What follows belongs to an exercise in optimizing a design on an open flow for small area; a production flow would make more cautious choices.
At most, simulation tests tie the RTL to the original design; equivalence was not proved.
Some runs may be left out. An edit can pass the tests and still lose a function that they never use.
Only the layout flow was run in run 2; the RTL was not checked for function there.

### config.mk
export PLATFORM = sky130hd
export DESIGN_NAME = cpu
export DESIGN_NICKNAME = cpu
export VERILOG_FILES = /design/flow/design.v
export SDC_FILE = /design/flow/constraint.sdc
export NUM_CORES = 4
export LEC_CHECK = 0
export CAP_MARGIN = 20
export CORE_MARGIN = 2
export CORE_UTILIZATION = 40
export SLEW_MARGIN = 20
### constraint.sdc
create_clock -name core_clock -period 20.0 [get_ports {clk}]
set_input_delay 4.0000 -clock core_clock [delete_from_list [all_inputs] [get_ports {clk}]]
set_output_delay 4.0000 -clock core_clock [all_outputs]
set_load 0.01 [all_outputs]
### design.v
module Registrador (
  input  wire        Clk,
  input  wire        Reset,
  input  wire        Load,
  input  wire [31:0] Entrada,
  output reg  [31:0] Saida
);
  always @(posedge Clk) begin
    if (Reset)
      Saida <= 32'b0;
    else if (Load)
      Saida <= Entrada;
  end
endmodule
module Instr_Reg (
  input  wire        Clk,
  input  wire        Reset,
  input  wire        Load_ir,
  input  wire [31:0] Entrada,
  output reg  [5:0]  Instr31_26,
  output reg  [4:0]  Instr25_21,
  output reg  [4:0]  Instr20_16,
  output reg  [15:0] Instr15_0
);
  always @(posedge Clk) begin
    if (Reset) begin
      Instr31_26 <= 6'b0;
      Instr25_21 <= 5'b0;
      Instr20_16 <= 5'b0;
      Instr15_0  <= 16'b0;
    end else if (Load_ir) begin
      Instr31_26 <= Entrada[31:26];
      Instr25_21 <= Entrada[25:21];
      Instr20_16 <= Entrada[20:16];
      Instr15_0  <= Entrada[15:0];
    end
  end
endmodule
module Banco_reg (
  input  wire        Clk,
  input  wire        Reset,
  input  wire        RegWrite,
  input  wire [4:0]  ReadReg1,
  input  wire [4:0]  ReadReg2,
  input  wire [4:0]  WriteReg,
  input  wire [31:0] WriteData,
  output wire [31:0] ReadData1,
  output wire [31:0] ReadData2
);
  reg [31:0] Cluster [0:31];
  integer i;
  assign ReadData1 = Cluster[ReadReg1];
  assign ReadData2 = Cluster[ReadReg2];
  always @(posedge Clk) begin
    if (Reset) begin
      for (i = 0; i < 32; i = i + 1)
        Cluster[i] <= 32'b0;
    end else if (RegWrite) begin
      Cluster[WriteReg] <= WriteData;
    end
  end
endmodule
module RegDesloc (
  input  wire        Clk,
  input  wire        Reset,
  input  wire [2:0]  Shift,
  input  wire [4:0]  N,
  input  wire [31:0] Entrada,
  output wire [31:0] Saida
);
  reg [31:0] temp;
  reg [4:0]  n_shift;
  assign Saida = temp;
  always @(posedge Clk) begin
    if (Reset) begin
      temp <= 32'b0;
    end else begin
      case (Shift)
        3'b001: begin
          temp    <= Entrada;
          n_shift <= N;
        end
        3'b010: temp <= temp << n_shift;
        3'b011: temp <= temp >> n_shift;
        3'b100: temp <= $signed(temp) >>> n_shift;
        3'b101: temp <= (temp >> n_shift) | (temp << (6'd32 - {1'b0, n_shift}));
        3'b110: temp <= (temp << n_shift) | (temp >> (6'd32 - {1'b0, n_shift}));
        default: temp <= temp;
      endcase
    end
  end
endmodule
module ula32 (
  input  wire [31:0] A,
  input  wire [31:0] B,
  input  wire [2:0]  Seletor,
  output wire [31:0] S,
  output wire        Overflow,
  output wire        Negativo,
  output wire        z,
  output wire        Igual,
  output wire        Maior,
  output wire        Menor
);
  reg  [31:0] s_temp;
  reg  [31:0] novo_B;
  wire [31:0] soma_temp;
  wire [31:0] carry_temp;
  wire        igual_temp;
  wire        overflow_temp;
  always @(*) begin
    case (Seletor)
      3'b000:  s_temp = A;
      3'b001:  s_temp = soma_temp;
      3'b010:  s_temp = soma_temp;
      3'b011:  s_temp = A & B;
      3'b110:  s_temp = A ^ B;
      3'b101:  s_temp = ~A;
      3'b100:  s_temp = soma_temp;
      default: s_temp = 32'b0;
    endcase
  end
  always @(*) begin
    case (Seletor)
      3'b001:  novo_B = B;
      3'b100:  novo_B = 32'd1;
      default: novo_B = ~B;
    endcase
  end
  assign S        = s_temp;
  assign Negativo = s_temp[31];
  assign z        = (s_temp == 32'b0);
  assign soma_temp[0]  = A[0] ^ novo_B[0] ^ Seletor[1];
  assign carry_temp[0] = (Seletor[1] & (A[0] | novo_B[0])) | (A[0] & novo_B[0]);
  genvar k;
  generate
    for (k = 1; k < 32; k = k + 1) begin : rc
      assign soma_temp[k]  = A[k] ^ novo_B[k] ^ carry_temp[k-1];
      assign carry_temp[k] = (carry_temp[k-1] & (A[k] | novo_B[k])) | (A[k] & novo_B[k]);
    end
  endgenerate
  assign overflow_temp = carry_temp[31] ^ carry_temp[30];
  assign Overflow      = overflow_temp;
  assign igual_temp = (soma_temp == 32'b0) ? ~overflow_temp : 1'b0;
  assign Igual      = igual_temp;
  assign Maior      = ((~soma_temp[31] & ~overflow_temp) | (overflow_temp & ~A[31])) & ~igual_temp;
  assign Menor      = (soma_temp[31] & ~overflow_temp) | (overflow_temp & A[31]);
endmodule
module mult(
    input wire [31:0] q,
    input wire [31:0] m,
    input wire clk,
    input wire start,
    input wire reset,
    output reg [31:0] hi,
    output reg [31:0] lo
);
    reg [31:0] a;
    reg regqcomparativo;
    reg [31:0] multiplicando;
    reg [31:0] multiplicador;
    reg [5:0] contador;
    reg status;
    reg [31:0] hi_v;
    reg [31:0] lo_v;
    always @ (posedge clk)
            begin
        hi_v = hi; lo_v = lo;
                if (reset == 1'b1) begin
                status = 1'b0;
                end
                if (start == 1'b1) begin
                a = 32'b0;
                regqcomparativo = 1'b0;
                multiplicando = q;
                multiplicador = m;
                contador = 6'd32;
                hi_v = 32'b0;
                lo_v = 32'b0;
                status = 1'b1;
                end
                if (reset == 1'b1 && status == 1'b1)begin
                    a = 32'b0;
                    regqcomparativo = 1'b0;
                    multiplicando = q;
                    multiplicador = m;
                    contador = 6'd32;
                    hi_v = 32'b0;
                    lo_v = 32'b0;
                end
                else if (contador != 0 && status == 1'b1) begin
                if (multiplicando[0] == 1'b1 && regqcomparativo == 1'b0)  
                begin
                    a = a - multiplicador;
                end
                else if (multiplicando[0] == 1'b0 && regqcomparativo == 1'b1)  
                begin
                    a = a+multiplicador;
                end
                {a, multiplicando, regqcomparativo} = {a, multiplicando, regqcomparativo} >> 1'b1;
                if(a[30] == 1'b1)begin
                    a[31] = 1'b1;
                end
                contador = contador - 1'b1;
            if (contador == 6'b0) begin
                hi_v = a;
                lo_v = multiplicando;
                status = 1'b0;
            end
        end
        hi <= hi_v; lo <= lo_v;
    end
endmodule
module div(
    input wire [31:0] b,
    input wire [31:0] q,
    input wire clk,
    input wire start,
    input wire reset,
    output reg divzero,
    output reg [31:0] hi,
    output reg [31:0] lo
);
    reg [31:0] a;
    reg [31:0] divisor;
    reg [31:0] dividendo;
    reg [5:0] contador;
    reg status;
    reg sinalDivisor;
    reg sinalDividendo;
    reg divzero_v;
    reg [31:0] hi_v;
    reg [31:0] lo_v;
    always @(posedge clk) begin
        divzero_v = divzero; hi_v = hi; lo_v = lo;
        if (reset == 1'b1) begin
          status = 1'b0;
          divzero_v = 1'b0;
        end
        if (divzero_v == 1'b1) begin
          status = 1'b0;
          divzero_v = 1'b0;
        end
        if (start == 1'b1) begin
                a = 32'b0;
                dividendo = q;
                divisor = b;
                contador = 6'd32;
                hi_v = 32'b0;
                lo_v = 32'b0;
                status = 1'b1;
                divzero_v = 1'b0;
                sinalDivisor = divisor[31];   
                sinalDividendo = dividendo[31]; 
                if (divisor[31] == 1'b1) begin
                  divisor = ~(divisor) + 1'b1;
                end
                if (dividendo[31] == 1'b1) begin
                  dividendo = ~(dividendo) + 1'b1;
                end
        end
        if (reset == 1'b1 && status == 1'b1)begin
                    a = 32'b0;
                    dividendo = q;
                    divisor = b;
                    contador = 6'd32;
                    hi_v = 32'b0;
                    lo_v = 32'b0;
                    divzero_v = 1'b0;
                    sinalDivisor = divisor[31];   
                    sinalDividendo = dividendo[31]; 
        end
        else if (contador != 0 && status == 1'b1) begin
            if(divisor == 32'b0) begin
                divzero_v = 1'b1;
                contador = 6'b0;
            end
            else begin
            {a,dividendo} = {a, dividendo} << 1'b1;
            a = a - divisor;
            if (a[31] == 1'b1)begin
                a = a + divisor;
            end
            else begin
                dividendo[0] = 1'b1;
            end
            contador = contador - 1'b1;
            end
        end
        if (contador == 6'b0 && divzero_v == 1'b0 && status == 1'b1) begin
          if (sinalDividendo == 1'b1) begin
            dividendo = ~dividendo + 1'b1;
          end
          if (sinalDivisor == 1'b1) begin
            dividendo = ~dividendo + 1'b1;
          end
                hi_v = a;
                lo_v = dividendo;
                status = 1'b0;
        end
        divzero <= divzero_v; hi <= hi_v; lo <= lo_v;
    end
endmodule
module load_size_control(
    input wire [1:0] load_size,
    input wire [31:0] load_input,
    output wire [23:0] out
);
    assign out = (load_size == 2'b00) ? load_input [7:0]:
                 (load_size == 2'b01) ? load_input [15:0]:
                 (load_size == 2'b10) ? load_input [31:16]:
                 load_input [31:8];
endmodule
module store_size_control(
  input wire store_size,  
  input wire [31:0] store_input,  
  input wire [23:0] byte_junction_input,  
  output wire [31:0] out  
);
  assign out = (store_size == 0) ? {{byte_junction_input}, {store_input[7:0]}} :
               {{byte_junction_input[15:0]}, store_input[15:0]};
endmodule
module mux_HILO (
  input HiLoSrc,
  input wire [31:0] inFromDiv,
  input wire [31:0] inFromMult,
  output wire [31:0] out
);
  assign out = (HiLoSrc == 0) ? inFromDiv : inFromMult;
endmodule
module mux_IorD (
  input wire [2:0] IorD,
  input wire [31:0] inFromPC,
  input wire [31:0] inFromALU,
  output wire [31:0] out
);
  assign out = (IorD == 0) ? 253 :
               (IorD == 1) ? 254 :
               (IorD == 2) ? 255 :
               (IorD == 3) ? inFromPC :
               inFromALU;
endmodule
module mux_PcSrc (
  input wire [1:0] sel,
  input wire [31:0] inFromALU, 
  input wire [31:0] inFromShiftL2,
  input wire [31:0] inFromLoadSizeControl,
  input wire [31:0] inFromEPC,
  output wire [31:0] out
);
  assign out =  (sel == 0) ? inFromALU :
                (sel == 1) ? inFromShiftL2:
                (sel == 2) ? inFromLoadSizeControl:
                inFromEPC;
endmodule
module mux_SRInput (
  input wire SrInputSrc,
  input wire [31:0] inFromB,
  input wire [31:0] inFromA,
  output wire [31:0] out
);
  assign out = (SrInputSrc == 0) ? inFromB : inFromA;
endmodule
module mux_SRN (
  input wire [1:0] SrNSrc,
  input wire [4:0] inFromShamt,
  input wire [4:0] inFromMem,
  input wire [4:0] inFromA,
  input wire [4:0] inFromB,
  output wire [4:0] out
);
  assign out =  (SrNSrc == 0) ? inFromShamt:
                (SrNSrc == 1) ? inFromMem:
                (SrNSrc == 2) ? inFromA:
                inFromB;
endmodule
module mux_conSrc (
  input wire [1:0] conSrc,
  input wire equalTo,
  input wire notEqualTo,
  input wire lessThanOrEq,
  input wire moreThan,
  output wire out
);
  assign out =  (conSrc == 0) ? equalTo :
                (conSrc == 1) ? notEqualTo:
                (conSrc == 2) ? lessThanOrEq:
                moreThan;
endmodule
module mux_ulaA (
  input wire sel,
  input wire [31:0] inFromPC,
  input wire [31:0] inFromReg,
  output wire [31:0] out
);
  assign out = (sel == 0) ? inFromPC : inFromReg;
endmodule
module mux_ulaB (
  input wire [1:0] sel,
  input wire [31:0] inFromReg,
  input wire [31:0] inFromSignExt,
  input wire [31:0] inFromShiftL2,
  output wire [31:0] out
);
  assign out =  (sel == 0) ? inFromReg :
                (sel == 1) ? 4:
                (sel == 2) ? inFromSignExt:
                inFromShiftL2;
endmodule
module mux_wrDataReg (
  input wire [3:0] sel,
  input wire [31:0] inFromAluResult,
  input wire [31:0] inFromMemData,
  input wire [31:0] inFromHI,
  input wire [31:0] inFromLO,
  input wire [31:0] inFromLoadSizeCtrl,
  input wire [31:0] inFromShiftReg,
  input wire [31:0] inFromB,
  input wire [31:0] inFromShift16,
  input wire [31:0] inFromA,
  input wire [31:0] inFromExtend,
  output wire [31:0] out
);
  assign out =  (sel == 0)  ? inFromAluResult:    
                (sel == 1)  ? inFromMemData:      
                (sel == 2)  ? inFromHI:           
                (sel == 3)  ? inFromLO:           
                (sel == 4)  ? 227:                 
                (sel == 5)  ? inFromLoadSizeCtrl: 
                (sel == 6)  ? inFromShiftReg:     
                (sel == 7)  ? inFromB:            
                (sel == 8)  ? inFromShift16:      
                (sel == 9)  ? inFromA:
                inFromExtend;
endmodule
module mux_wrReg (
  input wire [2:0] sel,
  input wire [4:0] inFromRT,
  input wire [4:0] inFromRD,
  input wire [4:0] inFromRS,
  output wire [4:0] out
);
  assign out =  (sel == 0) ? inFromRT :
                (sel == 1) ? inFromRD:
                (sel == 2) ? 31:
                (sel == 3) ? 29:
                inFromRS;
endmodule
module mux_writeDataMemSrc (
  input wire WriteDataSrc,
  input wire [31:0] inFromB,
  input wire [31:0] inFromStoreSizeControl,
  output wire [31:0] out
);
  assign out = (WriteDataSrc == 0) ? inFromB : inFromStoreSizeControl;
endmodule
module shift_16 (
  input wire [15:0] in,
  output wire [31:0] out
);
  assign out = {in, {16{1'b0}}};
endmodule
module shift_left_2(
    input wire [31:0] in,
    output wire [31:0] out
);
    assign out = in << 2;  
endmodule
module sign_extend (
  input wire [15:0] in,
  output wire [31:0] out
);
  assign out = (in[15]) ? {{16{1'b1}}, in} : {{16{1'b0}}, in};
endmodule
module control_unit (
  input wire clk,
  input wire reset,
  input wire Overflow,  
  input wire Negativo,  
  input wire Zero,   
  input wire Igual,  
  input wire Maior,  
  input wire Menor,  
  input wire invalid_opcode,
  input wire divzero,
  input wire [5:0] OPCODE,
  input wire [5:0] FUNCT,
  input wire conSrc_out,
    output reg PC_write,
    output reg A_write,
    output reg B_write,
    output reg EPC_write,
    output reg HI_write,
    output reg LO_write,
    output reg FlagRegWrite,
    output reg IRWrite,
    output reg RegWrite,
    output reg MemWrite,
    output reg [2:0] ShiftOP,
    output reg [2:0] Seletor,
    output reg mult_start,
    output reg div_start,
    output reg [1:0] load_size,
    output reg store_size,
    output reg writeCondition,
      output reg seletor_ulaA,
      output reg [1:0] seletor_ulaB,
      output reg [2:0] RegDst,
      output reg [3:0] MemtoReg,
      output reg SrInputSrc,
      output reg [1:0] SrNSrc,
      output reg SrctoMem,   
      output reg [2:0] IorD,
      output reg [1:0] PCSource,
      output reg [1:0] conSrc,
      output reg HiLoSrc,
  output reg reset_out
);
  reg [5:0] STATE;
  reg [5:0] COUNTER;
  reg CAN_OVERFLOW;
  parameter ST_r = 6'b0;
  parameter ST_add   = 6'b000110;
  parameter ST_and   = 6'b000111;
  parameter ST_div   = 6'b001000;
  parameter ST_mult  = 6'b001001;
  parameter ST_jr    = 6'b001010;
  parameter ST_mfhi  = 6'b001011;
  parameter ST_mflo  = 6'b001100;
  parameter ST_sll   = 6'b001101;
  parameter ST_sllv  = 6'b001110;
  parameter ST_slt   = 6'b001111;
  parameter ST_sra   = 6'b010000;
  parameter ST_srav  = 6'b010001;
  parameter ST_srl   = 6'b010010;
  parameter ST_sub   = 6'b010011;
  parameter ST_break = 6'b010100;
  parameter ST_rte   = 6'b010101;
  parameter ST_xchg  = 6'b010110;
  parameter ST_addi  = 6'b010111;
  parameter ST_addiu = 6'b011000;
  parameter ST_beq   = 6'b011001;
  parameter ST_bne   = 6'b011010;
  parameter ST_ble   = 6'b011011;
  parameter ST_bgt   = 6'b011100;
  parameter ST_sram  = 6'b011101;
  parameter ST_lb    = 6'b011110;
  parameter ST_lh    = 6'b011111;
  parameter ST_lui   = 6'b100000;
  parameter ST_lw    = 6'b100001;
  parameter ST_sb    = 6'b100010;
  parameter ST_sh    = 6'b100011;
  parameter ST_slti  = 6'b100100;
  parameter ST_sw    = 6'b100101;
  parameter ST_j = 6'b100110;
  parameter ST_jal = 6'b100111;
  parameter opcode_r = 6'b000000;
  parameter funct_add   = 6'b100000;
  parameter funct_and   = 6'b100100;
  parameter funct_div   = 6'b011010;
  parameter funct_mult  = 6'b011000;
  parameter funct_jr    = 6'b001000;
  parameter funct_mfhi  = 6'b010000;
  parameter funct_mflo  = 6'b010010;
  parameter funct_sll   = 6'b000000;
  parameter funct_sllv  = 6'b000100;
  parameter funct_slt   = 6'b101010;
  parameter funct_sra   = 6'b000011;
  parameter funct_srav  = 6'b000111;
  parameter funct_srl   = 6'b000010;
  parameter funct_sub   = 6'b100010;
  parameter funct_break = 6'b001101;
  parameter funct_rte   = 6'b010011;
  parameter funct_xchg  = 6'b000101;
  parameter opcode_addi  = 6'b001000;
  parameter opcode_addiu = 6'b001001; 
  parameter opcode_beq   = 6'b000100; 
  parameter opcode_bne   = 6'b000101; 
  parameter opcode_ble   = 6'b000110; 
  parameter opcode_bgt   = 6'b000111; 
  parameter opcode_sram  = 6'b000001; 
  parameter opcode_lb    = 6'b100000; 
  parameter opcode_lh    = 6'b100001; 
  parameter opcode_lui   = 6'b001111; 
  parameter opcode_lw    = 6'b100011; 
  parameter opcode_sb    = 6'b101000; 
  parameter opcode_sh    = 6'b101001; 
  parameter opcode_slti  = 6'b001010; 
  parameter opcode_sw    = 6'b101011; 
  parameter opcode_j = 6'b000010;
  parameter opcode_jal = 6'b000011;
  parameter ST_reset = 6'b111111;
  parameter ST_fetch = 6'b000001;
  parameter ST_decode = 6'b000010;     
  parameter ST_shift_end = 6'b101100;
  parameter ST_conditional_branch = 6'b101101;
  parameter ST_calculateOverflow = 6'b101110;
  parameter ST_invalid_opcode = 6'b000011;
  parameter ST_overflow = 6'b000100;
  parameter ST_divzero = 6'b000101;
  always @ (posedge clk) begin
    if (reset == 1'b1 || reset_out == 1'b1) begin
      if (reset == 1'b1 || STATE != ST_reset) begin     
        STATE = ST_reset;
        PC_write <= 0;    
        writeCondition <= 0;
        A_write <= 0;     
        B_write <= 0;     
        EPC_write <= 0;   
        HI_write <= 0;    
        LO_write <= 0;    
        FlagRegWrite <= 0;
        IRWrite <= 0;     
        RegWrite <= 0;    
        MemWrite <= 0;    
        ShiftOP <= 0;     
        Seletor <= 0;     
        mult_start <= 0; 
        div_start <= 0;  
        load_size <= 0;
        store_size <= 0;
        seletor_ulaA <= 0;
        seletor_ulaB <= 0;
        RegDst <= 0;   
        MemtoReg <= 0; 
        SrInputSrc <= 0;
        SrNSrc <= 0;
        SrctoMem <= 0;
        IorD <= 0;     
        PCSource <= 0; 
        conSrc <= 0;   
        HiLoSrc <= 0;
        reset_out <= 1;
        COUNTER = 0;
      end else begin       
        STATE = ST_fetch;
        PC_write <= 0;    
        writeCondition <= 0;
        A_write <= 0;     
        B_write <= 0;     
        EPC_write <= 0;   
        HI_write <= 0;    
        LO_write <= 0;    
        FlagRegWrite <= 0;
        IRWrite <= 0;     
        RegWrite <= 1'b1;    
        MemWrite <= 0;    
        ShiftOP <= 0;     
        Seletor <= 0;     
        mult_start <= 0; 
        div_start <= 0;  
        load_size <= 0;
        store_size <= 0;
        seletor_ulaA <= 0;
        seletor_ulaB <= 0;
        RegDst <= 3'b011;   
        MemtoReg <= 4'b0100; 
        SrInputSrc <= 0;
        SrNSrc <= 0;
        SrctoMem <= 0;
        IorD <= 0;     
        PCSource <= 0; 
        conSrc <= 0;   
        HiLoSrc <= 0;
        reset_out <= 0;  
        COUNTER = 0;
      end
    end
    else begin
      case (STATE)
        ST_fetch: begin
          if(COUNTER <= 6'b000001) begin  
            STATE = ST_fetch;  
            PC_write <= 1'b0;    
            writeCondition <= 0;
            A_write <= 1'b0;     
            B_write <= 1'b0;     
            EPC_write <= 1'b0;   
            HI_write <= 1'b0;    
            LO_write <= 1'b0;    
            FlagRegWrite <= 1'b0;
            IRWrite <= 1'b0;     
            RegWrite <= 1'b0;    
            MemWrite <= 1'b0;  
            ShiftOP <= 0;     
            Seletor <= 3'b000;     
            mult_start <= 1'b0; 
            div_start <= 1'b0;  
            load_size <= 2'b0;
            store_size <= 1'b0;
            seletor_ulaA <= 1'b0;
            seletor_ulaB <= 2'b0;
            RegDst <= 4'b0;   
            MemtoReg <= 4'b0; 
            SrInputSrc <= 1'b0;
            SrNSrc <= 3'b0;
            SrctoMem <= 0;
            IorD <= 3'b011;  
            PCSource <= 2'b0; 
            conSrc <= 0;   
            HiLoSrc <= 1'b0;
            reset_out <= 1'b0;  
            COUNTER = COUNTER + 1;
          end else if(COUNTER == 6'b000010)begin
            STATE = ST_fetch;
            PCSource <= 2'b00;  
            seletor_ulaA <= 1'b0;  
            seletor_ulaB <= 2'b01;  
            Seletor <= 3'b001;  
            PC_write <= 1'b1;  
            IRWrite <= 1'b1;  
            COUNTER = COUNTER + 1;
            CAN_OVERFLOW = 0;
          end
          else if(COUNTER == 6'b000011) begin
            STATE = ST_fetch;
            IRWrite <= 1'b0;  
            PC_write <= 1'b0;  
            A_write <= 1'b1;  
            B_write <= 1'b1;  
            COUNTER = COUNTER + 1;
          end
        else if(COUNTER == 6'b000100)begin
            A_write <= 1'b0;  
            B_write <= 1'b0;  
            COUNTER = 6'b0;
            case(OPCODE)
              opcode_r: begin
                case(FUNCT)
                  funct_add: begin
                    STATE = ST_add;
                  end
                  funct_and: begin
                    STATE = ST_and;
                  end
                  funct_div: begin
                    STATE = ST_div;
                  end
                  funct_mult: begin
                    STATE = ST_mult;
                  end
                  funct_jr: begin
                    STATE = ST_jr;
                  end
                  funct_mfhi: begin
                    STATE = ST_mfhi;
                  end
                  funct_mflo: begin
                    STATE = ST_mflo;
                  end
                  funct_sll: begin
                    STATE = ST_sll;
                  end
                  funct_sllv: begin
                    STATE = ST_sllv;
                  end
                  funct_slt: begin
                    STATE = ST_slt;
                  end
                  funct_sra: begin
                    STATE = ST_sra;
                  end
                  funct_srav: begin
                    STATE = ST_srav;
                  end
                  funct_srl: begin
                    STATE = ST_srl;
                  end
                  funct_sub: begin
                    STATE = ST_sub;
                  end
                  funct_break: begin
                    STATE = ST_break;
                  end
                  funct_rte: begin
                    STATE = ST_rte;
                  end
                  funct_xchg: begin
                    STATE = ST_xchg;
                  end
                  default: begin
                    STATE = ST_invalid_opcode;
                  end
                endcase
              end
            opcode_addi: begin
              STATE = ST_addi;
            end
            opcode_addiu: begin
              STATE = ST_addiu;
            end
            opcode_beq: begin
              STATE = ST_conditional_branch;
            end
            opcode_bne: begin
              STATE = ST_conditional_branch;
            end
            opcode_ble: begin
              STATE = ST_conditional_branch;
            end
            opcode_bgt: begin
              STATE = ST_conditional_branch;
            end
            opcode_sram: begin
              STATE = ST_sram;
            end
            opcode_lb: begin
              STATE = ST_lb;
            end
            opcode_lh: begin
              STATE = ST_lh;
            end
            opcode_lui: begin
              STATE = ST_lui;
            end
            opcode_lw: begin
              STATE = ST_lw;
            end
            opcode_sb: begin
              STATE = ST_sb;
            end
            opcode_sh: begin
              STATE = ST_sh;
            end
            opcode_slti: begin
              STATE = ST_slti;
            end
            opcode_sw: begin
              STATE = ST_sw;
            end
            opcode_j: begin
              STATE = ST_j;
            end
            opcode_jal: begin
              STATE = ST_jal;
            end
            default: begin
              STATE = ST_invalid_opcode;
            end
          endcase
          end
        end
        ST_add: begin
          PC_write <= 1'b0;  
          A_write <= 1'b0;     
          B_write <= 1'b0;     
          EPC_write <= 1'b0;   
          HI_write <= 1'b0;    
          LO_write <= 1'b0;    
          FlagRegWrite <= 1'b0;
          IRWrite <= 1'b0;     
          RegWrite <= 1'b1;   
          MemWrite <= 1'b0;   
          ShiftOP <= 0;     
          Seletor <= 3'b001;  
          mult_start <= 1'b0; 
          div_start <= 1'b0;  
          load_size <= 2'b0;
          store_size <= 1'b0;
          seletor_ulaA <= 1'b1;  
          seletor_ulaB <= 2'b00;  
          RegDst <= 3'b001;  
          MemtoReg <= 4'b0;  
          SrInputSrc <= 1'b0;
          SrNSrc <= 3'b0;
          SrctoMem <= 0;
          IorD <= 3'b000; 
          PCSource <= 2'b00;
          conSrc <= 0;   
          HiLoSrc <= 1'b0;
          reset_out <= 1'b0; 
          STATE = ST_calculateOverflow;
        end
        ST_and: begin
          PC_write <= 1'b0;    
          A_write <= 1'b0;     
          B_write <= 1'b0;     
          EPC_write <= 1'b0;   
          HI_write <= 1'b0;    
          LO_write <= 1'b0;    
          FlagRegWrite <= 1'b0;
          IRWrite <= 1'b0;     
          RegWrite <= 1'b1;  
          MemWrite <= 1'b0;   
          ShiftOP <= 0;     
          Seletor <= 3'b011;   
          mult_start <= 1'b0; 
          div_start <= 1'b0;  
          load_size <= 2'b0;
          store_size <= 1'b0;
          seletor_ulaA <= 1'b1;  
          seletor_ulaB <= 2'b00;  
          RegDst <= 3'b001;  
          MemtoReg <= 4'b0;  
          SrInputSrc <= 1'b0;
          SrNSrc <= 3'b0;
          SrctoMem <= 0;
          IorD <= 3'b000; 
          PCSource <= 2'b00;
          conSrc <= 0;   
          HiLoSrc <= 1'b0;
          reset_out <= 1'b0; 
          STATE = ST_fetch;
        end
        ST_div: begin
          if (COUNTER == 0) begin
            STATE = ST_div;
            PC_write <= 1'b0;
            A_write <= 1'b0;     
            B_write <= 1'b0;     
            EPC_write <= 1'b0;   
            HI_write <= 1'b0;    
            LO_write <= 1'b0;    
            FlagRegWrite <= 1'b0;
            IRWrite <= 1'b0;     
            RegWrite <= 1'b0;
            MemWrite <= 1'b0;   
            ShiftOP <= 0;     
            Seletor <= 3'b0;     
            mult_start <= 1'b0; 
            div_start <= 1'b1;   
            load_size <= 2'b0;
            store_size <= 1'b0;
            seletor_ulaA <= 1'b0;
            seletor_ulaB <= 2'b0;
            RegDst <= 3'b000;
            MemtoReg <= 4'b0; 
            SrInputSrc <= 1'b0;
            SrNSrc <= 3'b0;
            SrctoMem <= 0;
            IorD <= 3'b000; 
            PCSource <= 2'b01;
            conSrc <= 0;   
            HiLoSrc <= 1'b0;
            reset_out <= 1'b0; 
            COUNTER = COUNTER + 1;
          end else if (COUNTER < 32) begin
            STATE = ST_div;
            div_start <= 1'b0;   
            COUNTER = COUNTER + 1;
            if (divzero == 1) begin
              STATE = ST_divzero;
              COUNTER = 0;
            end
          end else begin
            STATE = ST_fetch;
            HiLoSrc <= 1'b0;
            HI_write <= 1'b1;
            LO_write <= 1'b1;
            COUNTER = 0;
          end
        end
        ST_mult: begin
          if (COUNTER == 0) begin
            STATE = ST_mult;
            PC_write <= 1'b0;
            A_write <= 1'b0;     
            B_write <= 1'b0;     
            EPC_write <= 1'b0;   
            HI_write <= 1'b0;    
            LO_write <= 1'b0;    
            FlagRegWrite <= 1'b0;
            IRWrite <= 1'b0;     
            RegWrite <= 1'b0;
            MemWrite <= 1'b0;   
            ShiftOP <= 0;     
            Seletor <= 3'b0;     
            mult_start <= 1'b1;  
            div_start <= 1'b0;  
            load_size <= 2'b0;
            store_size <= 1'b0;
            seletor_ulaA <= 1'b0;
            seletor_ulaB <= 2'b0;
            RegDst <= 3'b000;
            MemtoReg <= 4'b0; 
            SrInputSrc <= 1'b0;
            SrNSrc <= 3'b0;
            SrctoMem <= 0;
            IorD <= 3'b000; 
            PCSource <= 2'b00;
            conSrc <= 0;   
            HiLoSrc <= 1'b1;
            reset_out <= 1'b0; 
            COUNTER = COUNTER + 1;
          end else if (COUNTER < 32) begin
            STATE = ST_mult;
            mult_start <= 1'b0;  
            COUNTER = COUNTER + 1;
          end else begin
            STATE = ST_fetch;
            HiLoSrc <= 1'b1;
            HI_write <= 1'b1;
            LO_write <= 1'b1;
            COUNTER = 0;
          end
        end
        ST_jr: begin
          STATE = ST_fetch;
          PC_write <= 1'b1;      
          A_write <= 1'b0;     
          B_write <= 1'b0;     
          EPC_write <= 1'b0;   
          HI_write <= 1'b0;    
          LO_write <= 1'b0;    
          FlagRegWrite <= 1'b0;
          IRWrite <= 1'b0;     
          RegWrite <= 1'b0;    
          MemWrite <= 1'b0;
          ShiftOP <= 0;     
          Seletor <= 3'b000;       
          mult_start <= 1'b0; 
          div_start <= 1'b0;  
          load_size <= 2'b0;
          store_size <= 1'b0;
          seletor_ulaA <= 1'b1;   
          seletor_ulaB <= 2'b0;
          RegDst <= 4'b0;   
          MemtoReg <= 4'b0; 
          SrInputSrc <= 1'b0;
          SrNSrc <= 3'b0;
          SrctoMem <= 0;
          IorD <= 3'b011; 
          PCSource <= 2'b00;     
          conSrc <= 0;   
          HiLoSrc <= 1'b0;
          reset_out <= 1'b0;
        end
        ST_mfhi: begin
          PC_write <= 1'b0;    
          A_write <= 1'b0;     
          B_write <= 1'b0;     
          EPC_write <= 1'b0;   
          HI_write <= 1'b0;    
          LO_write <= 1'b0;    
          FlagRegWrite <= 1'b0;
          IRWrite <= 1'b0;     
          RegWrite <= 1'b1;  
          MemWrite <= 1'b0;   
          ShiftOP <= 0;     
          Seletor <= 3'b0;     
          mult_start <= 1'b0; 
          div_start <= 1'b0;  
          load_size <= 2'b0;
          store_size <= 1'b0;
          seletor_ulaA <= 1'b0;
          seletor_ulaB <= 2'b0;
          RegDst <= 3'b001;  
          MemtoReg <= 4'b0010;  
          SrInputSrc <= 1'b0;
          SrNSrc <= 3'b0;
          SrctoMem <= 0;
          IorD <= 3'b000; 
          PCSource <= 2'b0; 
          conSrc <= 0;   
          HiLoSrc <= 1'b0;
          reset_out <= 1'b0; 
          STATE = ST_fetch;
        end
        ST_mflo: begin
          PC_write <= 1'b0;   
          A_write <= 1'b0;     
          B_write <= 1'b0;     
          EPC_write <= 1'b0;   
          HI_write <= 1'b0;    
          LO_write <= 1'b0;    
          FlagRegWrite <= 1'b0;
          IRWrite <= 1'b0;     
          RegWrite <= 1'b1;  
          MemWrite <= 1'b0;   
          ShiftOP <= 0;     
          Seletor <= 3'b0;     
          mult_start <= 1'b0; 
          div_start <= 1'b0;  
          load_size <= 2'b0;
          store_size <= 1'b0;
          seletor_ulaA <= 1'b0;
          seletor_ulaB <= 2'b0;
          RegDst <= 3'b001;  
          MemtoReg <= 4'b0011;  
          SrInputSrc <= 1'b0;
          SrNSrc <= 3'b0;
          SrctoMem <= 0;
          IorD <= 3'b000; 
          PCSource <= 2'b00; 
          conSrc <= 0;   
          HiLoSrc <= 1'b0;
          reset_out <= 1'b0; 
          STATE = ST_fetch;
        end
        ST_sll: begin
        if(COUNTER == 6'b0)begin
          PC_write <= 1'b0;   
          A_write <= 1'b0;     
          B_write <= 1'b0;     
          EPC_write <= 1'b0;   
          HI_write <= 1'b0;    
          LO_write <= 1'b0;    
          FlagRegWrite <= 1'b0;
          IRWrite <= 1'b0;     
          RegWrite <= 1'b0; 
          MemWrite <= 1'b0;   
          ShiftOP <= 3'b001;  
          Seletor <= 3'b0;     
          mult_start <= 1'b0; 
          div_start <= 1'b0;  
          load_size <= 2'b0;
          store_size <= 1'b0;
          seletor_ulaA <= 1'b0;
          seletor_ulaB <= 2'b0;
          RegDst <= 3'b000;
          MemtoReg <= 4'b0000;
          SrInputSrc <= 1'b0;  
          SrNSrc <= 3'b000;  
          SrctoMem <= 0;
          IorD <= 3'b000; 
          PCSource <= 2'b00; 
          conSrc <= 0;   
          HiLoSrc <= 1'b0;
          reset_out <= 1'b0; 
          STATE = ST_sll;
          COUNTER = COUNTER + 1;
        end
        else begin
          PC_write <= 1'b0;   
          A_write <= 1'b0;     
          B_write <= 1'b0;     
          EPC_write <= 1'b0;   
          HI_write <= 1'b0;    
          LO_write <= 1'b0;    
          FlagRegWrite <= 1'b0;
          IRWrite <= 1'b0;     
          RegWrite <= 1'b0; 
          MemWrite <= 1'b0;   
          ShiftOP <= 3'b010;  
          Seletor <= 3'b0;     
          mult_start <= 1'b0; 
          div_start <= 1'b0;  
          load_size <= 2'b0;
          store_size <= 1'b0;
          seletor_ulaA <= 1'b0;
          seletor_ulaB <= 2'b0;
          RegDst <= 3'b000;
          MemtoReg <= 4'b0000;
          SrInputSrc <= 1'b0;
          SrNSrc <= 3'b000;
          SrctoMem <= 0;
          IorD <= 3'b000; 
          PCSource <= 2'b00; 
          conSrc <= 0;   
          HiLoSrc <= 1'b0;
          reset_out <= 1'b0; 
          STATE = ST_shift_end;      
        end
      end
        ST_sllv: begin
        if(COUNTER == 6'b0)begin
          PC_write <= 1'b0;   
          A_write <= 1'b0;     
          B_write <= 1'b0;     
          EPC_write <= 1'b0;   
          HI_write <= 1'b0;    
          LO_write <= 1'b0;    
          FlagRegWrite <= 1'b0;
          IRWrite <= 1'b0;     
          RegWrite <= 1'b0; 
          MemWrite <= 1'b0;   
          ShiftOP <= 3'b001;  
          Seletor <= 3'b0;     
          mult_start <= 1'b0; 
          div_start <= 1'b0;  
          load_size <= 2'b0;
          store_size <= 1'b0;
          seletor_ulaA <= 1'b0;
          seletor_ulaB <= 2'b0;
          RegDst <= 3'b000;
          MemtoReg <= 4'b0000;
          SrInputSrc <= 1'b1;  
          SrNSrc <= 3'b011;  
          SrctoMem <= 0;
          IorD <= 3'b000; 
          PCSource <= 2'b00; 
          conSrc <= 0;   
          HiLoSrc <= 1'b0;
          reset_out <= 1'b0; 
          STATE = ST_sllv;
          COUNTER = COUNTER + 1;
        end
        else begin
          PC_write <= 1'b0;   
          A_write <= 1'b0;     
          B_write <= 1'b0;     
          EPC_write <= 1'b0;   
          HI_write <= 1'b0;    
          LO_write <= 1'b0;    
          FlagRegWrite <= 1'b0;
          IRWrite <= 1'b0;     
          RegWrite <= 1'b0; 
          MemWrite <= 1'b0;   
          ShiftOP <= 3'b010;  
          Seletor <= 3'b0;     
          mult_start <= 1'b0; 
          div_start <= 1'b0;  
          load_size <= 2'b0;
          store_size <= 1'b0;
          seletor_ulaA <= 1'b0;
          seletor_ulaB <= 2'b0;
          RegDst <= 3'b000;
          MemtoReg <= 4'b0000;
          SrInputSrc <= 1'b0;
          SrNSrc <= 3'b000;
          SrctoMem <= 0;
          IorD <= 3'b000; 
          PCSource <= 2'b00; 
          conSrc <= 0;   
          HiLoSrc <= 1'b0;
          reset_out <= 1'b0; 
          STATE = ST_shift_end;      
        end
      end 
        ST_slt: begin
          PC_write <= 1'b0;    
          A_write <= 1'b0;     
          B_write <= 1'b0;     
          EPC_write <= 1'b0;   
          HI_write <= 1'b0;    
          LO_write <= 1'b0;    
          FlagRegWrite <= 1'b0;
          IRWrite <= 1'b0;     
          RegWrite <= 1'b1;  
          MemWrite <= 1'b0;   
          ShiftOP <= 0;     
          Seletor <= 3'b111;  
          mult_start <= 1'b0; 
          div_start <= 1'b0;  
          load_size <= 2'b0;
          store_size <= 1'b0;
          seletor_ulaA <= 1'b1;  
          seletor_ulaB <= 2'b00;  
          RegDst <= 3'b001;  
          MemtoReg <= 4'b1010;  
          SrInputSrc <= 1'b0;
          SrNSrc <= 3'b0;
          SrctoMem <= 0;
          IorD <= 3'b000; 
          PCSource <= 2'b00;
          conSrc <= 0;   
          HiLoSrc <= 1'b0;
          reset_out <= 1'b0; 
          STATE = ST_fetch;
        end
        ST_sra: begin
        if(COUNTER == 6'b0)begin
          PC_write <= 1'b0;   
          A_write <= 1'b0;     
          B_write <= 1'b0;     
          EPC_write <= 1'b0;   
          HI_write <= 1'b0;    
          LO_write <= 1'b0;    
          FlagRegWrite <= 1'b0;
          IRWrite <= 1'b0;     
          RegWrite <= 1'b0; 
          MemWrite <= 1'b0;   
          ShiftOP <= 3'b001;  
          Seletor <= 3'b0;     
          mult_start <= 1'b0; 
          div_start <= 1'b0;  
          load_size <= 2'b0;
          store_size <= 1'b0;
          seletor_ulaA <= 1'b0;
          seletor_ulaB <= 2'b0;
          RegDst <= 3'b000;
          MemtoReg <= 4'b0000;
          SrInputSrc <= 1'b0;  
          SrNSrc <= 3'b000;  
          SrctoMem <= 0;
          IorD <= 3'b000; 
          PCSource <= 2'b00; 
          conSrc <= 0;   
          HiLoSrc <= 1'b0;
          reset_out <= 1'b0; 
          STATE = ST_sra;
          COUNTER = COUNTER + 1;
        end
        else begin
          PC_write <= 1'b0;   
          A_write <= 1'b0;     
          B_write <= 1'b0;     
          EPC_write <= 1'b0;   
          HI_write <= 1'b0;    
          LO_write <= 1'b0;    
          FlagRegWrite <= 1'b0;
          IRWrite <= 1'b0;     
          RegWrite <= 1'b0; 
          MemWrite <= 1'b0;   
          ShiftOP <= 3'b100;  
          Seletor <= 3'b0;     
          mult_start <= 1'b0; 
          div_start <= 1'b0;  
          load_size <= 2'b0;
          store_size <= 1'b0;
          seletor_ulaA <= 1'b0;
          seletor_ulaB <= 2'b0;
          RegDst <= 3'b000;
          MemtoReg <= 4'b0000;
          SrInputSrc <= 1'b0;
          SrNSrc <= 3'b000;
          SrctoMem <= 0;
          IorD <= 3'b000; 
          PCSource <= 2'b00; 
          conSrc <= 0;   
          HiLoSrc <= 1'b0;
          reset_out <= 1'b0; 
          STATE = ST_shift_end;      
        end
      end
        ST_srav: begin
        if(COUNTER == 6'b0)begin
          PC_write <= 1'b0;   
          A_write <= 1'b0;     
          B_write <= 1'b0;     
          EPC_write <= 1'b0;   
          HI_write <= 1'b0;    
          LO_write <= 1'b0;    
          FlagRegWrite <= 1'b0;
          IRWrite <= 1'b0;     
          RegWrite <= 1'b0; 
          MemWrite <= 1'b0;   
          ShiftOP <= 3'b001;  
          Seletor <= 3'b0;     
          mult_start <= 1'b0; 
          div_start <= 1'b0;  
          load_size <= 2'b0;
          store_size <= 1'b0;
          seletor_ulaA <= 1'b0;
          seletor_ulaB <= 2'b0;
          RegDst <= 3'b000;
          MemtoReg <= 4'b0000;
          SrInputSrc <= 1'b1;  
          SrNSrc <= 3'b011;  
          SrctoMem <= 0;
          IorD <= 3'b000; 
          PCSource <= 2'b00; 
          conSrc <= 0;   
          HiLoSrc <= 1'b0;
          reset_out <= 1'b0; 
          STATE = ST_srav;
          COUNTER = COUNTER + 1;
        end
        else begin
          PC_write <= 1'b0;   
          A_write <= 1'b0;     
          B_write <= 1'b0;     
          EPC_write <= 1'b0;   
          HI_write <= 1'b0;    
          LO_write <= 1'b0;    
          FlagRegWrite <= 1'b0;
          IRWrite <= 1'b0;     
          RegWrite <= 1'b0; 
          MemWrite <= 1'b0;   
          ShiftOP <= 3'b100;  
          Seletor <= 3'b0;     
          mult_start <= 1'b0; 
          div_start <= 1'b0;  
          load_size <= 2'b0;
          store_size <= 1'b0;
          seletor_ulaA <= 1'b0;
          seletor_ulaB <= 2'b0;
          RegDst <= 3'b000;
          MemtoReg <= 4'b0000;
          SrInputSrc <= 1'b0;
          SrNSrc <= 3'b000;
          SrctoMem <= 0;
          IorD <= 3'b000; 
          PCSource <= 2'b00; 
          conSrc <= 0;   
          HiLoSrc <= 1'b0;
          reset_out <= 1'b0; 
          STATE = ST_shift_end;      
        end
      end
        ST_srl: begin
        if(COUNTER == 6'b0)begin
          PC_write <= 1'b0;   
          A_write <= 1'b0;     
          B_write <= 1'b0;     
          EPC_write <= 1'b0;   
          HI_write <= 1'b0;    
          LO_write <= 1'b0;    
          FlagRegWrite <= 1'b0;
          IRWrite <= 1'b0;     
          RegWrite <= 1'b0; 
          MemWrite <= 1'b0;   
          ShiftOP <= 3'b001;  
          Seletor <= 3'b0;     
          mult_start <= 1'b0; 
          div_start <= 1'b0;  
          load_size <= 2'b0;
          store_size <= 1'b0;
          seletor_ulaA <= 1'b0;
          seletor_ulaB <= 2'b0;
          RegDst <= 3'b000;
          MemtoReg <= 4'b0000;
          SrInputSrc <= 1'b0;  
          SrNSrc <= 3'b000;  
          SrctoMem <= 0;
          IorD <= 3'b000; 
          PCSource <= 2'b00; 
          conSrc <= 0;   
          HiLoSrc <= 1'b0;
          reset_out <= 1'b0; 
          STATE = ST_srl;
          COUNTER = COUNTER + 1;
        end
        else begin
          PC_write <= 1'b0;   
          A_write <= 1'b0;     
          B_write <= 1'b0;     
          EPC_write <= 1'b0;   
          HI_write <= 1'b0;    
          LO_write <= 1'b0;    
          FlagRegWrite <= 1'b0;
          IRWrite <= 1'b0;     
          RegWrite <= 1'b0; 
          MemWrite <= 1'b0;   
          ShiftOP <= 3'b011;  
          Seletor <= 3'b0;     
          mult_start <= 1'b0; 
          div_start <= 1'b0;  
          load_size <= 2'b0;
          store_size <= 1'b0;
          seletor_ulaA <= 1'b0;
          seletor_ulaB <= 2'b0;
          RegDst <= 3'b000;
          MemtoReg <= 4'b0000;
          SrInputSrc <= 1'b0;
          SrNSrc <= 3'b000;
          SrctoMem <= 0;
          IorD <= 3'b000; 
          PCSource <= 2'b00; 
          conSrc <= 0;   
          HiLoSrc <= 1'b0;
          reset_out <= 1'b0; 
          STATE = ST_shift_end;      
        end
      end
        ST_shift_end: begin
          PC_write <= 1'b0;   
          A_write <= 1'b0;     
          B_write <= 1'b0;     
          EPC_write <= 1'b0;   
          HI_write <= 1'b0;    
          LO_write <= 1'b0;    
          FlagRegWrite <= 1'b0;
          IRWrite <= 1'b0;     
          RegWrite <= 1'b1;   
          MemWrite <= 1'b0;   
          ShiftOP <= 0;     
          Seletor <= 3'b0;     
          mult_start <= 1'b0; 
          div_start <= 1'b0;  
          load_size <= 2'b0;
          store_size <= 1'b0;
          seletor_ulaA <= 1'b0;
          seletor_ulaB <= 2'b0;
          RegDst <= 3'b001;  
          MemtoReg <= 4'b0110;  
          SrInputSrc <= 1'b0;
          SrNSrc <= 3'b0;
          SrctoMem <= 0;
          IorD <= 3'b000; 
          PCSource <= 2'b00; 
          conSrc <= 0;   
          HiLoSrc <= 1'b0;
          reset_out <= 1'b0; 
          STATE = ST_fetch;
          COUNTER = 0;
      end
        ST_sub: begin
          PC_write <= 1'b0;  
          A_write <= 1'b0;     
          B_write <= 1'b0;     
          EPC_write <= 1'b0;   
          HI_write <= 1'b0;    
          LO_write <= 1'b0;    
          FlagRegWrite <= 1'b0;
          IRWrite <= 1'b0;     
          RegWrite <= 1'b1;   
          MemWrite <= 1'b0;   
          ShiftOP <= 0;     
          Seletor <= 3'b010;  
          mult_start <= 1'b0; 
          div_start <= 1'b0;  
          load_size <= 2'b0;
          store_size <= 1'b0;
          seletor_ulaA <= 1'b1;  
          seletor_ulaB <= 2'b00;  
          RegDst <= 3'b001;  
          MemtoReg <= 4'b0000;  
          SrInputSrc <= 1'b0;
          SrNSrc <= 3'b0;
          SrctoMem <= 0;
          IorD <= 3'b000; 
          PCSource <= 2'b00;
          conSrc <= 0;   
          HiLoSrc <= 1'b0;
          reset_out <= 1'b0; 
          STATE = ST_calculateOverflow;
        end
        ST_break: begin
          STATE = ST_fetch;
          PC_write <= 1'b1;      
          A_write <= 1'b0;     
          B_write <= 1'b0;     
          EPC_write <= 1'b0;   
          HI_write <= 1'b0;    
          LO_write <= 1'b0;    
          FlagRegWrite <= 1'b0;
          IRWrite <= 1'b0;     
          RegWrite <= 1'b0;    
          MemWrite <= 1'b0;
          ShiftOP <= 0;     
          Seletor <= 3'b010;     
          mult_start <= 1'b0; 
          div_start <= 1'b0;  
          load_size <= 2'b0;
          store_size <= 1'b0;
          seletor_ulaA <= 1'b0;  
          seletor_ulaB <= 2'b01; 
          RegDst <= 4'b0;   
          MemtoReg <= 4'b0; 
          SrInputSrc <= 1'b0;
          SrNSrc <= 3'b0;
          SrctoMem <= 0;
          IorD <= 3'b011; 
          PCSource <= 2'b0;      
          conSrc <= 0;   
          HiLoSrc <= 1'b0;
          reset_out <= 1'b0;
        end
        ST_rte: begin
          STATE = ST_fetch;
          PC_write <= 1'b1;      
          A_write <= 1'b0;     
          B_write <= 1'b0;     
          EPC_write <= 1'b0;   
          HI_write <= 1'b0;    
          LO_write <= 1'b0;    
          FlagRegWrite <= 1'b0;
          IRWrite <= 1'b0;     
          RegWrite <= 1'b0;    
          MemWrite <= 1'b0;
          ShiftOP <= 0;     
          Seletor <= 3'b000;
          mult_start <= 1'b0; 
          div_start <= 1'b0;  
          load_size <= 2'b0;
          store_size <= 1'b0;
          seletor_ulaA <= 1'b0;
          seletor_ulaB <= 2'b0;
          RegDst <= 4'b0;   
          MemtoReg <= 4'b0; 
          SrInputSrc <= 1'b0;
          SrNSrc <= 3'b0;
          SrctoMem <= 0;
          IorD <= 3'b011; 
          PCSource <= 2'b11;      
          conSrc <= 0;   
          HiLoSrc <= 1'b0;
          reset_out <= 1'b0;
        end
        ST_xchg: begin
          if (COUNTER == 1'b0)begin
            PC_write <= 1'b0;   
            A_write <= 1'b0;     
            B_write <= 1'b0;     
            EPC_write <= 1'b0;   
            HI_write <= 1'b0;    
            LO_write <= 1'b0;    
            FlagRegWrite <= 1'b0;
            IRWrite <= 1'b0;     
            RegWrite <= 1'b1;   
            MemWrite <= 1'b0;   
            ShiftOP <= 0;     
            Seletor <= 3'b0;     
            mult_start <= 1'b0; 
            div_start <= 1'b0;  
            load_size <= 2'b0;
            store_size <= 1'b0;
            seletor_ulaA <= 1'b0;
            seletor_ulaB <= 2'b0;
            RegDst <= 3'b000;  
            MemtoReg <= 4'b1001;  
            SrInputSrc <= 1'b0;
            SrNSrc <= 3'b0;
            SrctoMem <= 0;
            IorD <= 3'b000; 
            PCSource <= 2'b00;
            conSrc <= 0;   
            HiLoSrc <= 1'b0;
            reset_out <= 1'b0;
            COUNTER = COUNTER + 1;
            STATE = ST_xchg; 
          end else if (COUNTER == 1'b1) begin
            STATE = ST_fetch;
            RegDst <= 3'b100;  
            MemtoReg <= 4'b0111;  
            RegWrite <= 1'b1;   
            COUNTER = 0;
          end
        end
        ST_addi: begin
          PC_write <= 1'b0;  
          A_write <= 1'b0;     
          B_write <= 1'b0;     
          EPC_write <= 1'b0;   
          HI_write <= 1'b0;    
          LO_write <= 1'b0;    
          FlagRegWrite <= 1'b0;
          IRWrite <= 1'b0;     
          RegWrite <= 1'b1;   
          MemWrite <= 1'b0;   
          ShiftOP <= 0;     
          Seletor <= 3'b001;  
          mult_start <= 1'b0; 
          div_start <= 1'b0;  
          load_size <= 2'b0;
          store_size <= 1'b0;
          seletor_ulaA <= 1'b1;  
          seletor_ulaB <= 2'b10;  
          RegDst <= 3'b000;  
          MemtoReg <= 4'b0000;  
          SrInputSrc <= 1'b0;
          SrNSrc <= 3'b0;
          SrctoMem <= 0;
          IorD <= 3'b000; 
          PCSource <= 2'b00;
          conSrc <= 0;   
          HiLoSrc <= 1'b0;
          reset_out <= 1'b0; 
          STATE = ST_calculateOverflow;
        end
        ST_addiu: begin
          PC_write <= 1'b0;    
          A_write <= 1'b0;     
          B_write <= 1'b0;     
          EPC_write <= 1'b0;   
          HI_write <= 1'b0;    
          LO_write <= 1'b0;    
          FlagRegWrite <= 1'b0;
          IRWrite <= 1'b0;     
          RegWrite <= 1'b1;  
          MemWrite <= 1'b0;   
          ShiftOP <= 0;     
          Seletor <= 3'b001;  
          mult_start <= 1'b0; 
          div_start <= 1'b0;  
          load_size <= 2'b0;
          store_size <= 1'b0;
          seletor_ulaA <= 1'b1;  
          seletor_ulaB <= 2'b10; 
          RegDst <= 3'b000;  
          MemtoReg <= 4'b0;  
          SrInputSrc <= 1'b0;
          SrNSrc <= 3'b0;
          SrctoMem <= 0;
          IorD <= 3'b000; 
          PCSource <= 2'b00;
          conSrc <= 0;   
          HiLoSrc <= 1'b0;
          reset_out <= 1'b0; 
          STATE = ST_fetch;
        end
        ST_beq: begin
          PC_write <= 1'b0;  
          writeCondition <= 1;
          A_write <= 1'b0;     
          B_write <= 1'b0;     
          EPC_write <= 1'b0;   
          HI_write <= 1'b0;    
          LO_write <= 1'b0;    
          FlagRegWrite <= 1'b0;  
          IRWrite <= 1'b0;     
          RegWrite <= 1'b0; 
          MemWrite <= 1'b0;   
          ShiftOP <= 0;     
          Seletor <= 3'b001;  
          mult_start <= 1'b0; 
          div_start <= 1'b0;  
          load_size <= 2'b0;
          store_size <= 1'b0;
          seletor_ulaA <= 1'b0;  
          seletor_ulaB <= 2'b11;  
          RegDst <= 3'b000;
          MemtoReg <= 4'b0;
          SrInputSrc <= 1'b0;
          SrNSrc <= 3'b0;
          SrctoMem <= 0;
          IorD <= 3'b000; 
          PCSource <= 2'b00;  
          conSrc <= 2'b00;  
          HiLoSrc <= 1'b0;
          reset_out <= 1'b0; 
          STATE = ST_fetch;        
        end
        ST_bne: begin
          PC_write <= 0;  
          writeCondition <= 1;
          A_write <= 1'b0;     
          B_write <= 1'b0;     
          EPC_write <= 1'b0;   
          HI_write <= 1'b0;    
          LO_write <= 1'b0;    
          FlagRegWrite <= 1'b0;  
          IRWrite <= 1'b0;     
          RegWrite <= 1'b0; 
          MemWrite <= 1'b0;   
          ShiftOP <= 0;     
          Seletor <= 3'b001;  
          mult_start <= 1'b0; 
          div_start <= 1'b0;  
          load_size <= 2'b0;
          store_size <= 1'b0;
          seletor_ulaA <= 1'b0;  
          seletor_ulaB <= 2'b11;  
          RegDst <= 3'b000;
          MemtoReg <= 4'b0;
          SrInputSrc <= 1'b0;
          SrNSrc <= 3'b0;
          SrctoMem <= 0;
          IorD <= 3'b000; 
          PCSource <= 2'b00;  
          conSrc <= 2'b01;  
          HiLoSrc <= 1'b0;
          reset_out <= 1'b0; 
          STATE = ST_fetch;
        end
        ST_ble: begin
          PC_write <= 0;  
          writeCondition <= 1;
          A_write <= 1'b0;     
          B_write <= 1'b0;     
          EPC_write <= 1'b0;   
          HI_write <= 1'b0;    
          LO_write <= 1'b0;    
          FlagRegWrite <= 1'b0;  
          IRWrite <= 1'b0;     
          RegWrite <= 1'b0; 
          MemWrite <= 1'b0;   
          ShiftOP <= 0;     
          Seletor <= 3'b001;  
          mult_start <= 1'b0; 
          div_start <= 1'b0;  
          load_size <= 2'b0;
          store_size <= 1'b0;
          seletor_ulaA <= 1'b0;  
          seletor_ulaB <= 2'b11;  
          RegDst <= 3'b000;
          MemtoReg <= 4'b0;
          SrInputSrc <= 1'b0;
          SrNSrc <= 3'b0;
          SrctoMem <= 0;
          IorD <= 3'b000; 
          PCSource <= 2'b00;  
          conSrc <= 2'b10;  
          HiLoSrc <= 1'b0;
          reset_out <= 1'b0; 
          STATE = ST_fetch;
        end
        ST_bgt:begin
          PC_write <= 0;  
          writeCondition <= 1;
          A_write <= 1'b0;     
          B_write <= 1'b0;     
          EPC_write <= 1'b0;   
          HI_write <= 1'b0;    
          LO_write <= 1'b0;    
          FlagRegWrite <= 1'b0;  
          IRWrite <= 1'b0;     
          RegWrite <= 1'b0; 
          MemWrite <= 1'b0;   
          ShiftOP <= 0;     
          Seletor <= 3'b001;  
          mult_start <= 1'b0; 
          div_start <= 1'b0;  
          load_size <= 2'b0;
          store_size <= 1'b0;
          seletor_ulaA <= 1'b0;  
          seletor_ulaB <= 2'b11;  
          RegDst <= 3'b000;
          MemtoReg <= 4'b0;
          SrInputSrc <= 1'b0;
          SrNSrc <= 3'b0;
          SrctoMem <= 0;
          IorD <= 3'b000; 
          PCSource <= 2'b00;  
          conSrc <= 2'b11;  
          HiLoSrc <= 1'b0;
          reset_out <= 1'b0; 
          STATE = ST_fetch;    
        end
        ST_sram: begin
          if (COUNTER <= 1'b1)begin
            PC_write <= 1'b0;   
            A_write <= 1'b0;     
            B_write <= 1'b0;     
            EPC_write <= 1'b0;   
            HI_write <= 1'b0;    
            LO_write <= 1'b0;    
            FlagRegWrite <= 1'b0;
            IRWrite <= 1'b0;     
            RegWrite <= 1'b0;  
            MemWrite <= 1'b0;
            ShiftOP <= 0;     
            Seletor <= 3'b001;  
            mult_start <= 1'b0; 
            div_start <= 1'b0;  
            load_size <= 2'b0;
            store_size <= 1'b0;
            seletor_ulaA <= 1'b1;  
            seletor_ulaB <= 2'b10;  
            RegDst <= 3'b000;
            MemtoReg <= 4'b0000;
            SrInputSrc <= 1'b0;
            SrNSrc <= 3'b0;
            SrctoMem <= 0;
            IorD <= 3'b100;  
            PCSource <= 2'b00;
            conSrc <= 0;   
            HiLoSrc <= 1'b0;
            reset_out <= 1'b0;
            COUNTER = COUNTER + 1;
            STATE = ST_sram; 
          end else if (COUNTER == 2'b10) begin
            STATE = ST_sram;
            SrNSrc <= 3'b001;  
            SrInputSrc <= 1'b0;  
            ShiftOP <= 3'b001;  
            COUNTER = COUNTER + 1;
          end else if (COUNTER == 2'b11) begin
            STATE = ST_sram;
            ShiftOP <= 3'b100;  
            COUNTER = COUNTER + 1;
          end else if (COUNTER == 3'b100) begin
            STATE = ST_fetch;
            MemtoReg <= 3'b110;  
            RegDst <= 1'b0;  
            RegWrite <= 1'b1;  
            COUNTER = 0;
          end
        end
        ST_lb: begin
          if (COUNTER <= 1'b1)begin
            PC_write <= 1'b0;   
            A_write <= 1'b0;     
            B_write <= 1'b0;     
            EPC_write <= 1'b0;   
            HI_write <= 1'b0;    
            LO_write <= 1'b0;    
            FlagRegWrite <= 1'b0;
            IRWrite <= 1'b0;     
            RegWrite <= 1'b0;  
            MemWrite <= 1'b0;  
            ShiftOP <= 0;     
            Seletor <= 3'b001;  
            mult_start <= 1'b0; 
            div_start <= 1'b0;  
            load_size <= 2'b0;
            store_size <= 1'b0;
            seletor_ulaA <= 1'b1;  
            seletor_ulaB <= 2'b10;  
            RegDst <= 3'b000;
            MemtoReg <= 4'b0000;
            SrInputSrc <= 1'b0;
            SrNSrc <= 3'b0;
            SrctoMem <= 0;
            IorD <= 3'b100;  
            PCSource <= 2'b00;
            conSrc <= 0;   
            HiLoSrc <= 1'b0;
            reset_out <= 1'b0;
            COUNTER = COUNTER + 1;
            STATE = ST_lb; 
          end else if (COUNTER == 2'b10) begin
            STATE = ST_fetch;
            RegWrite <= 1'b1;   
            MemtoReg <= 4'b0101;  
            load_size <= 2'b00;  
            RegDst <= 1'b0;  
            COUNTER = 0;
          end
        end
        ST_lh: begin
          if (COUNTER <= 1'b1)begin
            PC_write <= 1'b0;   
            A_write <= 1'b0;     
            B_write <= 1'b0;     
            EPC_write <= 1'b0;   
            HI_write <= 1'b0;    
            LO_write <= 1'b0;    
            FlagRegWrite <= 1'b0;
            IRWrite <= 1'b0;     
            RegWrite <= 1'b0;  
            MemWrite <= 1'b0;  
            ShiftOP <= 0;     
            Seletor <= 3'b001;  
            mult_start <= 1'b0; 
            div_start <= 1'b0;  
            load_size <= 2'b0;
            store_size <= 1'b0;
            seletor_ulaA <= 1'b1;  
            seletor_ulaB <= 2'b10;  
            RegDst <= 3'b000;
            MemtoReg <= 4'b0000;
            SrInputSrc <= 1'b0;
            SrNSrc <= 3'b0;
            SrctoMem <= 0;
            IorD <= 3'b100;  
            PCSource <= 2'b00;
            conSrc <= 0;   
            HiLoSrc <= 1'b0;
            reset_out <= 1'b0;
            COUNTER = COUNTER + 1;
            STATE = ST_lh; 
          end else if (COUNTER == 2'b10) begin
            STATE = ST_fetch;
            RegWrite <= 1'b1;   
            MemtoReg <= 4'b0101;  
            load_size <= 2'b01;  
            RegDst <= 1'b0;  
            COUNTER = 0;
          end
        end
        ST_lui: begin
          PC_write <= 1'b0;   
          A_write <= 1'b0;     
          B_write <= 1'b0;     
          EPC_write <= 1'b0;   
          HI_write <= 1'b0;    
          LO_write <= 1'b0;    
          FlagRegWrite <= 1'b0;
          IRWrite <= 1'b0;     
          RegWrite <= 1'b1;     
          MemWrite <= 1'b0;   
          ShiftOP <= 0;     
          Seletor <= 3'b0;     
          mult_start <= 1'b0; 
          div_start <= 1'b0;  
          load_size <= 2'b0;
          store_size <= 1'b0;
          seletor_ulaA <= 1'b0;
          seletor_ulaB <= 2'b0;
          RegDst <= 3'b000; 
          MemtoReg <= 4'b1000;  
          SrInputSrc <= 1'b0;
          SrNSrc <= 3'b0;
          SrctoMem <= 0;
          IorD <= 3'b000; 
          PCSource <= 2'b00; 
          conSrc <= 0;   
          HiLoSrc <= 1'b0;
          reset_out <= 1'b0; 
          STATE = ST_fetch;
        end
        ST_lw: begin
          if (COUNTER <= 1'b1)begin
            PC_write <= 1'b0;   
            A_write <= 1'b0;     
            B_write <= 1'b0;     
            EPC_write <= 1'b0;   
            HI_write <= 1'b0;    
            LO_write <= 1'b0;    
            FlagRegWrite <= 1'b0;
            IRWrite <= 1'b0;     
            RegWrite <= 1'b0;  
            MemWrite <= 1'b0;  
            ShiftOP <= 0;     
            Seletor <= 3'b001;  
            mult_start <= 1'b0; 
            div_start <= 1'b0;  
            load_size <= 2'b0;
            store_size <= 1'b0;
            seletor_ulaA <= 1'b1;  
            seletor_ulaB <= 2'b10;  
            RegDst <= 3'b000;
            MemtoReg <= 4'b0000;
            SrInputSrc <= 1'b0;
            SrNSrc <= 3'b0;
            SrctoMem <= 0;
            IorD <= 3'b100;  
            PCSource <= 2'b00;
            conSrc <= 0;   
            HiLoSrc <= 1'b0;
            reset_out <= 1'b0;
            COUNTER = COUNTER + 1;
            STATE = ST_lw; 
          end else if (COUNTER == 2'b10) begin
            STATE = ST_fetch;
            RegWrite <= 1'b1;   
            MemtoReg <= 4'b0001;  
            RegDst <= 1'b0;  
            COUNTER = 0;
          end
        end
        ST_sb: begin
          if (COUNTER <= 1'b1)begin
            PC_write <= 1'b0;   
            A_write <= 1'b0;     
            B_write <= 1'b0;     
            EPC_write <= 1'b0;   
            HI_write <= 1'b0;    
            LO_write <= 1'b0;    
            FlagRegWrite <= 1'b0;
            IRWrite <= 1'b0;     
            RegWrite <= 1'b0;  
            MemWrite <= 1'b0;  
            ShiftOP <= 0;     
            Seletor <= 3'b001;  
            mult_start <= 1'b0; 
            div_start <= 1'b0;  
            load_size <= 2'b0;
            store_size <= 1'b0;
            seletor_ulaA <= 1'b1;  
            seletor_ulaB <= 2'b10;  
            RegDst <= 3'b000;
            MemtoReg <= 4'b0000;
            SrInputSrc <= 1'b0;
            SrNSrc <= 3'b0;
            SrctoMem <= 0;
            IorD <= 3'b100;  
            PCSource <= 2'b00;
            conSrc <= 0;   
            HiLoSrc <= 1'b0;
            reset_out <= 1'b0;
            COUNTER = COUNTER + 1;
            STATE = ST_sb; 
          end else if (COUNTER == 2'b10) begin
            STATE = ST_fetch;
            load_size <= 2'b11;  
            store_size <= 1'b0;  
            SrctoMem <= 1'b1;  
            MemWrite <= 1'b1;  
            COUNTER = 0;
          end
        end
        ST_sh: begin
          if (COUNTER <= 1'b1)begin
            PC_write <= 1'b0;   
            A_write <= 1'b0;     
            B_write <= 1'b0;     
            EPC_write <= 1'b0;   
            HI_write <= 1'b0;    
            LO_write <= 1'b0;    
            FlagRegWrite <= 1'b0;
            IRWrite <= 1'b0;     
            RegWrite <= 1'b0;  
            MemWrite <= 1'b0;  
            ShiftOP <= 0;     
            Seletor <= 3'b001;  
            mult_start <= 1'b0; 
            div_start <= 1'b0;  
            load_size <= 2'b0;
            store_size <= 1'b0;
            seletor_ulaA <= 1'b1;  
            seletor_ulaB <= 2'b10;  
            RegDst <= 3'b000;
            MemtoReg <= 4'b0000;
            SrInputSrc <= 1'b0;
            SrNSrc <= 3'b0;
            SrctoMem <= 0;
            IorD <= 3'b100;  
            PCSource <= 2'b00;
            conSrc <= 0;   
            HiLoSrc <= 1'b0;
            reset_out <= 1'b0;
            COUNTER = COUNTER + 1;
            STATE = ST_sh; 
          end else if (COUNTER == 2'b10) begin
            STATE = ST_fetch;
            load_size <= 2'b10;  
            store_size <= 1'b1;  
            SrctoMem <= 1'b1;  
            MemWrite <= 1'b1;  
            COUNTER = 0;
          end
        end
        ST_slti: begin
          PC_write <= 1'b0;    
          A_write <= 1'b0;     
          B_write <= 1'b0;     
          EPC_write <= 1'b0;   
          HI_write <= 1'b0;    
          LO_write <= 1'b0;    
          FlagRegWrite <= 1'b0;
          IRWrite <= 1'b0;     
          RegWrite <= 1'b1; 
          MemWrite <= 1'b0;   
          ShiftOP <= 0;     
          Seletor <= 3'b111;  
          mult_start <= 1'b0; 
          div_start <= 1'b0;  
          load_size <= 2'b0;
          store_size <= 1'b0;
          seletor_ulaA <= 1'b1;  
          seletor_ulaB <= 2'b10;  
          RegDst <= 3'b000;  
          MemtoReg <= 4'b1010;  
          SrInputSrc <= 1'b0;
          SrNSrc <= 3'b0;
          SrctoMem <= 0;
          IorD <= 3'b000; 
          PCSource <= 2'b00;
          conSrc <= 0;   
          HiLoSrc <= 1'b0;
          reset_out <= 1'b0; 
          STATE = ST_fetch;
        end
        ST_sw: begin
          STATE = ST_fetch;
          PC_write <= 1'b0;
          A_write <= 1'b0;     
          B_write <= 1'b0;     
          EPC_write <= 1'b0;   
          HI_write <= 1'b0;    
          LO_write <= 1'b0;    
          FlagRegWrite <= 1'b0;
          IRWrite <= 1'b0;     
          RegWrite <= 1'b0;    
          MemWrite <= 1'b1;        
          ShiftOP <= 0;     
          Seletor <= 3'b001;       
          mult_start <= 1'b0; 
          div_start <= 1'b0;  
          load_size <= 2'b0;
          store_size <= 1'b0;
          seletor_ulaA <= 1'b1;   
          seletor_ulaB <= 2'b10;   
          RegDst <= 4'b0;   
          MemtoReg <= 4'b0; 
          SrInputSrc <= 1'b0;
          SrNSrc <= 3'b0;
          SrctoMem <= 0;         
          IorD <= 3'b100;        
          PCSource <= 2'b00;
          conSrc <= 0;
          HiLoSrc <= 1'b0;
          reset_out <= 1'b0;
        end
        ST_j: begin 
          PC_write <= 1'b1;   
          A_write <= 1'b0;     
          B_write <= 1'b0;     
          EPC_write <= 1'b0;   
          HI_write <= 1'b0;    
          LO_write <= 1'b0;    
          FlagRegWrite <= 1'b0;
          IRWrite <= 1'b0;     
          RegWrite <= 1'b0;  
          MemWrite <= 1'b0;   
          ShiftOP <= 0;     
          Seletor <= 3'b0;     
          mult_start <= 1'b0; 
          div_start <= 1'b0;  
          load_size <= 2'b0;
          store_size <= 1'b0;
          seletor_ulaA <= 1'b0;
          seletor_ulaB <= 2'b0;
          RegDst <= 3'b0;
          MemtoReg <= 4'b0; 
          SrInputSrc <= 1'b0;
          SrNSrc <= 3'b0;
          SrctoMem <= 0;
          IorD <= 3'b000; 
          PCSource <= 2'b01;   
          conSrc <= 0;   
          HiLoSrc <= 1'b0;
          reset_out <= 1'b0; 
          STATE = ST_fetch;
        end
        ST_jal: begin
          PC_write <= 1'b1;  
          A_write <= 1'b0;     
          B_write <= 1'b0;     
          EPC_write <= 1'b0;   
          HI_write <= 1'b0;    
          LO_write <= 1'b0;    
          FlagRegWrite <= 1'b0;
          IRWrite <= 1'b0;     
          RegWrite <= 1'b1;   
          MemWrite <= 1'b0;   
          ShiftOP <= 0;     
          Seletor <= 3'b0;     
          mult_start <= 1'b0; 
          div_start <= 1'b0;  
          load_size <= 2'b0;
          store_size <= 1'b0;
          seletor_ulaA <= 1'b0;
          seletor_ulaB <= 2'b0;
          RegDst <= 3'b010;  
          MemtoReg <= 4'b0; 
          SrInputSrc <= 1'b0;
          SrNSrc <= 3'b0;
          SrctoMem <= 0;
          IorD <= 3'b000; 
          PCSource <= 2'b01;  
          conSrc <= 0;   
          HiLoSrc <= 1'b0;
          reset_out <= 1'b0; 
          STATE = ST_fetch;
        end
        ST_conditional_branch: begin
          PC_write <= 1'b0;    
          A_write <= 1'b0;     
          B_write <= 1'b0;     
          EPC_write <= 1'b0;   
          HI_write <= 1'b0;    
          LO_write <= 1'b0;    
          FlagRegWrite <= 1'b1;  
          IRWrite <= 1'b0;     
          RegWrite <= 1'b0; 
          MemWrite <= 1'b0;   
          ShiftOP <= 0;     
          Seletor <= 3'b111;  
          mult_start <= 1'b0; 
          div_start <= 1'b0;  
          load_size <= 2'b0;
          store_size <= 1'b0;
          seletor_ulaA <= 1'b1;  
          seletor_ulaB <= 2'b00;  
          RegDst <= 3'b000;
          MemtoReg <= 4'b0;
          SrInputSrc <= 1'b0;
          SrNSrc <= 3'b0;
          SrctoMem <= 0;
          IorD <= 3'b000; 
          PCSource <= 2'b00;
          conSrc <= 0;   
          HiLoSrc <= 1'b0;
          reset_out <= 1'b0;
          case(OPCODE)
            opcode_beq: begin
              STATE = ST_beq;
            end
            opcode_bne: begin
              STATE = ST_bne;
            end
            opcode_ble: begin
              STATE = ST_ble;
            end
            opcode_bgt:begin
              STATE = ST_bgt;
            end
          endcase
        end
        ST_invalid_opcode: begin
          if (COUNTER < 6'b000010) begin
            STATE = ST_invalid_opcode;  
            PC_write <= 1'b0;    
            A_write <= 1'b0;     
            B_write <= 1'b0;     
            EPC_write <= 1'b1;     
            HI_write <= 1'b0;    
            LO_write <= 1'b0;    
            FlagRegWrite <= 1'b0;
            IRWrite <= 1'b0;     
            RegWrite <= 1'b0;    
            MemWrite <= 1'b0;      
            ShiftOP <= 0;     
            Seletor <= 3'b010;     
            mult_start <= 1'b0; 
            div_start <= 1'b0;  
            load_size <= 2'b0;
            store_size <= 1'b0;
            seletor_ulaA <= 1'b0;  
            seletor_ulaB <= 2'b01; 
            RegDst <= 4'b0;   
            MemtoReg <= 4'b0; 
            SrInputSrc <= 1'b0;
            SrNSrc <= 3'b0;
            SrctoMem <= 0;
            IorD <= 3'b000;        
            PCSource <= 2'b0; 
            conSrc <= 0;   
            HiLoSrc <= 1'b0;
            reset_out <= 1'b0;
            COUNTER = COUNTER + 1;
          end else begin
            STATE = ST_fetch;  
            PC_write <= 1'b1;      
            A_write <= 1'b0;     
            B_write <= 1'b0;     
            EPC_write <= 1'b0;
            HI_write <= 1'b0;    
            LO_write <= 1'b0;    
            FlagRegWrite <= 1'b0;
            IRWrite <= 1'b0;     
            RegWrite <= 1'b0;    
            MemWrite <= 1'b0;
            ShiftOP <= 0;     
            Seletor <= 3'b000;
            mult_start <= 1'b0; 
            div_start <= 1'b0;  
            load_size <= 2'b0;     
            store_size <= 1'b0;
            seletor_ulaA <= 1'b0;
            seletor_ulaB <= 2'b01;
            RegDst <= 4'b0;   
            MemtoReg <= 4'b0; 
            SrInputSrc <= 1'b0;
            SrNSrc <= 3'b0;
            SrctoMem <= 0;
            IorD <= 3'b000;
            PCSource <= 2'b10;     
            conSrc <= 0;   
            HiLoSrc <= 1'b0;
            reset_out <= 1'b0;
            COUNTER = 0;
          end
        end
        ST_overflow: begin
          if (COUNTER < 6'b000010) begin
            STATE = ST_overflow;  
            PC_write <= 1'b0;    
            A_write <= 1'b0;     
            B_write <= 1'b0;     
            EPC_write <= 1'b1;     
            HI_write <= 1'b0;    
            LO_write <= 1'b0;    
            FlagRegWrite <= 1'b0;
            IRWrite <= 1'b0;     
            RegWrite <= 1'b0;    
            MemWrite <= 1'b0;      
            ShiftOP <= 0;     
            Seletor <= 3'b010;     
            mult_start <= 1'b0; 
            div_start <= 1'b0;  
            load_size <= 2'b0;
            store_size <= 1'b0;
            seletor_ulaA <= 1'b0;  
            seletor_ulaB <= 2'b01; 
            RegDst <= 4'b0;   
            MemtoReg <= 4'b0; 
            SrInputSrc <= 1'b0;
            SrNSrc <= 3'b0;
            SrctoMem <= 0;
            IorD <= 3'b001;        
            PCSource <= 2'b0; 
            conSrc <= 0;   
            HiLoSrc <= 1'b0;
            reset_out <= 1'b0;
            COUNTER = COUNTER + 1;
          end else begin
            STATE = ST_fetch;  
            PC_write <= 1'b1;      
            A_write <= 1'b0;     
            B_write <= 1'b0;     
            EPC_write <= 1'b0;
            HI_write <= 1'b0;    
            LO_write <= 1'b0;    
            FlagRegWrite <= 1'b0;
            IRWrite <= 1'b0;     
            RegWrite <= 1'b0;    
            MemWrite <= 1'b0;
            ShiftOP <= 0;     
            Seletor <= 3'b000;
            mult_start <= 1'b0; 
            div_start <= 1'b0;  
            load_size <= 2'b0;     
            store_size <= 1'b0;
            seletor_ulaA <= 1'b0;
            seletor_ulaB <= 2'b01;
            RegDst <= 4'b0;   
            MemtoReg <= 4'b0; 
            SrInputSrc <= 1'b0;
            SrNSrc <= 3'b0;
            SrctoMem <= 0;
            IorD <= 3'b000;
            PCSource <= 2'b10;     
            conSrc <= 0;   
            HiLoSrc <= 1'b0;
            reset_out <= 1'b0;
            COUNTER = 0;
          end
        end
        ST_divzero: begin
          if (COUNTER < 6'b000010) begin
            STATE = ST_divzero;  
            PC_write <= 1'b0;    
            A_write <= 1'b0;     
            B_write <= 1'b0;     
            EPC_write <= 1'b1;     
            HI_write <= 1'b0;    
            LO_write <= 1'b0;    
            FlagRegWrite <= 1'b0;
            IRWrite <= 1'b0;     
            RegWrite <= 1'b0;    
            MemWrite <= 1'b0;      
            ShiftOP <= 0;     
            Seletor <= 3'b010;     
            mult_start <= 1'b0; 
            div_start <= 1'b0;  
            load_size <= 2'b0;
            store_size <= 1'b0;
            seletor_ulaA <= 1'b0;  
            seletor_ulaB <= 2'b01; 
            RegDst <= 4'b0;   
            MemtoReg <= 4'b0; 
            SrInputSrc <= 1'b0;
            SrNSrc <= 3'b0;
            SrctoMem <= 0;
            IorD <= 3'b010;        
            PCSource <= 2'b0; 
            conSrc <= 0;   
            HiLoSrc <= 1'b0;
            reset_out <= 1'b0;
            COUNTER = COUNTER + 1;
          end else begin
            STATE = ST_fetch;  
            PC_write <= 1'b1;      
            A_write <= 1'b0;     
            B_write <= 1'b0;     
            EPC_write <= 1'b0;
            HI_write <= 1'b0;    
            LO_write <= 1'b0;    
            FlagRegWrite <= 1'b0;
            IRWrite <= 1'b0;     
            RegWrite <= 1'b0;    
            MemWrite <= 1'b0;
            ShiftOP <= 0;     
            Seletor <= 3'b000;
            mult_start <= 1'b0; 
            div_start <= 1'b0;  
            load_size <= 2'b0;     
            store_size <= 1'b0;
            seletor_ulaA <= 1'b0;
            seletor_ulaB <= 2'b01;
            RegDst <= 4'b0;   
            MemtoReg <= 4'b0; 
            SrInputSrc <= 1'b0;
            SrNSrc <= 3'b0;
            SrctoMem <= 0;
            IorD <= 3'b000;
            PCSource <= 2'b10;     
            conSrc <= 0;   
            HiLoSrc <= 1'b0;
            reset_out <= 1'b0;
            COUNTER = 0;
          end
        end
        ST_calculateOverflow: begin
          if (Overflow == 1'b1) begin
            STATE = ST_overflow;
          end
          else begin
            STATE = ST_fetch;
          end
        end
      endcase
    end
  end
endmodule
module cpu (
  input wire clk,
  input wire reset,
  input wire [31:0] mem_rdata,
  output wire [31:0] mem_addr,
  output wire [31:0] mem_wdata,
  output wire mem_we
);
  wire reset_out;
  wire rst;
  assign rst = reset | reset_out;
  wire invalid_opcode;
  assign invalid_opcode = 1'b0;
  wire [31:0] PC_in;
  wire [31:0] PC_out;
  wire [31:0] A_in;
  wire [31:0] A_out;
  wire [31:0] B_in;
  wire [31:0] B_out;
  wire [31:0] EPC_in;
  wire [31:0] EPC_out;
  wire [31:0] HI_in;
  wire [31:0] HI_out;
  wire [31:0] LO_in;
  wire [31:0] LO_out;
  wire [31:0] FLAG_REG_in;     
  wire [31:0] FLAG_REG_out;
  wire [31:0] IR_in;
  wire [5:0] IR_opcode;
  wire [4:0] IR_rs;
  wire [4:0] IR_rt;
  wire [15:0] IR_im;       
  wire [4:0] ReadReg1;
  wire [4:0] ReadReg2;
  wire [4:0] WriteReg;
  wire [31:0] WriteDataReg;
  wire [31:0] ReadData1;
  wire [31:0] ReadData2;
  wire [31:0] Address;
  wire [31:0] WriteDataMem;
  wire [31:0] MemData;
  wire [4:0] SRN;
  wire [31:0] SRInput;
  wire [31:0] SROut;
  wire [31:0] ula_A_in;
  wire [31:0] ula_B_in;
  wire [31:0] ULA_out;
  wire [31:0] sign_extend_out;
  wire [31:0] shift_left_2_mux_ula_b_out;
  wire [31:0] shift_left_2_IR_out;
  wire [31:0] shift_16_out;
  wire [23:0] load_size_control_out;
  wire [31:0] store_size_control_out;
  wire conSrc_out;
  wire [31:0] mult_hi_out;
  wire [31:0] mult_lo_out;
  wire [31:0] div_hi_out;
  wire [31:0] div_lo_out;
  wire PC_write;
  wire A_write;
  wire B_write;
  wire EPC_write;
  wire HI_write;
  wire LO_write;
  wire FlagRegWrite;
  wire IRWrite;
  wire RegWrite;
  wire MemWrite;
  wire [2:0] ShiftOP;
  wire [2:0] Seletor;
  wire mult_start;
  wire div_start;
  wire seletor_ulaA;
  wire [1:0] seletor_ulaB;
  wire [2:0] RegDst;
  wire [3:0] MemtoReg;
  wire SrInputSrc;
  wire [1:0] SrNSrc;
  wire [1:0] load_size;
  wire store_size;
  wire SrctoMem;   
  wire [2:0] IorD;
  wire [1:0] PCSource;
  wire [1:0] conSrc;
  wire HiLoSrc;
  wire writeCondition;
  wire Overflow;  
  wire Negativo;  
  wire Zero;   
  wire Igual;  
  wire Maior;  
  wire Menor;  
  wire divzero;  
    Registrador PC_(
      clk,
      rst,
      PC_write | (writeCondition & conSrc_out),
      PC_in,
      PC_out
    );
    Registrador A_(
      clk,
      rst,
      A_write,
      A_in,
      A_out
    );
    Registrador B_(
      clk,
      rst,
      B_write,
      B_in,
      B_out
    );
    Registrador EPC_(
      clk,
      rst,
      EPC_write,
      ULA_out,
      EPC_out
    );
    Registrador HI_(
      clk,
      rst,
      HI_write,
      HI_in,
      HI_out
    );
    Registrador LO_(
      clk,
      rst,
      LO_write,
      LO_in,
      LO_out
    );
    Registrador FLAG_REG_(
      clk,
      rst,
      FlagRegWrite,
      {29'b0, Igual, Menor, Maior},
      FLAG_REG_out
    );
    Instr_Reg IR_(
      clk,
      rst,
      IRWrite,
      MemData,
      IR_opcode,
      IR_rs,
      IR_rt,
      IR_im
    );
    Banco_reg BANCO_REG_(
      clk,
      rst,
      RegWrite,
      IR_rs,
      IR_rt,
      WriteReg,
      WriteDataReg,
      A_in,
      B_in
    );
    RegDesloc SR_(
      clk,
      rst,
      ShiftOP,
      SRN,
      SRInput,
      SROut
    );
  assign mem_addr = Address;
  assign mem_wdata = WriteDataMem;
  assign mem_we = MemWrite;
  assign MemData = mem_rdata;
  ula32 ULA_(
    ula_A_in,
    ula_B_in,
    Seletor,
    ULA_out,
    Overflow,
    Negativo,
    Zero,
    Igual,
    Maior,
    Menor
  );
    mux_ulaA MUX_ULA_A_(
      seletor_ulaA,
      PC_out,
      A_out,
      ula_A_in
    );
    mux_ulaB MUX_ULA_B_(
      seletor_ulaB,
      B_out,
      sign_extend_out,
      shift_left_2_mux_ula_b_out,
      ula_B_in
    );
    mux_wrReg MUX_WRREG_(
      RegDst,
      IR_rt,
      IR_im[15:11],
      IR_rs,
      WriteReg
    );
    mux_wrDataReg MUX_WRDATADATAREG_(
      MemtoReg,
      ULA_out,
      MemData,
      HI_out,
      LO_out,
      {{8'b0}, load_size_control_out},
      SROut,
      B_out,
      shift_16_out,
      A_out,
      {{31'b0}, {Menor}},
      WriteDataReg
    );
    mux_writeDataMemSrc MUX_WRITEDATAMEMSRC_(
      SrctoMem,
      B_out,
      store_size_control_out,
      WriteDataMem
    );
    mux_SRInput MUX_SRINPUT_(
      SrInputSrc,
      B_out,
      A_out,
      SRInput
    );
    mux_SRN MUX_SRN_(
      SrNSrc,
      IR_im[10:6],
      MemData[4:0],
      A_out[4:0],
      B_out[4:0],
      SRN
    );
    mux_IorD MUX_IORD_(
      IorD,
      PC_out,
      ULA_out,
      Address
    );
    mux_PcSrc MUX_PCSRC_(
      PCSource,
      ULA_out,
      {{PC_out[31:28]}, {shift_left_2_IR_out[27:0]}},
      {{8'b0}, load_size_control_out},
      EPC_out,
      PC_in
    );
    mux_conSrc MUX_CONSRC_(
      conSrc,
      FLAG_REG_out[2],
      ~FLAG_REG_out[2],
      FLAG_REG_out[2] | FLAG_REG_out[1],
      FLAG_REG_out[0],
      conSrc_out
    );
    mux_HILO MUX_HI_(
      HiLoSrc,
      div_hi_out,
      mult_hi_out,
      HI_in
    );
    mux_HILO MUX_LO_(
      HiLoSrc,
      div_lo_out,
      mult_lo_out,
      LO_in
    );
  sign_extend SIGN_EXTEND_(
    IR_im,
    sign_extend_out
  );
  shift_left_2 SHIFT_LEFT_2_MUX_ULA_B_(
    sign_extend_out,
    shift_left_2_mux_ula_b_out
  );
  shift_left_2 SHIFT_LEFT_2_IR_(
    {6'b0, IR_rs, IR_rt, IR_im},
    shift_left_2_IR_out
  );
  shift_16 SHIFT_16_(
    IR_im,
    shift_16_out
  );
  load_size_control LOAD_SIZE_CONTROL_(
    load_size,
    MemData,
    load_size_control_out
  );
  store_size_control STORE_SIZE_CONTROL_(
    store_size,
    B_out,
    load_size_control_out,
    store_size_control_out
  );
  mult MULT_(
    A_out,
    B_out,
    clk,
    mult_start,
    rst,
    mult_hi_out,
    mult_lo_out
  );
  div DIV_(
    B_out,
    A_out,
    clk,
    div_start,
    rst,
    divzero,
    div_hi_out,
    div_lo_out
  );
  control_unit CTRL_UNIT_(
    .clk(clk),
    .reset(reset),
    .Overflow(Overflow),  
    .Negativo(Negativo),  
    .Zero(Zero),   
    .Igual(Igual),  
    .Maior(Maior),  
    .Menor(Menor),  
    .invalid_opcode(invalid_opcode),
    .divzero(divzero),
    .OPCODE(IR_opcode),
    .FUNCT(IR_im[5:0]),
    .conSrc_out(conSrc_out),
    .PC_write(PC_write),     
    .A_write(A_write),      
    .B_write(B_write),      
    .EPC_write(EPC_write),    
    .HI_write(HI_write),     
    .LO_write(LO_write),     
    .FlagRegWrite(FlagRegWrite), 
    .IRWrite(IRWrite),      
    .RegWrite(RegWrite),
    .MemWrite(MemWrite),
    .ShiftOP(ShiftOP),
    .Seletor(Seletor),
    .mult_start(mult_start), 
    .div_start(div_start),  
    .load_size(load_size),
    .store_size(store_size),
    .writeCondition(writeCondition),
    .seletor_ulaA(seletor_ulaA),
    .seletor_ulaB(seletor_ulaB),
    .RegDst(RegDst),   
    .MemtoReg(MemtoReg), 
    .SrInputSrc(SrInputSrc),
    .SrNSrc(SrNSrc),
    .SrctoMem(SrctoMem),
    .IorD(IorD),     
    .PCSource(PCSource), 
    .conSrc(conSrc),   
    .HiLoSrc(HiLoSrc),
   .reset_out(reset_out) 
  );
endmodule
### run.sh
#!/bin/bash
# synth_recipe.tcl (not shown) runs the flow's synth.tcl, then flattens the netlist and writes it again
# the make line also repeats each setting of config.mk as NAME=value (left out here)
make -C /OpenROAD-flow-scripts/flow DESIGN_CONFIG=/design/flow/config.mk WORK_HOME=/design/flow/orfs CLKGATE_MAP_FILE= SYNTH_SCRIPT=/design/flow/synth_recipe.tcl finish
**Run 1: pin placement**

The bar under the picture is 200 um long. Pins as bars across the die edge, other pins in grey.
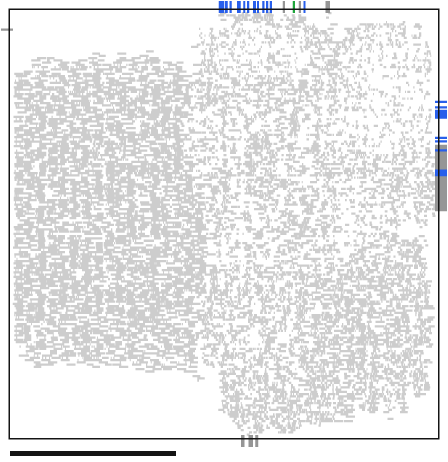
- mem_addr: blue (pins 32; direction output; edge 18 top, 14 right)
- mem_we: green (pins 1; direction output; edge top)

**Run 1: port wiring**

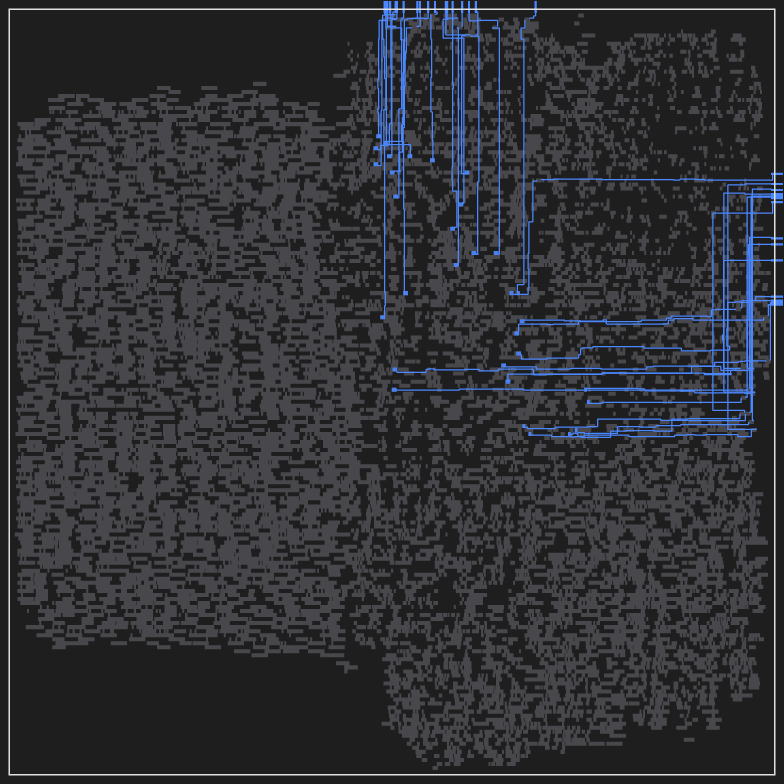
- mem_addr: blue (bits 32; direction output; edge 18 top, 14 right; end cells 32; buffers 32; wire 6630 um)

**Run 1: placed cells, one colour a class**

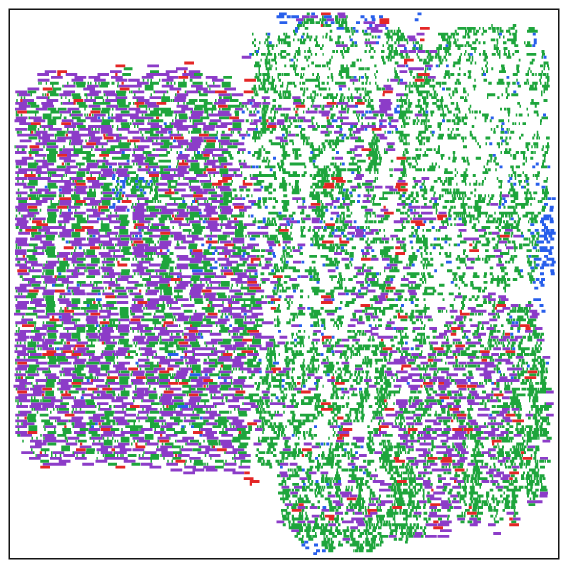
- clock drivers and dummy loads: red (cells 358)
- other buffers and delay cells: blue (cells 461)
- all other logic: green (cells 7688)
- flip-flops: purple (cells 1686)

**Run 1: met3 routing**

The bar under the picture is 200 um long. Cells faint in the background.
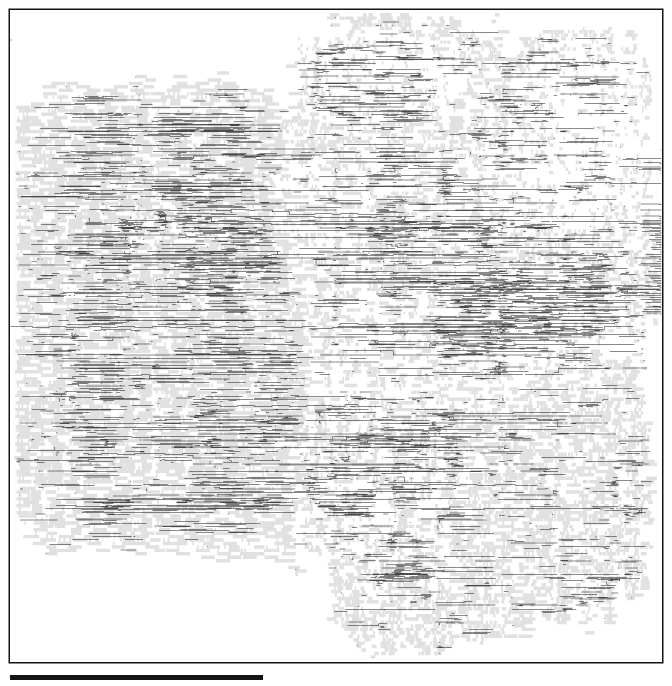
- share of all routed wire: 11%
- longest straight run: 231 um
- wire length on this layer: 53.2 mm
- main direction: horizontal
- nets with wire on the layer: 1370

==> flow_metrics.tcl, run 1 <==
set metrics [dict create \
    grt_pass1_wl_um 650000 \
    final_cell_mix "nor2_1, edfxtp_1, nand2_1, mux4_2, a21oi_1" \
    gp_congestion 1.01 \
    initial_core_util_pct 40.1 \
    yosysMostFrequentCell "nor2_1" \
    final.fill_count 24491 \
    drive_gt1_share_pct 16.5 \
    drv_cap 0 \
    slew-limit-headroom_pct 20.0 \
    clock_path_buffers 3 \
    synth-simple-area-share_pct 14.3 \
    final_common_cell "nor2_1" \
    drtIter0Drc 12824 \
    fin_skew_ps 77.0 \
    dpl_cell_area_mm2 0.110 \
    seq_share_pct 38.5 \
    synth_cell_type_count 107 \
    p_comb_w 0.00671 \
    multiInputGateArea_mm2 0.0564 \
    crit_end "mem_addr[31]" \
    totalPowerFinal_w 0.0151 \
    cpMostUsedCell "fa_1" \
    tap-cell-count 3515 \
    final_cells 13725 \
    synth_edf_count 1108 \
    num_io_pins 99 \
    dp_cells 13346 \
    finalSetupViolations 0 \
    clockRootBuffer "clkbuf_16" \
    synthMuxAreaShare_pct 20.0 \
    p_seq_share_pct 31.6 \
    worstSetupEndpointType "primary output" \
    die_x_um 516 \
    largest_reg_flops 1024 \
    outcome "timing/DRC/antenna clean" \
    wl_per_cell_um 33.9 \
    power_density_mw_per_mm2 130 \
    peakVddDrop_mv 0.129 \
    synth_area_leaders "edfxtp_1, mux4_2, dfxtp_1" \
    synth_top_area_share_pct 31.7 \
    use_met1_pct 43.5 \
    max_stage_delay_ps 560 \
    arrival_ps 15610 \
    hold-worst-slack_ps 455 \
    synth_compound_area_share_pct 14.4 \
    tns_ps 0 \
    cp-startpoint "IR_.Instr15_0[0]" \
    reg2reg_depth 52 \
    clock_cell_area_share_pct 5.50 \
    synthFlopType "edfxtp_1" \
    antenna_found_initial 37 \
    bufAreaShareNonClock_pct 3.26 \
    netlist_instances 10365 \
    maxUsedRoutingLayer "met5" \
    met1_length_um 174000 \
    multi_input_cells 7496 \
    holdPathStages 2 \
    rrSetupSlack_ps 4690 \
    nFlopsAndLatches 1686 \
    ys_warn_count 8 \
    crit_family "adder cells" \
    vias_per_cell 6.55 \
    n_clock_buffer 244 \
    grt_pass1_vias 86311 \
    r2r-start "IR_.Instr15_0[0]" \
    pg_clk_w 0.00364 \
    stdcell_area_mm2 0.117 \
    post-cts-setup-buffers 0 \
    hold_viol 0 \
    clock_latency_ps 880 \
    critPathMaxFanout 5 \
    grtUsageMet3_pct 8.80 \
    dieHeight_um 516 \
    coreArea_mm2 0.262 \
    p_switching_w 0.00626 \
    largest_class "multi-input combinational cells" \
    finalWirelength_um 465000 \
    grt_use_total_pct 34.1 \
    buffers 461 \
    gr-max-usage-layer "met2" \
    numPortBuffers 98 \
    tritoncts "yes" \
    clkTransAtPathRegs_ps 60 \
    cts.htree.levels 4 \
    numCtsBuffers 191 \
    syn_to_final_growth_pct 11.1 \
    ctsHoldBuffers 0 \
    hold_class "flop to flop" \
    max_freq_ghz 0.0510 \
    p_leak_nw 41.0 \
    synth_seq_area_share_pct 42.7 \
    post_cts_resized 0 \
    critPathBufInv 4 \
    drc 0 \
    min_period_over_period_pct 98.1 \
    clock_sinks 1686 \
    ant_nets 0 \
    top_register "BANCO_REG_.Cluster" \
    tightest_slew_ps 1170 \
    whs_endpoint "CTRL_UNIT_.IRWrite" \
    synth_xor_area_share_pct 1.47 \
    synth_common_cells "nor2_1, edfxtp_1, clkbuf_1, nand2_1, a21oi_1" \
    diodes 17 \
    multi_input_area_share_pct 48.3 \
    vias 89950 \
    wl_met3_um 53200 \
    met2_length_um 203000 \
    synth_seq_cells 1686 \
    comb_power_share_pct 44.3 \
    min-delay-start "CTRL_UNIT_.IRWrite" \
    dieArea_mm2 0.267 \
    period_needed_ps 19610 \
    power_leader "combinational logic" \
    synth_top_family_by_area "multiplexers" \
    power.internal_w 0.00888 \
    grt_max_degree 108 \
    layout_setup_ws_ps 385 \
    dpl_worst_slack_ps 1170 \
    dr.pass1.iters 8 \
    inverters 192 \
    utilization_pct 44.6 \
    synth_fa_ha_area_share_pct 2.77 \
    p_seq_w 0.00479 \
    r2r_end "BANCO_REG_.Cluster[24][0]" \
    worstSetupPathType "flop to primary output" \
    synth.cell_area_mm2 0.105 \
    cpMaxStageDelayCell "clkdlybuf4s50_1" \
    swShare_pct 41.4 \
    syn_nets 10610 \
    syn_area_per_cell_um2 10.1 \
    report.final.slew_viol_count 0 \
    grt.met2_usage_pct 51.7 \
    gr-total-overflow 0 \
    seq_area_mm2 0.0449 \
    clockPowerShare_pct 24.1 \
    nets 10273 \
    async_flop_share_pct 0 \
    row_count 188 \
    start_kind "flop" \
    cp.required_ps 16000 \
    yosysTopAreaCell "edfxtp_1" \
    crit_cells 46 \
    dp_hpwl_um 313000 \
]
==> run 2: a larger rewrite; changed files in full <==
==> design.v <==
module cpu (
  input  wire        clk,
  input  wire        reset,
  input  wire [31:0] mem_rdata,
  output wire [31:0] mem_addr,
  output wire [31:0] mem_wdata,
  output wire        mem_we
);
  localparam [4:0]
    S_RST  = 5'd0,  S_RST2 = 5'd1,
    S_F1   = 5'd2,  S_F2   = 5'd3,  S_F3  = 5'd4,  S_F4  = 5'd5,
    S_I0   = 5'd6,
    S_AD1  = 5'd7,  S_AD2  = 5'd8,  S_PREX = 5'd9,
    S_EXA  = 5'd10, S_EXB  = 5'd11, S_EXC = 5'd12,
    S_W1   = 5'd13, S_P1   = 5'd14,
    S_XC1  = 5'd15, S_XC2  = 5'd16,
    S_SH1  = 5'd17, S_SH2  = 5'd18, S_SH3 = 5'd19,
    S_MD   = 5'd20, S_MDL  = 5'd21,
    S_CB1  = 5'd22, S_CB2  = 5'd23,
    S_L1   = 5'd24, S_L2   = 5'd25, S_L3  = 5'd26,
    S_SW1  = 5'd27, S_SR4  = 5'd28, S_SR5 = 5'd29, S_F1S = 5'd30;
  reg  [4:0]  state;
  reg  [4:0]  cnt;
  reg  [1:0]  exv;        
  reg         taken;      
  reg         bq;         
  reg  [31:0] PC, EPC, IR, B, HI, LO;
  wire rst = reset | (state == S_RST);
  wire [5:0] op = IR[31:26];
  wire [5:0] fn = IR[5:0];
  wire [4:0] rs = IR[25:21];
  wire [4:0] rt = IR[20:16];
  wire [4:0] rd = IR[15:11];
  wire       r  = (op == 6'h00);
  wire i_add   = r & (fn == 6'h20);
  wire i_and   = r & (fn == 6'h24);
  wire i_div   = r & (fn == 6'h1a);
  wire i_mult  = r & (fn == 6'h18);
  wire i_jr    = r & (fn == 6'h08);
  wire i_mfhi  = r & (fn == 6'h10);
  wire i_mflo  = r & (fn == 6'h12);
  wire i_sll   = r & (fn == 6'h00);
  wire i_sllv  = r & (fn == 6'h04);
  wire i_slt   = r & (fn == 6'h2a);
  wire i_sra   = r & (fn == 6'h03);
  wire i_srav  = r & (fn == 6'h07);
  wire i_srl   = r & (fn == 6'h02);
  wire i_sub   = r & (fn == 6'h22);
  wire i_break = r & (fn == 6'h0d);
  wire i_rte   = r & (fn == 6'h13);
  wire i_xchg  = r & (fn == 6'h05);
  wire i_addi  = (op == 6'h08);
  wire i_addiu = (op == 6'h09);
  wire i_br    = (op[5:2] == 4'b0001);           
  wire i_sram  = (op == 6'h01);
  wire i_lb    = (op == 6'h20);
  wire i_lh    = (op == 6'h21);
  wire i_lui   = (op == 6'h0f);
  wire i_lw    = (op == 6'h23);
  wire i_sb    = (op == 6'h28);
  wire i_sh    = (op == 6'h29);
  wire i_slti  = (op == 6'h0a);
  wire i_sw    = (op == 6'h2b);
  wire i_j     = (op == 6'h02);
  wire i_jal   = (op == 6'h03);
  wire d_ad  = i_add | i_sub | i_addi;
  wire d_w1  = i_and | i_slt | i_mfhi | i_mflo | i_addiu | i_slti | i_lui | i_j | i_jal;
  wire d_md  = i_div | i_mult;
  wire d_p1  = i_jr | i_break | i_rte;
  wire d_sh  = i_sll | i_sllv | i_sra | i_srav | i_srl;
  wire d_mem = i_sram | i_lb | i_lh | i_lw | i_sb | i_sh;
  reg  [31:0] rf [0:31];
  wire        i_shv = i_sllv | i_srav;
  wire [4:0]  raddr = (((state == S_F4) & ~i_shv) | ((state == S_SH3) & i_shv)) ? rt : rs;
  reg  [31:0] A;
  integer ri;
  always @(*) begin
    A = 32'b0;
    for (ri = 0; ri < 32; ri = ri + 1)
      A = A | (rf[ri] & {32{raddr == ri}});
  end
  wire is_div = fn[1];                  
  wire sA = A[31];
  wire sB = B[31];
  wire b_zero = (B == 32'b0);
  wire md_en  = ~(is_div & b_zero);
  wire booth_sub = LO[0] & ~bq;
  wire booth_add = ~LO[0] & bq;
  reg  [2:0] asel;    
  reg  [2:0] bsel;    
  reg        inv, cin, andop, b227;
  wire [31:0] sext  = {{16{IR[15]}}, IR[15:0]};
  reg  [31:0] ain, bin;
  always @(*) begin
    case (asel)
      3'd1:    ain = A;
      3'd2:    ain = PC;
      3'd3:    ain = HI;
      3'd4:    ain = {HI[30:0], LO[31] ^ sA};
      default: ain = 32'b0;
    endcase
    case (bsel)
      3'd1:    bin = Bsh;
      3'd2:    bin = 32'd4;
      3'd3:    bin = sext;
      3'd4:    bin = {sext[29:0], 2'b00};
      3'd5:    bin = LO;
      3'd7:    bin = {IR[15:0], 16'b0};
      default: bin = {24'b0, b227, b227, b227, 3'b000, b227, b227};
    endcase
  end
  wire [31:0] bx  = bin ^ {32{inv}};
  wire [31:0] sum = ain + bx + {31'b0, cin};
  wire [31:0] alu = andop ? (ain & bin) : sum;
  wire ov = (ain[31] == bx[31]) & (sum[31] != ain[31]);
  wire lt = sum[31] ^ ov;
  wire eq = (sum == 32'b0);
  always @(*) begin
    asel = 3'd1; bsel = 3'd3; inv = 1'b0; cin = 1'b0; andop = 1'b0; b227 = 1'b0;
    case (state)
      S_F1, S_F2, S_F3, S_F4, S_EXA, S_EXB: begin
        asel = 3'd2; bsel = 3'd2;
        inv = (state == S_EXA) | (state == S_EXB);
        cin = inv;
      end
      S_I0: begin
        bsel = 3'd0; inv = i_div & sA;
      end
      S_AD1: begin
        bsel = r ? 3'd1 : 3'd3; inv = r & fn[1]; cin = r & fn[1];
      end
      S_W1: begin
        if (i_and | i_slt) bsel = 3'd1;
        if (i_slt | i_slti) begin inv = 1'b1; cin = 1'b1; end
        andop = i_and;
        if (i_jal) begin asel = 3'd2; bsel = 3'd0; end
        if (i_mfhi) begin asel = 3'd3; bsel = 3'd0; end
        if (i_mflo) begin asel = 3'd0; bsel = 3'd5; end
        if (i_lui)  begin asel = 3'd0; bsel = 3'd7; end
      end
      S_P1: begin
        if (i_break) begin asel = 3'd2; bsel = 3'd2; inv = 1'b1; cin = 1'b1; end
        else bsel = 3'd0;
      end
      S_XC1: bsel = 3'd0;
      S_XC2: begin asel = 3'd0; bsel = 3'd1; end
      S_MD: begin
        if (is_div) begin
          asel = 3'd4; bsel = 3'd1; inv = ~sB; cin = ~sB;
        end else begin
          asel = 3'd3; bsel = (booth_sub | booth_add) ? 3'd1 : 3'd0;
          inv = booth_sub; cin = booth_sub;
        end
      end
      S_MDL: begin
        asel = 3'd0; bsel = 3'd5; inv = is_div & (sA ^ sB); cin = inv;
      end
      S_CB1: begin bsel = 3'd1; inv = 1'b1; cin = 1'b1; end
      S_CB2: begin asel = 3'd2; bsel = 3'd4; end
      S_RST2: begin asel = 3'd0; bsel = 3'd0; b227 = 1'b1; end
      S_SH3, S_F1S: begin asel = 3'd0; bsel = 3'd1; end
      default: ;
    endcase
  end
  wire        sh_on    = (state == S_SH3) | (state == S_F1S);
  wire [4:0]  sh_amt   = ~sh_on ? 5'd0 :
                         (state == S_F1S) ? mem_rdata[4:0] :
                         fn[2] ? A[4:0] : IR[10:6];
  wire        sh_left  = (state == S_SH3) & ~fn[1];
  wire        sh_fill  = ((state == S_F1S) | fn[0]) & ~sh_left & B[31];
  wire [4:0]  rot = sh_left ? (5'd0 - sh_amt) : sh_amt;
  wire [31:0] r0 = rot[0] ? {B[0], B[31:1]} : B;
  wire [31:0] r1 = rot[1] ? {r0[1:0], r0[31:2]} : r0;
  wire [31:0] r2 = rot[2] ? {r1[3:0], r1[31:4]} : r1;
  wire [31:0] r3 = rot[3] ? {r2[7:0], r2[31:8]} : r2;
  wire [31:0] r4 = rot[4] ? {r3[15:0], r3[31:16]} : r3;
  reg  [31:0] Bsh;
  integer k;
  always @(*) begin
    for (k = 0; k < 32; k = k + 1)
      Bsh[k] = (sh_left ? (k >= sh_amt) : ({1'b0, sh_amt} <= 6'd31 - k)) ? r4[k] : sh_fill;
  end
  wire w1_write = (state == S_W1) & ~i_j;
  wire ld_write = (state == S_L3) & ~op[3] & op[5];       
  wire rf_we = (state == S_RST2) | (state == S_AD1) | w1_write | (state == S_XC1) |
               (state == S_XC2) | (state == S_SH3) | ld_write | (state == S_F1S);
  wire [4:0] waddr = (state == S_RST2) ? 5'd29 :
                     ((state == S_W1) & i_jal) ? 5'd31 :
                     (state == S_XC2) ? rs :
                     (r & (state != S_XC1)) ? rd : rt;
  wire [31:0] ld_data = {op[1] ? mem_rdata[31:16] : 16'b0,
                         op[0] ? mem_rdata[15:8]  : 8'b0,
                         mem_rdata[7:0]};
  wire [31:0] wdata = (state == S_L3) ? ld_data :
                      ((state == S_W1) & (i_slt | i_slti)) ? {31'b0, lt} :
                      alu;
  wire [31:0] wdata_r = wdata & {32{~rst}};
  integer i;
  always @(posedge clk) begin
    for (i = 0; i < 32; i = i + 1)
      if (rst | (rf_we & (waddr == i)))
        rf[i] <= wdata_r;
  end
  wire addr_pc  = (state == S_F1) | (state == S_F1S) | (state == S_F2) | (state == S_F3) | (state == S_F4) |
                  (state == S_I0) | (state == S_P1);
  wire addr_alu = (state == S_L1) | (state == S_L2) | (state == S_L3) | (state == S_SW1) |
                  (state == S_SR4) | (state == S_SR5);
  wire exab = (state == S_EXA) | (state == S_EXB);
  assign mem_addr = addr_pc  ? PC :
                    addr_alu ? alu :
                    {24'b0, 6'b111111, exab ? exv : 2'b01};
  assign mem_we = (state == S_SW1) | ((state == S_L3) & op[3]);
  assign mem_wdata = {(state == S_SW1) ? B[31:16] : mem_rdata[31:16],
                      ((state == S_SW1) | op[0]) ? B[15:8] : mem_rdata[15:8],
                      B[7:0]};
  always @(posedge clk) begin
    if (state == S_F3) IR <= mem_rdata;
    if (state == S_F4) B  <= A;
    if (state == S_CB1)
      taken <= (op[1:0] == 2'b00) ? eq :
               (op[1:0] == 2'b01) ? ~eq :
               (op[1:0] == 2'b10) ? (eq | lt) : (~eq & ~lt);
  end
  always @(posedge clk) begin
    if (rst) begin
      PC <= 32'b0;
    end else begin
      case (state)
        S_F3: PC <= alu;
        S_P1: PC <= i_rte ? EPC : alu;
        S_W1: if (i_j | i_jal) PC <= {PC[31:28], IR[25:0], 2'b00};
        S_CB2: if (taken) PC <= alu;
        S_EXC: PC <= {24'b0, mem_rdata[7:0]};
        default: ;
      endcase
    end
  end
  always @(posedge clk) begin
    if (rst) EPC <= 32'b0;
    else if (state == S_EXA) EPC <= alu;
  end
  always @(posedge clk) begin
    if (rst) begin
      HI <= 32'b0;
      LO <= 32'b0;
    end else begin
      if (state == S_I0 && d_md && md_en) begin
        HI <= 32'b0;
        LO <= alu;
      end
      if (state == S_MD && md_en) begin
        if (is_div) begin
          HI <= sum[31] ? ain : sum;
          LO <= {LO[30:0], ~sum[31]};
        end else begin
          HI <= {sum[31], sum[31:1]};
          LO <= {sum[0], LO[31:1]};
        end
      end
      if (state == S_MDL) LO <= alu;
    end
  end
  always @(posedge clk) begin
    if (state == S_I0) bq <= 1'b0;
    else if (state == S_MD) bq <= LO[0];
  end
  always @(posedge clk) begin
    if (reset) begin
      state <= S_RST;
    end else begin
      case (state)
        S_RST:  state <= S_RST2;
        S_RST2: state <= S_F1;
        S_F1:   state <= S_F2;
        S_F2:   state <= S_F3;
        S_F3:   state <= S_F4;
        S_F4:   state <= S_I0;
        S_I0: begin
          cnt <= 5'd0;
          if (d_ad)       state <= S_AD1;
          else if (d_w1)  state <= S_W1;
          else if (d_md)  state <= S_MD;
          else if (d_p1)  state <= S_P1;
          else if (d_sh)  state <= S_SH1;
          else if (i_xchg) state <= S_XC1;
          else if (i_br)  state <= S_CB1;
          else if (d_mem) state <= S_L1;
          else if (i_sw)  state <= S_SW1;
          else begin
            state <= S_EXA;
            exv <= 2'b01;
          end
        end
        S_AD1: begin
          if (ov) begin
            state <= S_PREX;
            exv <= 2'b10;
          end else
            state <= S_AD2;
        end
        S_AD2:  state <= S_F1;
        S_PREX: state <= S_EXA;
        S_EXA:  state <= S_EXB;
        S_EXB:  state <= S_EXC;
        S_EXC:  state <= S_F1;
        S_W1:   state <= S_F1;
        S_P1:   state <= S_F1;
        S_XC1:  state <= S_XC2;
        S_XC2:  state <= S_F1;
        S_SH1:  state <= S_SH2;
        S_SH2:  state <= S_SH3;
        S_SH3:  state <= S_F1;
        S_MD: begin
          cnt <= cnt + 5'd1;
          if (cnt == 5'd1 && is_div && b_zero) begin
            state <= S_PREX;
            exv <= 2'b11;
          end else if (cnt == 5'd31)
            state <= S_MDL;
        end
        S_MDL:  state <= S_F1;
        S_CB1:  state <= S_CB2;
        S_CB2:  state <= S_F1;
        S_L1:   state <= S_L2;
        S_L2:   state <= S_L3;
        S_L3:   state <= op[5] ? S_F1 : S_SR4;
        S_SW1:  state <= S_F1;
        S_SR4:  state <= S_SR5;
        S_SR5:  state <= S_F1S;
        S_F1S:  state <= S_F2;
        default: state <= S_RST;
      endcase
    end
  end
endmodule
==> config.mk <==
export PLATFORM = sky130hd
export DESIGN_NAME = cpu
export DESIGN_NICKNAME = cpu
export VERILOG_FILES = /design/flow/design.v
export SDC_FILE = /design/flow/constraint.sdc
export NUM_CORES = 4
export LEC_CHECK = 0
export CAP_MARGIN = 0
export CORE_MARGIN = 2
export CORE_UTILIZATION = 70
export GPL_TIMING_DRIVEN = 0
export SLEW_MARGIN = 0
==> run 2 against run 1 <==
Against the previous run: the run now fails in global routing; synthesized area fell by 45%; synthesized cell count is 54% lower.
==> flow_metrics.tcl, run 2 <==
set metrics [dict create \
    outcome "aborted with a tool error" \
    haltStage "global routing" \
    tool.error "[ERROR GRT-0116] Global routing finished with congestion. Check the congestion regions in the DRC Viewer." \
    row_count 105 \
    dp_cells 6031 \
    synth_xor_area_share_pct 0.996 \
    dpl_worst_slack_ps -785 \
    yosysMostFrequentCell "edfxtp_1" \
    clock_sinks 1230 \
    netlist_instances 4795 \
    grt_max_degree 42 \
    cts.htree.levels 3 \
    synth_top_area_share_pct 56.7 \
    synth.cell_area_mm2 0.0580 \
    grtUsageMet3_pct 61.2 \
    synth_edf_count 1096 \
    synth_compound_area_share_pct 18.8 \
    dpl_cell_area_mm2 0.0621 \
    num_io_pins 99 \
    gp_congestion 1.19 \
    numPortBuffers 97 \
    clock_path_buffers 3 \
    synthMuxAreaShare_pct 4.48 \
    post-cts-setup-buffers 1 \
    synth_top_family_by_area "compound AO/OA/AOI/OAI gates" \
    synth_fa_ha_area_share_pct 1.01 \
    synth_area_leaders "edfxtp_1, dfxtp_1, mux2i_1" \
    synth_cell_type_count 113 \
    gr-max-usage-layer "met2" \
    synth_seq_area_share_pct 61.4 \
    ys_warn_count 2 \
    synth_seq_cells 1230 \
    grt_pass1_wl_um 440000 \
    die_x_um 292 \
    ctsHoldBuffers 0 \
    syn_area_per_cell_um2 12.1 \
    grt_use_total_pct 74.2 \
    post_cts_resized 8 \
    async_flop_share_pct 0 \
    initial_core_util_pct 70.7 \
    yosysTopAreaCell "edfxtp_1" \
    numCtsBuffers 113 \
    grt_pass1_vias 58481 \
    synth_common_cells "edfxtp_1, nand2_1, o21ai_0, clkbuf_1, a21oi_1" \
    clockRootBuffer "clkbuf_16" \
    grt.met2_usage_pct 88.5 \
    synthFlopType "edfxtp_1" \
    synth-simple-area-share_pct 10.4 \
    gr-total-overflow 5 \
    use_met1_pct 76.0 \
    syn_nets 4873 \
    dp_hpwl_um 189000 \
    dieHeight_um 292 \
]
==> run 3, diff against run 2 <==
--- a/design.v
+++ b/design.v
@@ -19,5 +19,5 @@
     S_CB1  = 5'd22, S_CB2  = 5'd23,
     S_L1   = 5'd24, S_L2   = 5'd25, S_L3  = 5'd26,
-    S_SW1  = 5'd27, S_SR4  = 5'd28, S_SR5 = 5'd29, S_F1S = 5'd30;
+    S_SW1  = 5'd27, S_SR4  = 5'd28, S_SR5 = 5'd29;
   reg  [4:0]  state;
   reg  [4:0]  cnt;
@@ -71,6 +71,5 @@
   wire d_mem = i_sram | i_lb | i_lh | i_lw | i_sb | i_sh;
   reg  [31:0] rf [0:31];
-  wire        i_shv = i_sllv | i_srav;
-  wire [4:0]  raddr = (((state == S_F4) & ~i_shv) | ((state == S_SH3) & i_shv)) ? rt : rs;
+  wire [4:0]  raddr = (state == S_F4) ? rt : rs;
   reg  [31:0] A;
   integer ri;
@@ -101,9 +100,10 @@
     endcase
     case (bsel)
-      3'd1:    bin = Bsh;
+      3'd1:    bin = B;
       3'd2:    bin = 32'd4;
       3'd3:    bin = sext;
       3'd4:    bin = {sext[29:0], 2'b00};
       3'd5:    bin = LO;
+      3'd6:    bin = HI;
       3'd7:    bin = {IR[15:0], 16'b0};
       default: bin = {24'b0, b227, b227, b227, 3'b000, b227, b227};
@@ -135,5 +135,5 @@
         andop = i_and;
         if (i_jal) begin asel = 3'd2; bsel = 3'd0; end
-        if (i_mfhi) begin asel = 3'd3; bsel = 3'd0; end
+        if (i_mfhi) begin asel = 3'd0; bsel = 3'd6; end
         if (i_mflo) begin asel = 3'd0; bsel = 3'd5; end
         if (i_lui)  begin asel = 3'd0; bsel = 3'd7; end
@@ -159,30 +159,28 @@
       S_CB2: begin asel = 3'd2; bsel = 3'd4; end
       S_RST2: begin asel = 3'd0; bsel = 3'd0; b227 = 1'b1; end
-      S_SH3, S_F1S: begin asel = 3'd0; bsel = 3'd1; end
       default: ;
     endcase
   end
-  wire        sh_on    = (state == S_SH3) | (state == S_F1S);
-  wire [4:0]  sh_amt   = ~sh_on ? 5'd0 :
-                         (state == S_F1S) ? mem_rdata[4:0] :
-                         fn[2] ? A[4:0] : IR[10:6];
+  wire        sh_v   = (state == S_SH3) & fn[2];        
+  wire [31:0] sh_src = sh_v ? A : B;
+  wire [4:0]  sh_amt = (state == S_SR5) ? mem_rdata[4:0] : (fn[2] ? B[4:0] : IR[10:6]);
   wire        sh_left  = (state == S_SH3) & ~fn[1];
-  wire        sh_fill  = ((state == S_F1S) | fn[0]) & ~sh_left & B[31];
-  wire [4:0]  rot = sh_left ? (5'd0 - sh_amt) : sh_amt;
-  wire [31:0] r0 = rot[0] ? {B[0], B[31:1]} : B;
-  wire [31:0] r1 = rot[1] ? {r0[1:0], r0[31:2]} : r0;
-  wire [31:0] r2 = rot[2] ? {r1[3:0], r1[31:4]} : r1;
-  wire [31:0] r3 = rot[3] ? {r2[7:0], r2[31:8]} : r2;
-  wire [31:0] r4 = rot[4] ? {r3[15:0], r3[31:16]} : r3;
-  reg  [31:0] Bsh;
+  wire        sh_arith = (state == S_SR5) | fn[0];
+  reg  [31:0] sh_x, sh_out;
+  wire [31:0] sh_y;
   integer k;
   always @(*) begin
     for (k = 0; k < 32; k = k + 1)
-      Bsh[k] = (sh_left ? (k >= sh_amt) : ({1'b0, sh_amt} <= 6'd31 - k)) ? r4[k] : sh_fill;
+      sh_x[k] = sh_left ? sh_src[31-k] : sh_src[k];
+  end
+  assign sh_y = $signed({sh_arith & ~sh_left & sh_src[31], sh_x}) >>> sh_amt;
+  always @(*) begin
+    for (k = 0; k < 32; k = k + 1)
+      sh_out[k] = sh_left ? sh_y[31-k] : sh_y[k];
   end
   wire w1_write = (state == S_W1) & ~i_j;
   wire ld_write = (state == S_L3) & ~op[3] & op[5];       
   wire rf_we = (state == S_RST2) | (state == S_AD1) | w1_write | (state == S_XC1) |
-               (state == S_XC2) | (state == S_SH3) | ld_write | (state == S_F1S);
+               (state == S_XC2) | (state == S_SH3) | ld_write | (state == S_SR5);
   wire [4:0] waddr = (state == S_RST2) ? 5'd29 :
                      ((state == S_W1) & i_jal) ? 5'd31 :
@@ -192,5 +190,6 @@
                          op[0] ? mem_rdata[15:8]  : 8'b0,
                          mem_rdata[7:0]};
-  wire [31:0] wdata = (state == S_L3) ? ld_data :
+  wire [31:0] wdata = ((state == S_SH3) | (state == S_SR5)) ? sh_out :
+                      (state == S_L3) ? ld_data :
                       ((state == S_W1) & (i_slt | i_slti)) ? {31'b0, lt} :
                       alu;
@@ -202,5 +201,5 @@
         rf[i] <= wdata_r;
   end
-  wire addr_pc  = (state == S_F1) | (state == S_F1S) | (state == S_F2) | (state == S_F3) | (state == S_F4) |
+  wire addr_pc  = (state == S_F1) | (state == S_F2) | (state == S_F3) | (state == S_F4) |
                   (state == S_I0) | (state == S_P1);
   wire addr_alu = (state == S_L1) | (state == S_L2) | (state == S_L3) | (state == S_SW1) |
@@ -327,6 +326,5 @@
         S_SW1:  state <= S_F1;
         S_SR4:  state <= S_SR5;
-        S_SR5:  state <= S_F1S;
-        S_F1S:  state <= S_F2;
+        S_SR5:  state <= S_F1;
         default: state <= S_RST;
       endcase
--- a/config.mk
+++ b/config.mk
@@ -6,7 +6,6 @@
 export NUM_CORES = 4
 export LEC_CHECK = 0
-export CAP_MARGIN = 0
+export CAP_MARGIN = 20
 export CORE_MARGIN = 2
-export CORE_UTILIZATION = 70
-export GPL_TIMING_DRIVEN = 0
-export SLEW_MARGIN = 0
+export CORE_UTILIZATION = 40
+export SLEW_MARGIN = 20
**Run 3: met3 routing**

The bar under the picture is 100 um long. Cells faint in the background.
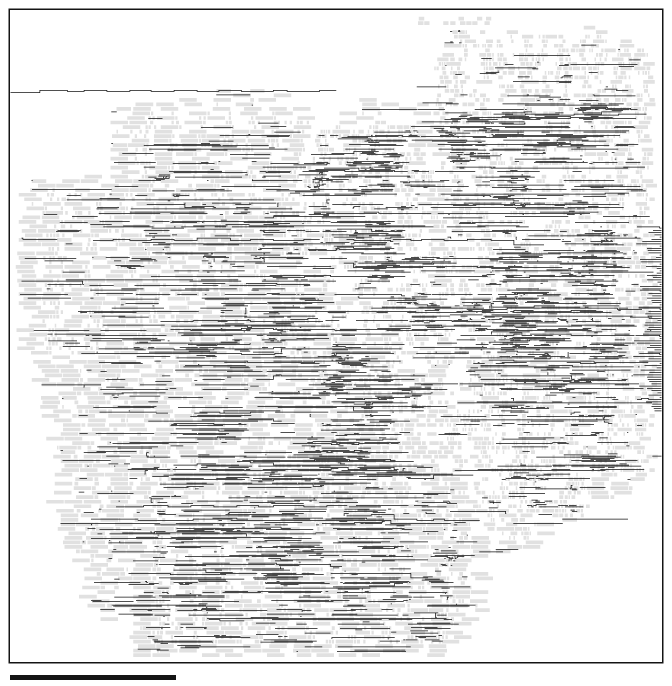
- main direction: horizontal
- nets with wire on the layer: 948
- wire length on this layer: 34.6 mm

**Run 3: port wiring**

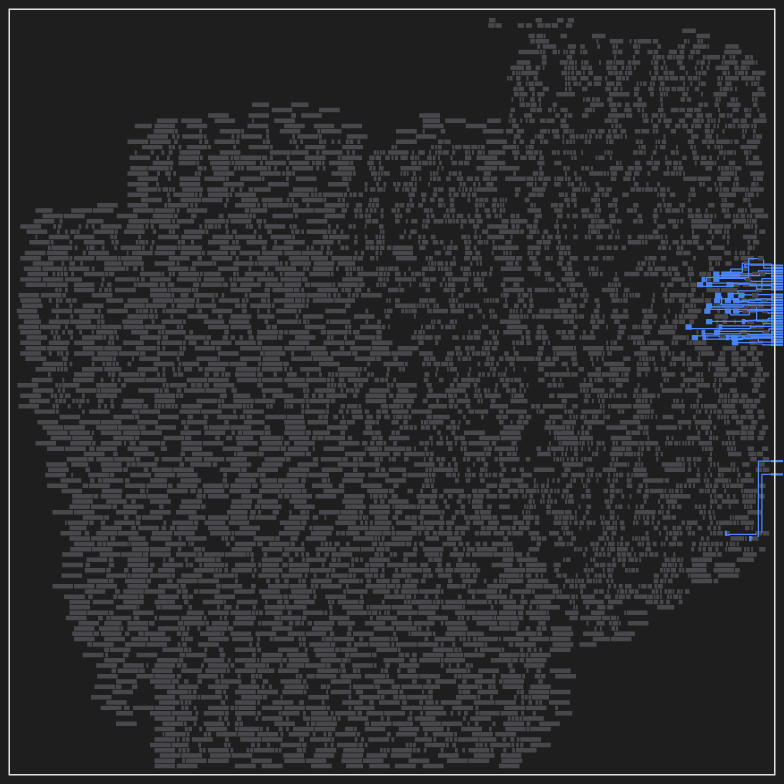
IO Pins: 99
port bufs: 98

==> run 3 against run 2 <==
Against the previous run: now clean on timing, DRC and antenna; synthesized cell count rose by 13%; synthesized area rose by 4.2%.
==> flow_metrics.tcl, run 3 <==
set metrics [dict create \
    outcome "timing/DRC/antenna clean" \
    gp_congestion 1.04 \
    clockRootBuffer "clkbuf_16" \
    multiInputGateArea_mm2 0.0239 \
    power.internal_w 0.00506 \
    arrival_ps 12390 \
    worstSetupPathType "flop to primary output" \
    synth_area_leaders "edfxtp_1, o21ai_0, dfxtp_1" \
    grtUsageMet3_pct 8.77 \
    report.final.slew_viol_count 0 \
    synth_seq_cells 1230 \
    finalSetupViolations 0 \
    utilization_pct 46.3 \
    gr-total-overflow 0 \
    met1_length_um 97500 \
    grt_pass1_wl_um 366000 \
    period_needed_ps 16390 \
    clock_path_buffers 3 \
    synth_xor_area_share_pct 1.01 \
    final_cell_mix "edfxtp_1, o21ai_0, nand2_1, nor2_1, a21oi_1" \
    yosysMostFrequentCell "edfxtp_1" \
    dp_hpwl_um 170000 \
    min_period_over_period_pct 82.0 \
    rrSetupSlack_ps 5630 \
    grt_use_total_pct 33.4 \
    numCtsBuffers 134 \
    synth_edf_count 1096 \
    netlist_instances 5397 \
    synth_common_cells "edfxtp_1, o21ai_0, nand2_1, clkbuf_1, nor2_1" \
    whs_endpoint "bq" \
    met2_length_um 111000 \
    power_leader "sequential cells" \
    tightest_slew_ps 1280 \
    drtIter0Drc 8628 \
    holdPathStages 2 \
    vias_per_cell 6.81 \
    synth_compound_area_share_pct 22.2 \
    max_freq_ghz 0.0610 \
    dp_cells 7300 \
    fin_skew_ps 51.5 \
    final.fill_count 13611 \
    inverters 65 \
    worstSetupEndpointType "primary output" \
    tritoncts "yes" \
    dpl_cell_area_mm2 0.0651 \
    diodes 7 \
    async_flop_share_pct 0 \
    use_met1_pct 43.9 \
    die_x_um 393 \
    multi_input_area_share_pct 34.4 \
    comb_power_share_pct 17.3 \
    wl_per_cell_um 35.0 \
    cp.required_ps 16000 \
    slew-limit-headroom_pct 14.4 \
    largest_class "registers" \
    critPathMaxFanout 54 \
    crit_cells 29 \
    tap-cell-count 2016 \
    hold-worst-slack_ps 461 \
    synth-simple-area-share_pct 10.3 \
    post_cts_resized 0 \
    critPathBufInv 5 \
    syn_nets 5469 \
    tns_ps 0 \
    clock_cell_area_share_pct 6.21 \
    grt_max_degree 76 \
    p_comb_w 0.00124 \
    antenna_found_initial 17 \
    r2r_end "taken" \
    grt_pass1_vias 46659 \
    cp-startpoint "state[0]" \
    cpMaxStageDelayCell "a2111oi_0" \
    peakVddDrop_mv 0.0887 \
    final_cells 7541 \
    synthMuxAreaShare_pct 3.28 \
    drc 0 \
    min-delay-start "bq" \
    gr-max-usage-layer "met2" \
    reg2reg_depth 37 \
    swShare_pct 29.5 \
    row_count 142 \
    ctsHoldBuffers 0 \
    synthFlopType "edfxtp_1" \
    cpMostUsedCell "buf_4" \
    p_leak_nw 24.2 \
    dr.pass1.iters 7 \
    top_register "rf" \
    layout_setup_ws_ps 3610 \
    vias 51334 \
    clock_latency_ps 790 \
    post-cts-setup-buffers 0 \
    dieHeight_um 393 \
    power_density_mw_per_mm2 103 \
    synth_cell_type_count 108 \
    coreArea_mm2 0.150 \
    synth_top_area_share_pct 54.4 \
    syn_to_final_growth_pct 14.8 \
    multi_input_cells 3644 \
    buffers 345 \
    p_switching_w 0.00211 \
    largest_reg_flops 1024 \
    ant_nets 0 \
    p_seq_share_pct 48.1 \
    dpl_worst_slack_ps 4770 \
    start_kind "flop" \
    synth.cell_area_mm2 0.0605 \
    hold_viol 0 \
    max_stage_delay_ps 860 \
    hold_class "flop to flop" \
    seq_area_mm2 0.0356 \
    drv_cap 0 \
    drive_gt1_share_pct 13.0 \
    crit_end "mem_addr[31]" \
    maxUsedRoutingLayer "met5" \
    totalPowerFinal_w 0.00717 \
    ys_warn_count 2 \
    crit_family "compound AO/OA/AOI/OAI gates" \
    bufAreaShareNonClock_pct 4.08 \
    initial_core_util_pct 40.3 \
    synth_fa_ha_area_share_pct 0.823 \
]
**Run 3: pin placement**

The bar under the picture is 100 um long. Pins as bars across the die edge, other pins in grey.
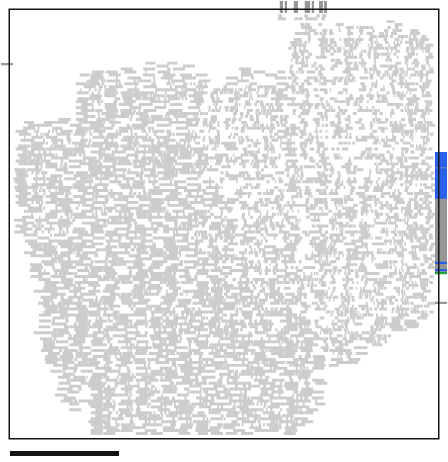
- mem_addr: blue (pins 32; direction output; edge right)
- mem_we: green (pins 1; direction output; edge right)

--- run 4: outline of the changes from run 3 ---
design.v: 333 -> 351 lines; modules unchanged: 0
  cpu: edited, 333 -> 351 lines
==> flow/run.sh (new file) <==
#!/bin/bash
# Own layout flow: the standard ORFS flow (standard.sh) with these changes to how the
# layout is made:
#  1. after the standard synthesis, its combinational cells are mapped again (for area, then
#     buffered and sized by ABC for the clock period) by
#     Yosys/ABC (flow/resyn.tcl); the flip-flops, their names and cell types are kept
#  2. CTS with larger sink clusters and without dummy loads
#  3. the port buffers are sky130_fd_sc_hd__buf_1
#  4. a fanout limit of 16 for the placement repair (flow/pre_resize.tcl)
# Each tool's full output goes to its own log in this folder (ORFS steps: orfs/logs/).
set -euo pipefail
PLAT=${FLOW_PLATFORM:-sky130hd}
TOP=${FLOW_TOP:-cpu}
R=orfs/results/$PLAT/cpu/base
LIB=$FLOW_HOME/platforms/$PLAT/lib/sky130_fd_sc_hd__tt_025C_1v80.lib
export CTS_ARGS="-sink_clustering_enable -repair_clock_nets -dont_use_dummy_load -sink_clustering_size 20 -sink_clustering_max_diameter 100"
export BUFFER_PORTS_ARGS="-buffer_cell sky130_fd_sc_hd__buf_1"
export PRE_RESIZE_TCL="$PWD/flow/pre_resize.tcl"

# 1. standard synthesis
bash standard.sh "$PWD/$R/1_2_yosys.v" > make_synth.log 2>&1
cp "$R/1_2_yosys.v" standard_1_2_yosys.v

# 2. area re-mapping of the combinational logic
printf "set_driving_cell sky130_fd_sc_hd__buf_1\nset_load 5\n" > abc.constr
python3 flow/genmodels.py "$LIB" cell_models.v > genmodels.log 2>&1
DONT_USE=$(python3 - "$FLOW_HOME/platforms/$PLAT/config.mk" <<'PY'
import re, sys
t = open(sys.argv[1]).read()
i = t.index('DONT_USE_CELLS')
print(' '.join(re.findall(r'sky130_fd_sc_hd__\w+', t[i:t.index('\n#', i)])))
PY
)
YOSYS=$(command -v yosys || echo "$FLOW_HOME/../tools/install/yosys/bin/yosys")
RESYN_LIB="$LIB" RESYN_DONT_USE="$DONT_USE" RESYN_MODELS=cell_models.v \
RESYN_IN=standard_1_2_yosys.v RESYN_TOP="$TOP" RESYN_STAT=resyn_stat.txt RESYN_OUT=resyn_1_2_yosys.v \
RESYN_ABC="+strash;&get -n;&deepsyn -T 60;&dch -f;&nf -R 1000;&put;topo;stime -c;buffer -c -N 16;upsize -c;dnsize -c;" \
RESYN_ABC_EXTRA="-D 20000 -constr $PWD/abc.constr" \
  "$YOSYS" -c flow/resyn.tcl > resyn.log 2>&1
cp resyn_1_2_yosys.v "$R/1_2_yosys.v"
touch "$R/1_2_yosys.v"

# 3. the rest of the standard flow, from the re-mapped netlist
bash standard.sh > make_finish.log 2>&1
==> flow/genmodels.py (new file) <==
#!/usr/bin/env python3
"""Write Verilog models of the single-output combinational cells of a liberty file.
usage: genmodels.py LIB OUT.v"""
import re, sys
lib = open(sys.argv[1]).read()
out = []
def conv(f):
    f = f.replace('!', '~').replace('+', '|').replace('*', '&')
    f = re.sub(r'\)\s*\(', ') & (', f)
    # implicit AND by space between operands: "A B" -> "A & B"
    f = re.sub(r'([A-Za-z0-9_\)])\s+(?=[A-Za-z0-9_\(~])', r'\1 & ', f)
    return f
for m in re.finditer(r'\n\s*cell\s*\(\s*"?(\w+)"?\s*\)\s*\{', lib):
    name = m.group(1)
    start = m.end()
    depth = 1; i = start
    while depth:
        c = lib[i]
        if c == '{': depth += 1
        elif c == '}': depth -= 1
        i += 1
    body = lib[start:i]
    if re.search(r'\b(ff|latch|statetable)\s*\(', body):
        continue
    pins = re.findall(r'\n\s*pin\s*\(\s*"?(\w+)"?\s*\)\s*\{(.*?)\n\s{8}\}', body, re.S)
    if not pins:
        continue
    ins, outs = [], []
    for pn, pb in pins:
        d = re.search(r'direction\s*:\s*"?(\w+)"?', pb)
        if not d: continue
        if d.group(1) == 'input': ins.append(pn)
        elif d.group(1) == 'output':
            f = re.search(r'function\s*:\s*"([^"]*)"', pb)
            outs.append((pn, f.group(1) if f else None))
    if len(outs) != 1 or outs[0][1] is None:
        continue
    on, f = outs[0]
    ports = ', '.join(['input ' + p for p in ins] + ['output ' + on])
    out.append(f'module {name}({ports});\n  assign {on} = {conv(f)};\nendmodule\n')
open(sys.argv[2], 'w').write('\n'.join(out))
print(len(out), 'models')
==> flow/pre_resize.tcl (new file) <==
# Before the placement repair (repair_design): a fanout limit, so that the long high-fanout
# nets (the register file's write enables and data) are split into small buffer trees.
set_max_fanout 16 [current_design]
==> flow/resyn.tcl (new file) <==
# Re-map the combinational logic of the standard synthesis netlist for area.
# The flip-flops (and the ha/fa and tie cells) are kept as they are, with their names;
# every other cell is read as its function and mapped again by ABC.
yosys -import
set lib $::env(RESYN_LIB)
set du {}
foreach c $::env(RESYN_DONT_USE) { lappend du -dont_use $c }
read_verilog $::env(RESYN_MODELS)
read_liberty -lib -ignore_redef $lib
read_verilog $::env(RESYN_IN)
hierarchy -check -top $::env(RESYN_TOP)
flatten
opt -purge
techmap
opt -fast
abc -liberty $lib {*}$du -script $::env(RESYN_ABC) {*}$::env(RESYN_ABC_EXTRA)
setundef -zero
splitnets
opt_clean -purge
hilomap -singleton -hicell sky130_fd_sc_hd__conb_1 HI -locell sky130_fd_sc_hd__conb_1 LO
insbuf -buf sky130_fd_sc_hd__buf_4 A X
tee -o $::env(RESYN_STAT) stat -liberty $lib
write_verilog -noattr -nohex -nodec $::env(RESYN_OUT)
==> standard.sh (new file) <==
#!/bin/bash
# synth_recipe.tcl (not shown) runs the flow's synth.tcl, then flattens the netlist and writes it again
# the make line also repeats each setting of config.mk as NAME=value (left out here)
make -C /OpenROAD-flow-scripts/flow DESIGN_CONFIG=/design/flow/config.mk WORK_HOME=/design/flow/orfs CLKGATE_MAP_FILE= SYNTH_SCRIPT=/design/flow/synth_recipe.tcl "${@:-finish}"
--- a/config.mk
+++ b/config.mk
@@ -6,6 +6,8 @@
 export NUM_CORES = 4
 export LEC_CHECK = 0
-export CAP_MARGIN = 20
+export CAP_MARGIN = 10
 export CORE_MARGIN = 2
-export CORE_UTILIZATION = 40
-export SLEW_MARGIN = 20
+export CORE_UTILIZATION = 60
+export GPL_TIMING_DRIVEN = 0
+export SETUP_SLACK_MARGIN = 1.0
+export SLEW_MARGIN = 10
removed: run.sh
**Run 4: the whole layout, all layers**

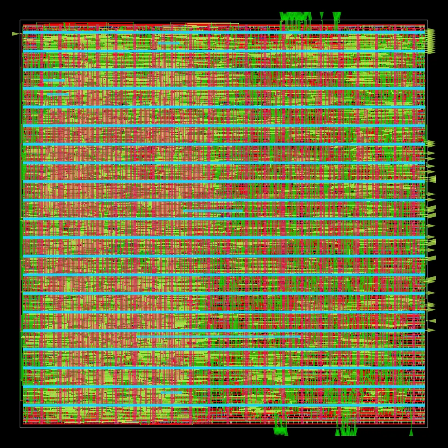
Routed WL: 241000 um
FP Rows: 107
Die Wd: 297 um

**Run 4: placed cells, one colour a class**

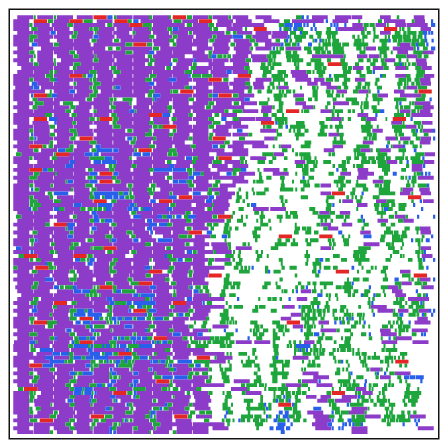
- cells driving clock nets: red (cells 74)
- all other logic: green (cells 2389)
- other buffers and delay cells: blue (cells 501)
- flip-flops: purple (cells 1240)

==> run 4 against run 3 <==
Against the previous run: now fails the layout checks on max-capacitance violations, max-slew violations; clock skew increased by 91 ps; global-route usage increased by 19 points; maximum frequency fell by 13%.
==> flow_metrics.tcl, run 4 <==
set metrics [dict create \
    seq_area_mm2 0.0358 \
    seq_share_pct 61.5 \
    report.final.slew_viol_count 84 \
    post-cts-setup-buffers 0 \
    cp-startpoint "IR[22]" \
    crit_end "mem_addr[31]" \
    final_common_cell "edfxtp_1" \
    dieArea_mm2 0.0884 \
    r2r_end "taken" \
    multiInputGateArea_mm2 0.0151 \
    clockPowerShare_pct 22.3 \
    grt_pass1_vias 41836 \
    netlist_instances 3786 \
    hold_viol 0 \
    nFlopsAndLatches 1240 \
    dr.pass1.iters 14 \
    utilization_pct 68.2 \
    wl_per_cell_um 44.9 \
    slew-limit-headroom_pct -7.19 \
    gr-max-usage-layer "met2" \
    inverters 50 \
    p_seq_w 0.00394 \
    power_leader "sequential cells" \
    clock_sinks 1240 \
    numCtsBuffers 74 \
    cpMaxStageDelayCell "o21ai_0" \
    drive_gt1_share_pct 6.95 \
    totalPowerFinal_w 0.00702 \
    finalSetupViolations 0 \
    numPortBuffers 97 \
    max_freq_ghz 0.0534 \
    final_cell_mix "edfxtp_1, nand2_1, a222oi_1, nor2_1, o21ai_0" \
    vias_per_cell 8.32 \
    clock_latency_ps 760 \
    maxUsedRoutingLayer "met5" \
    p_seq_share_pct 56.1 \
    drv_cap 7 \
    period_needed_ps 18740 \
    dp_hpwl_um 159000 \
    tritoncts "yes" \
    swShare_pct 33.6 \
    final.fill_count 5455 \
    power.internal_w 0.00466 \
    tns_ps 0 \
    start_kind "flop" \
    n_clock_buffer 74 \
    num_io_pins 99 \
    grt_max_degree 21 \
    fin_skew_ps 143 \
    gp_congestion 1.04 \
    tightest_slew_ps 1610 \
    pg_clk_w 0.00157 \
    grt_use_total_pct 52.5 \
    met1_length_um 68500 \
    worstSetupEndpointType "primary output" \
    ctsHoldBuffers 0 \
    so_faults "max-capacitance violations, max-slew violations" \
    outcome "finished with violations" \
    met2_length_um 102000 \
    clkTransAtPathRegs_ps 100 \
    cpMostUsedCell "o21bai_1" \
    p_leak_nw 20.8 \
    multi_input_area_share_pct 25.9 \
    cts.htree.levels 3 \
    reg2reg_depth 63 \
    tap-cell-count 1144 \
    rrSetupSlack_ps 3260 \
]
**Run 4: met3 routing**

The bar under the picture is 100 um long. Cells faint in the background.
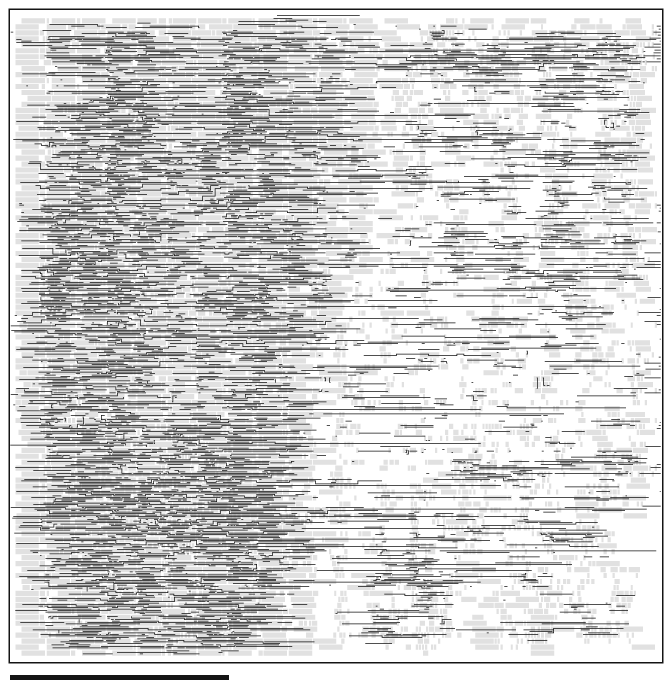
- share of all routed wire: 17%
- longest straight run: 133 um
- main direction: horizontal
- wire length on this layer: 40.2 mm
- nets with wire on the layer: 1350

-- separate check: timing with driven ports --
Ports are ideal in the flow. The routed layouts listed here were re-timed in OpenROAD. Step 1 (the two cells are an assumption about what drives the block):
set clk [get_ports {clk}]
set_driving_cell -lib_cell sky130_fd_sc_hd__clkbuf_16 $clk
set_driving_cell -lib_cell sky130_fd_sc_hd__buf_2 [delete_from_list [all_inputs] $clk]
Step 2, shift: input delay + t, output delay - t, t = (earliest + latest rising clock arrival at the registers) / 2. This alone moves slack from input paths to output paths. Slacks: ideal ports / drivers / drivers and shift; pairs: ideal ports / drivers.
run | t, ns | slack for setup (ns) | clock arrival spread, ns
run 1 | 0.931 | 0.385 / 0.294 / 1.225 | 0.079 / 0.079
run 3 | 0.841 | 3.605 / 3.527 / 4.368 | 0.052 / 0.051
run 4 | 0.764 | 1.262 / 1.185 / 1.949 | 0.142 / 0.143
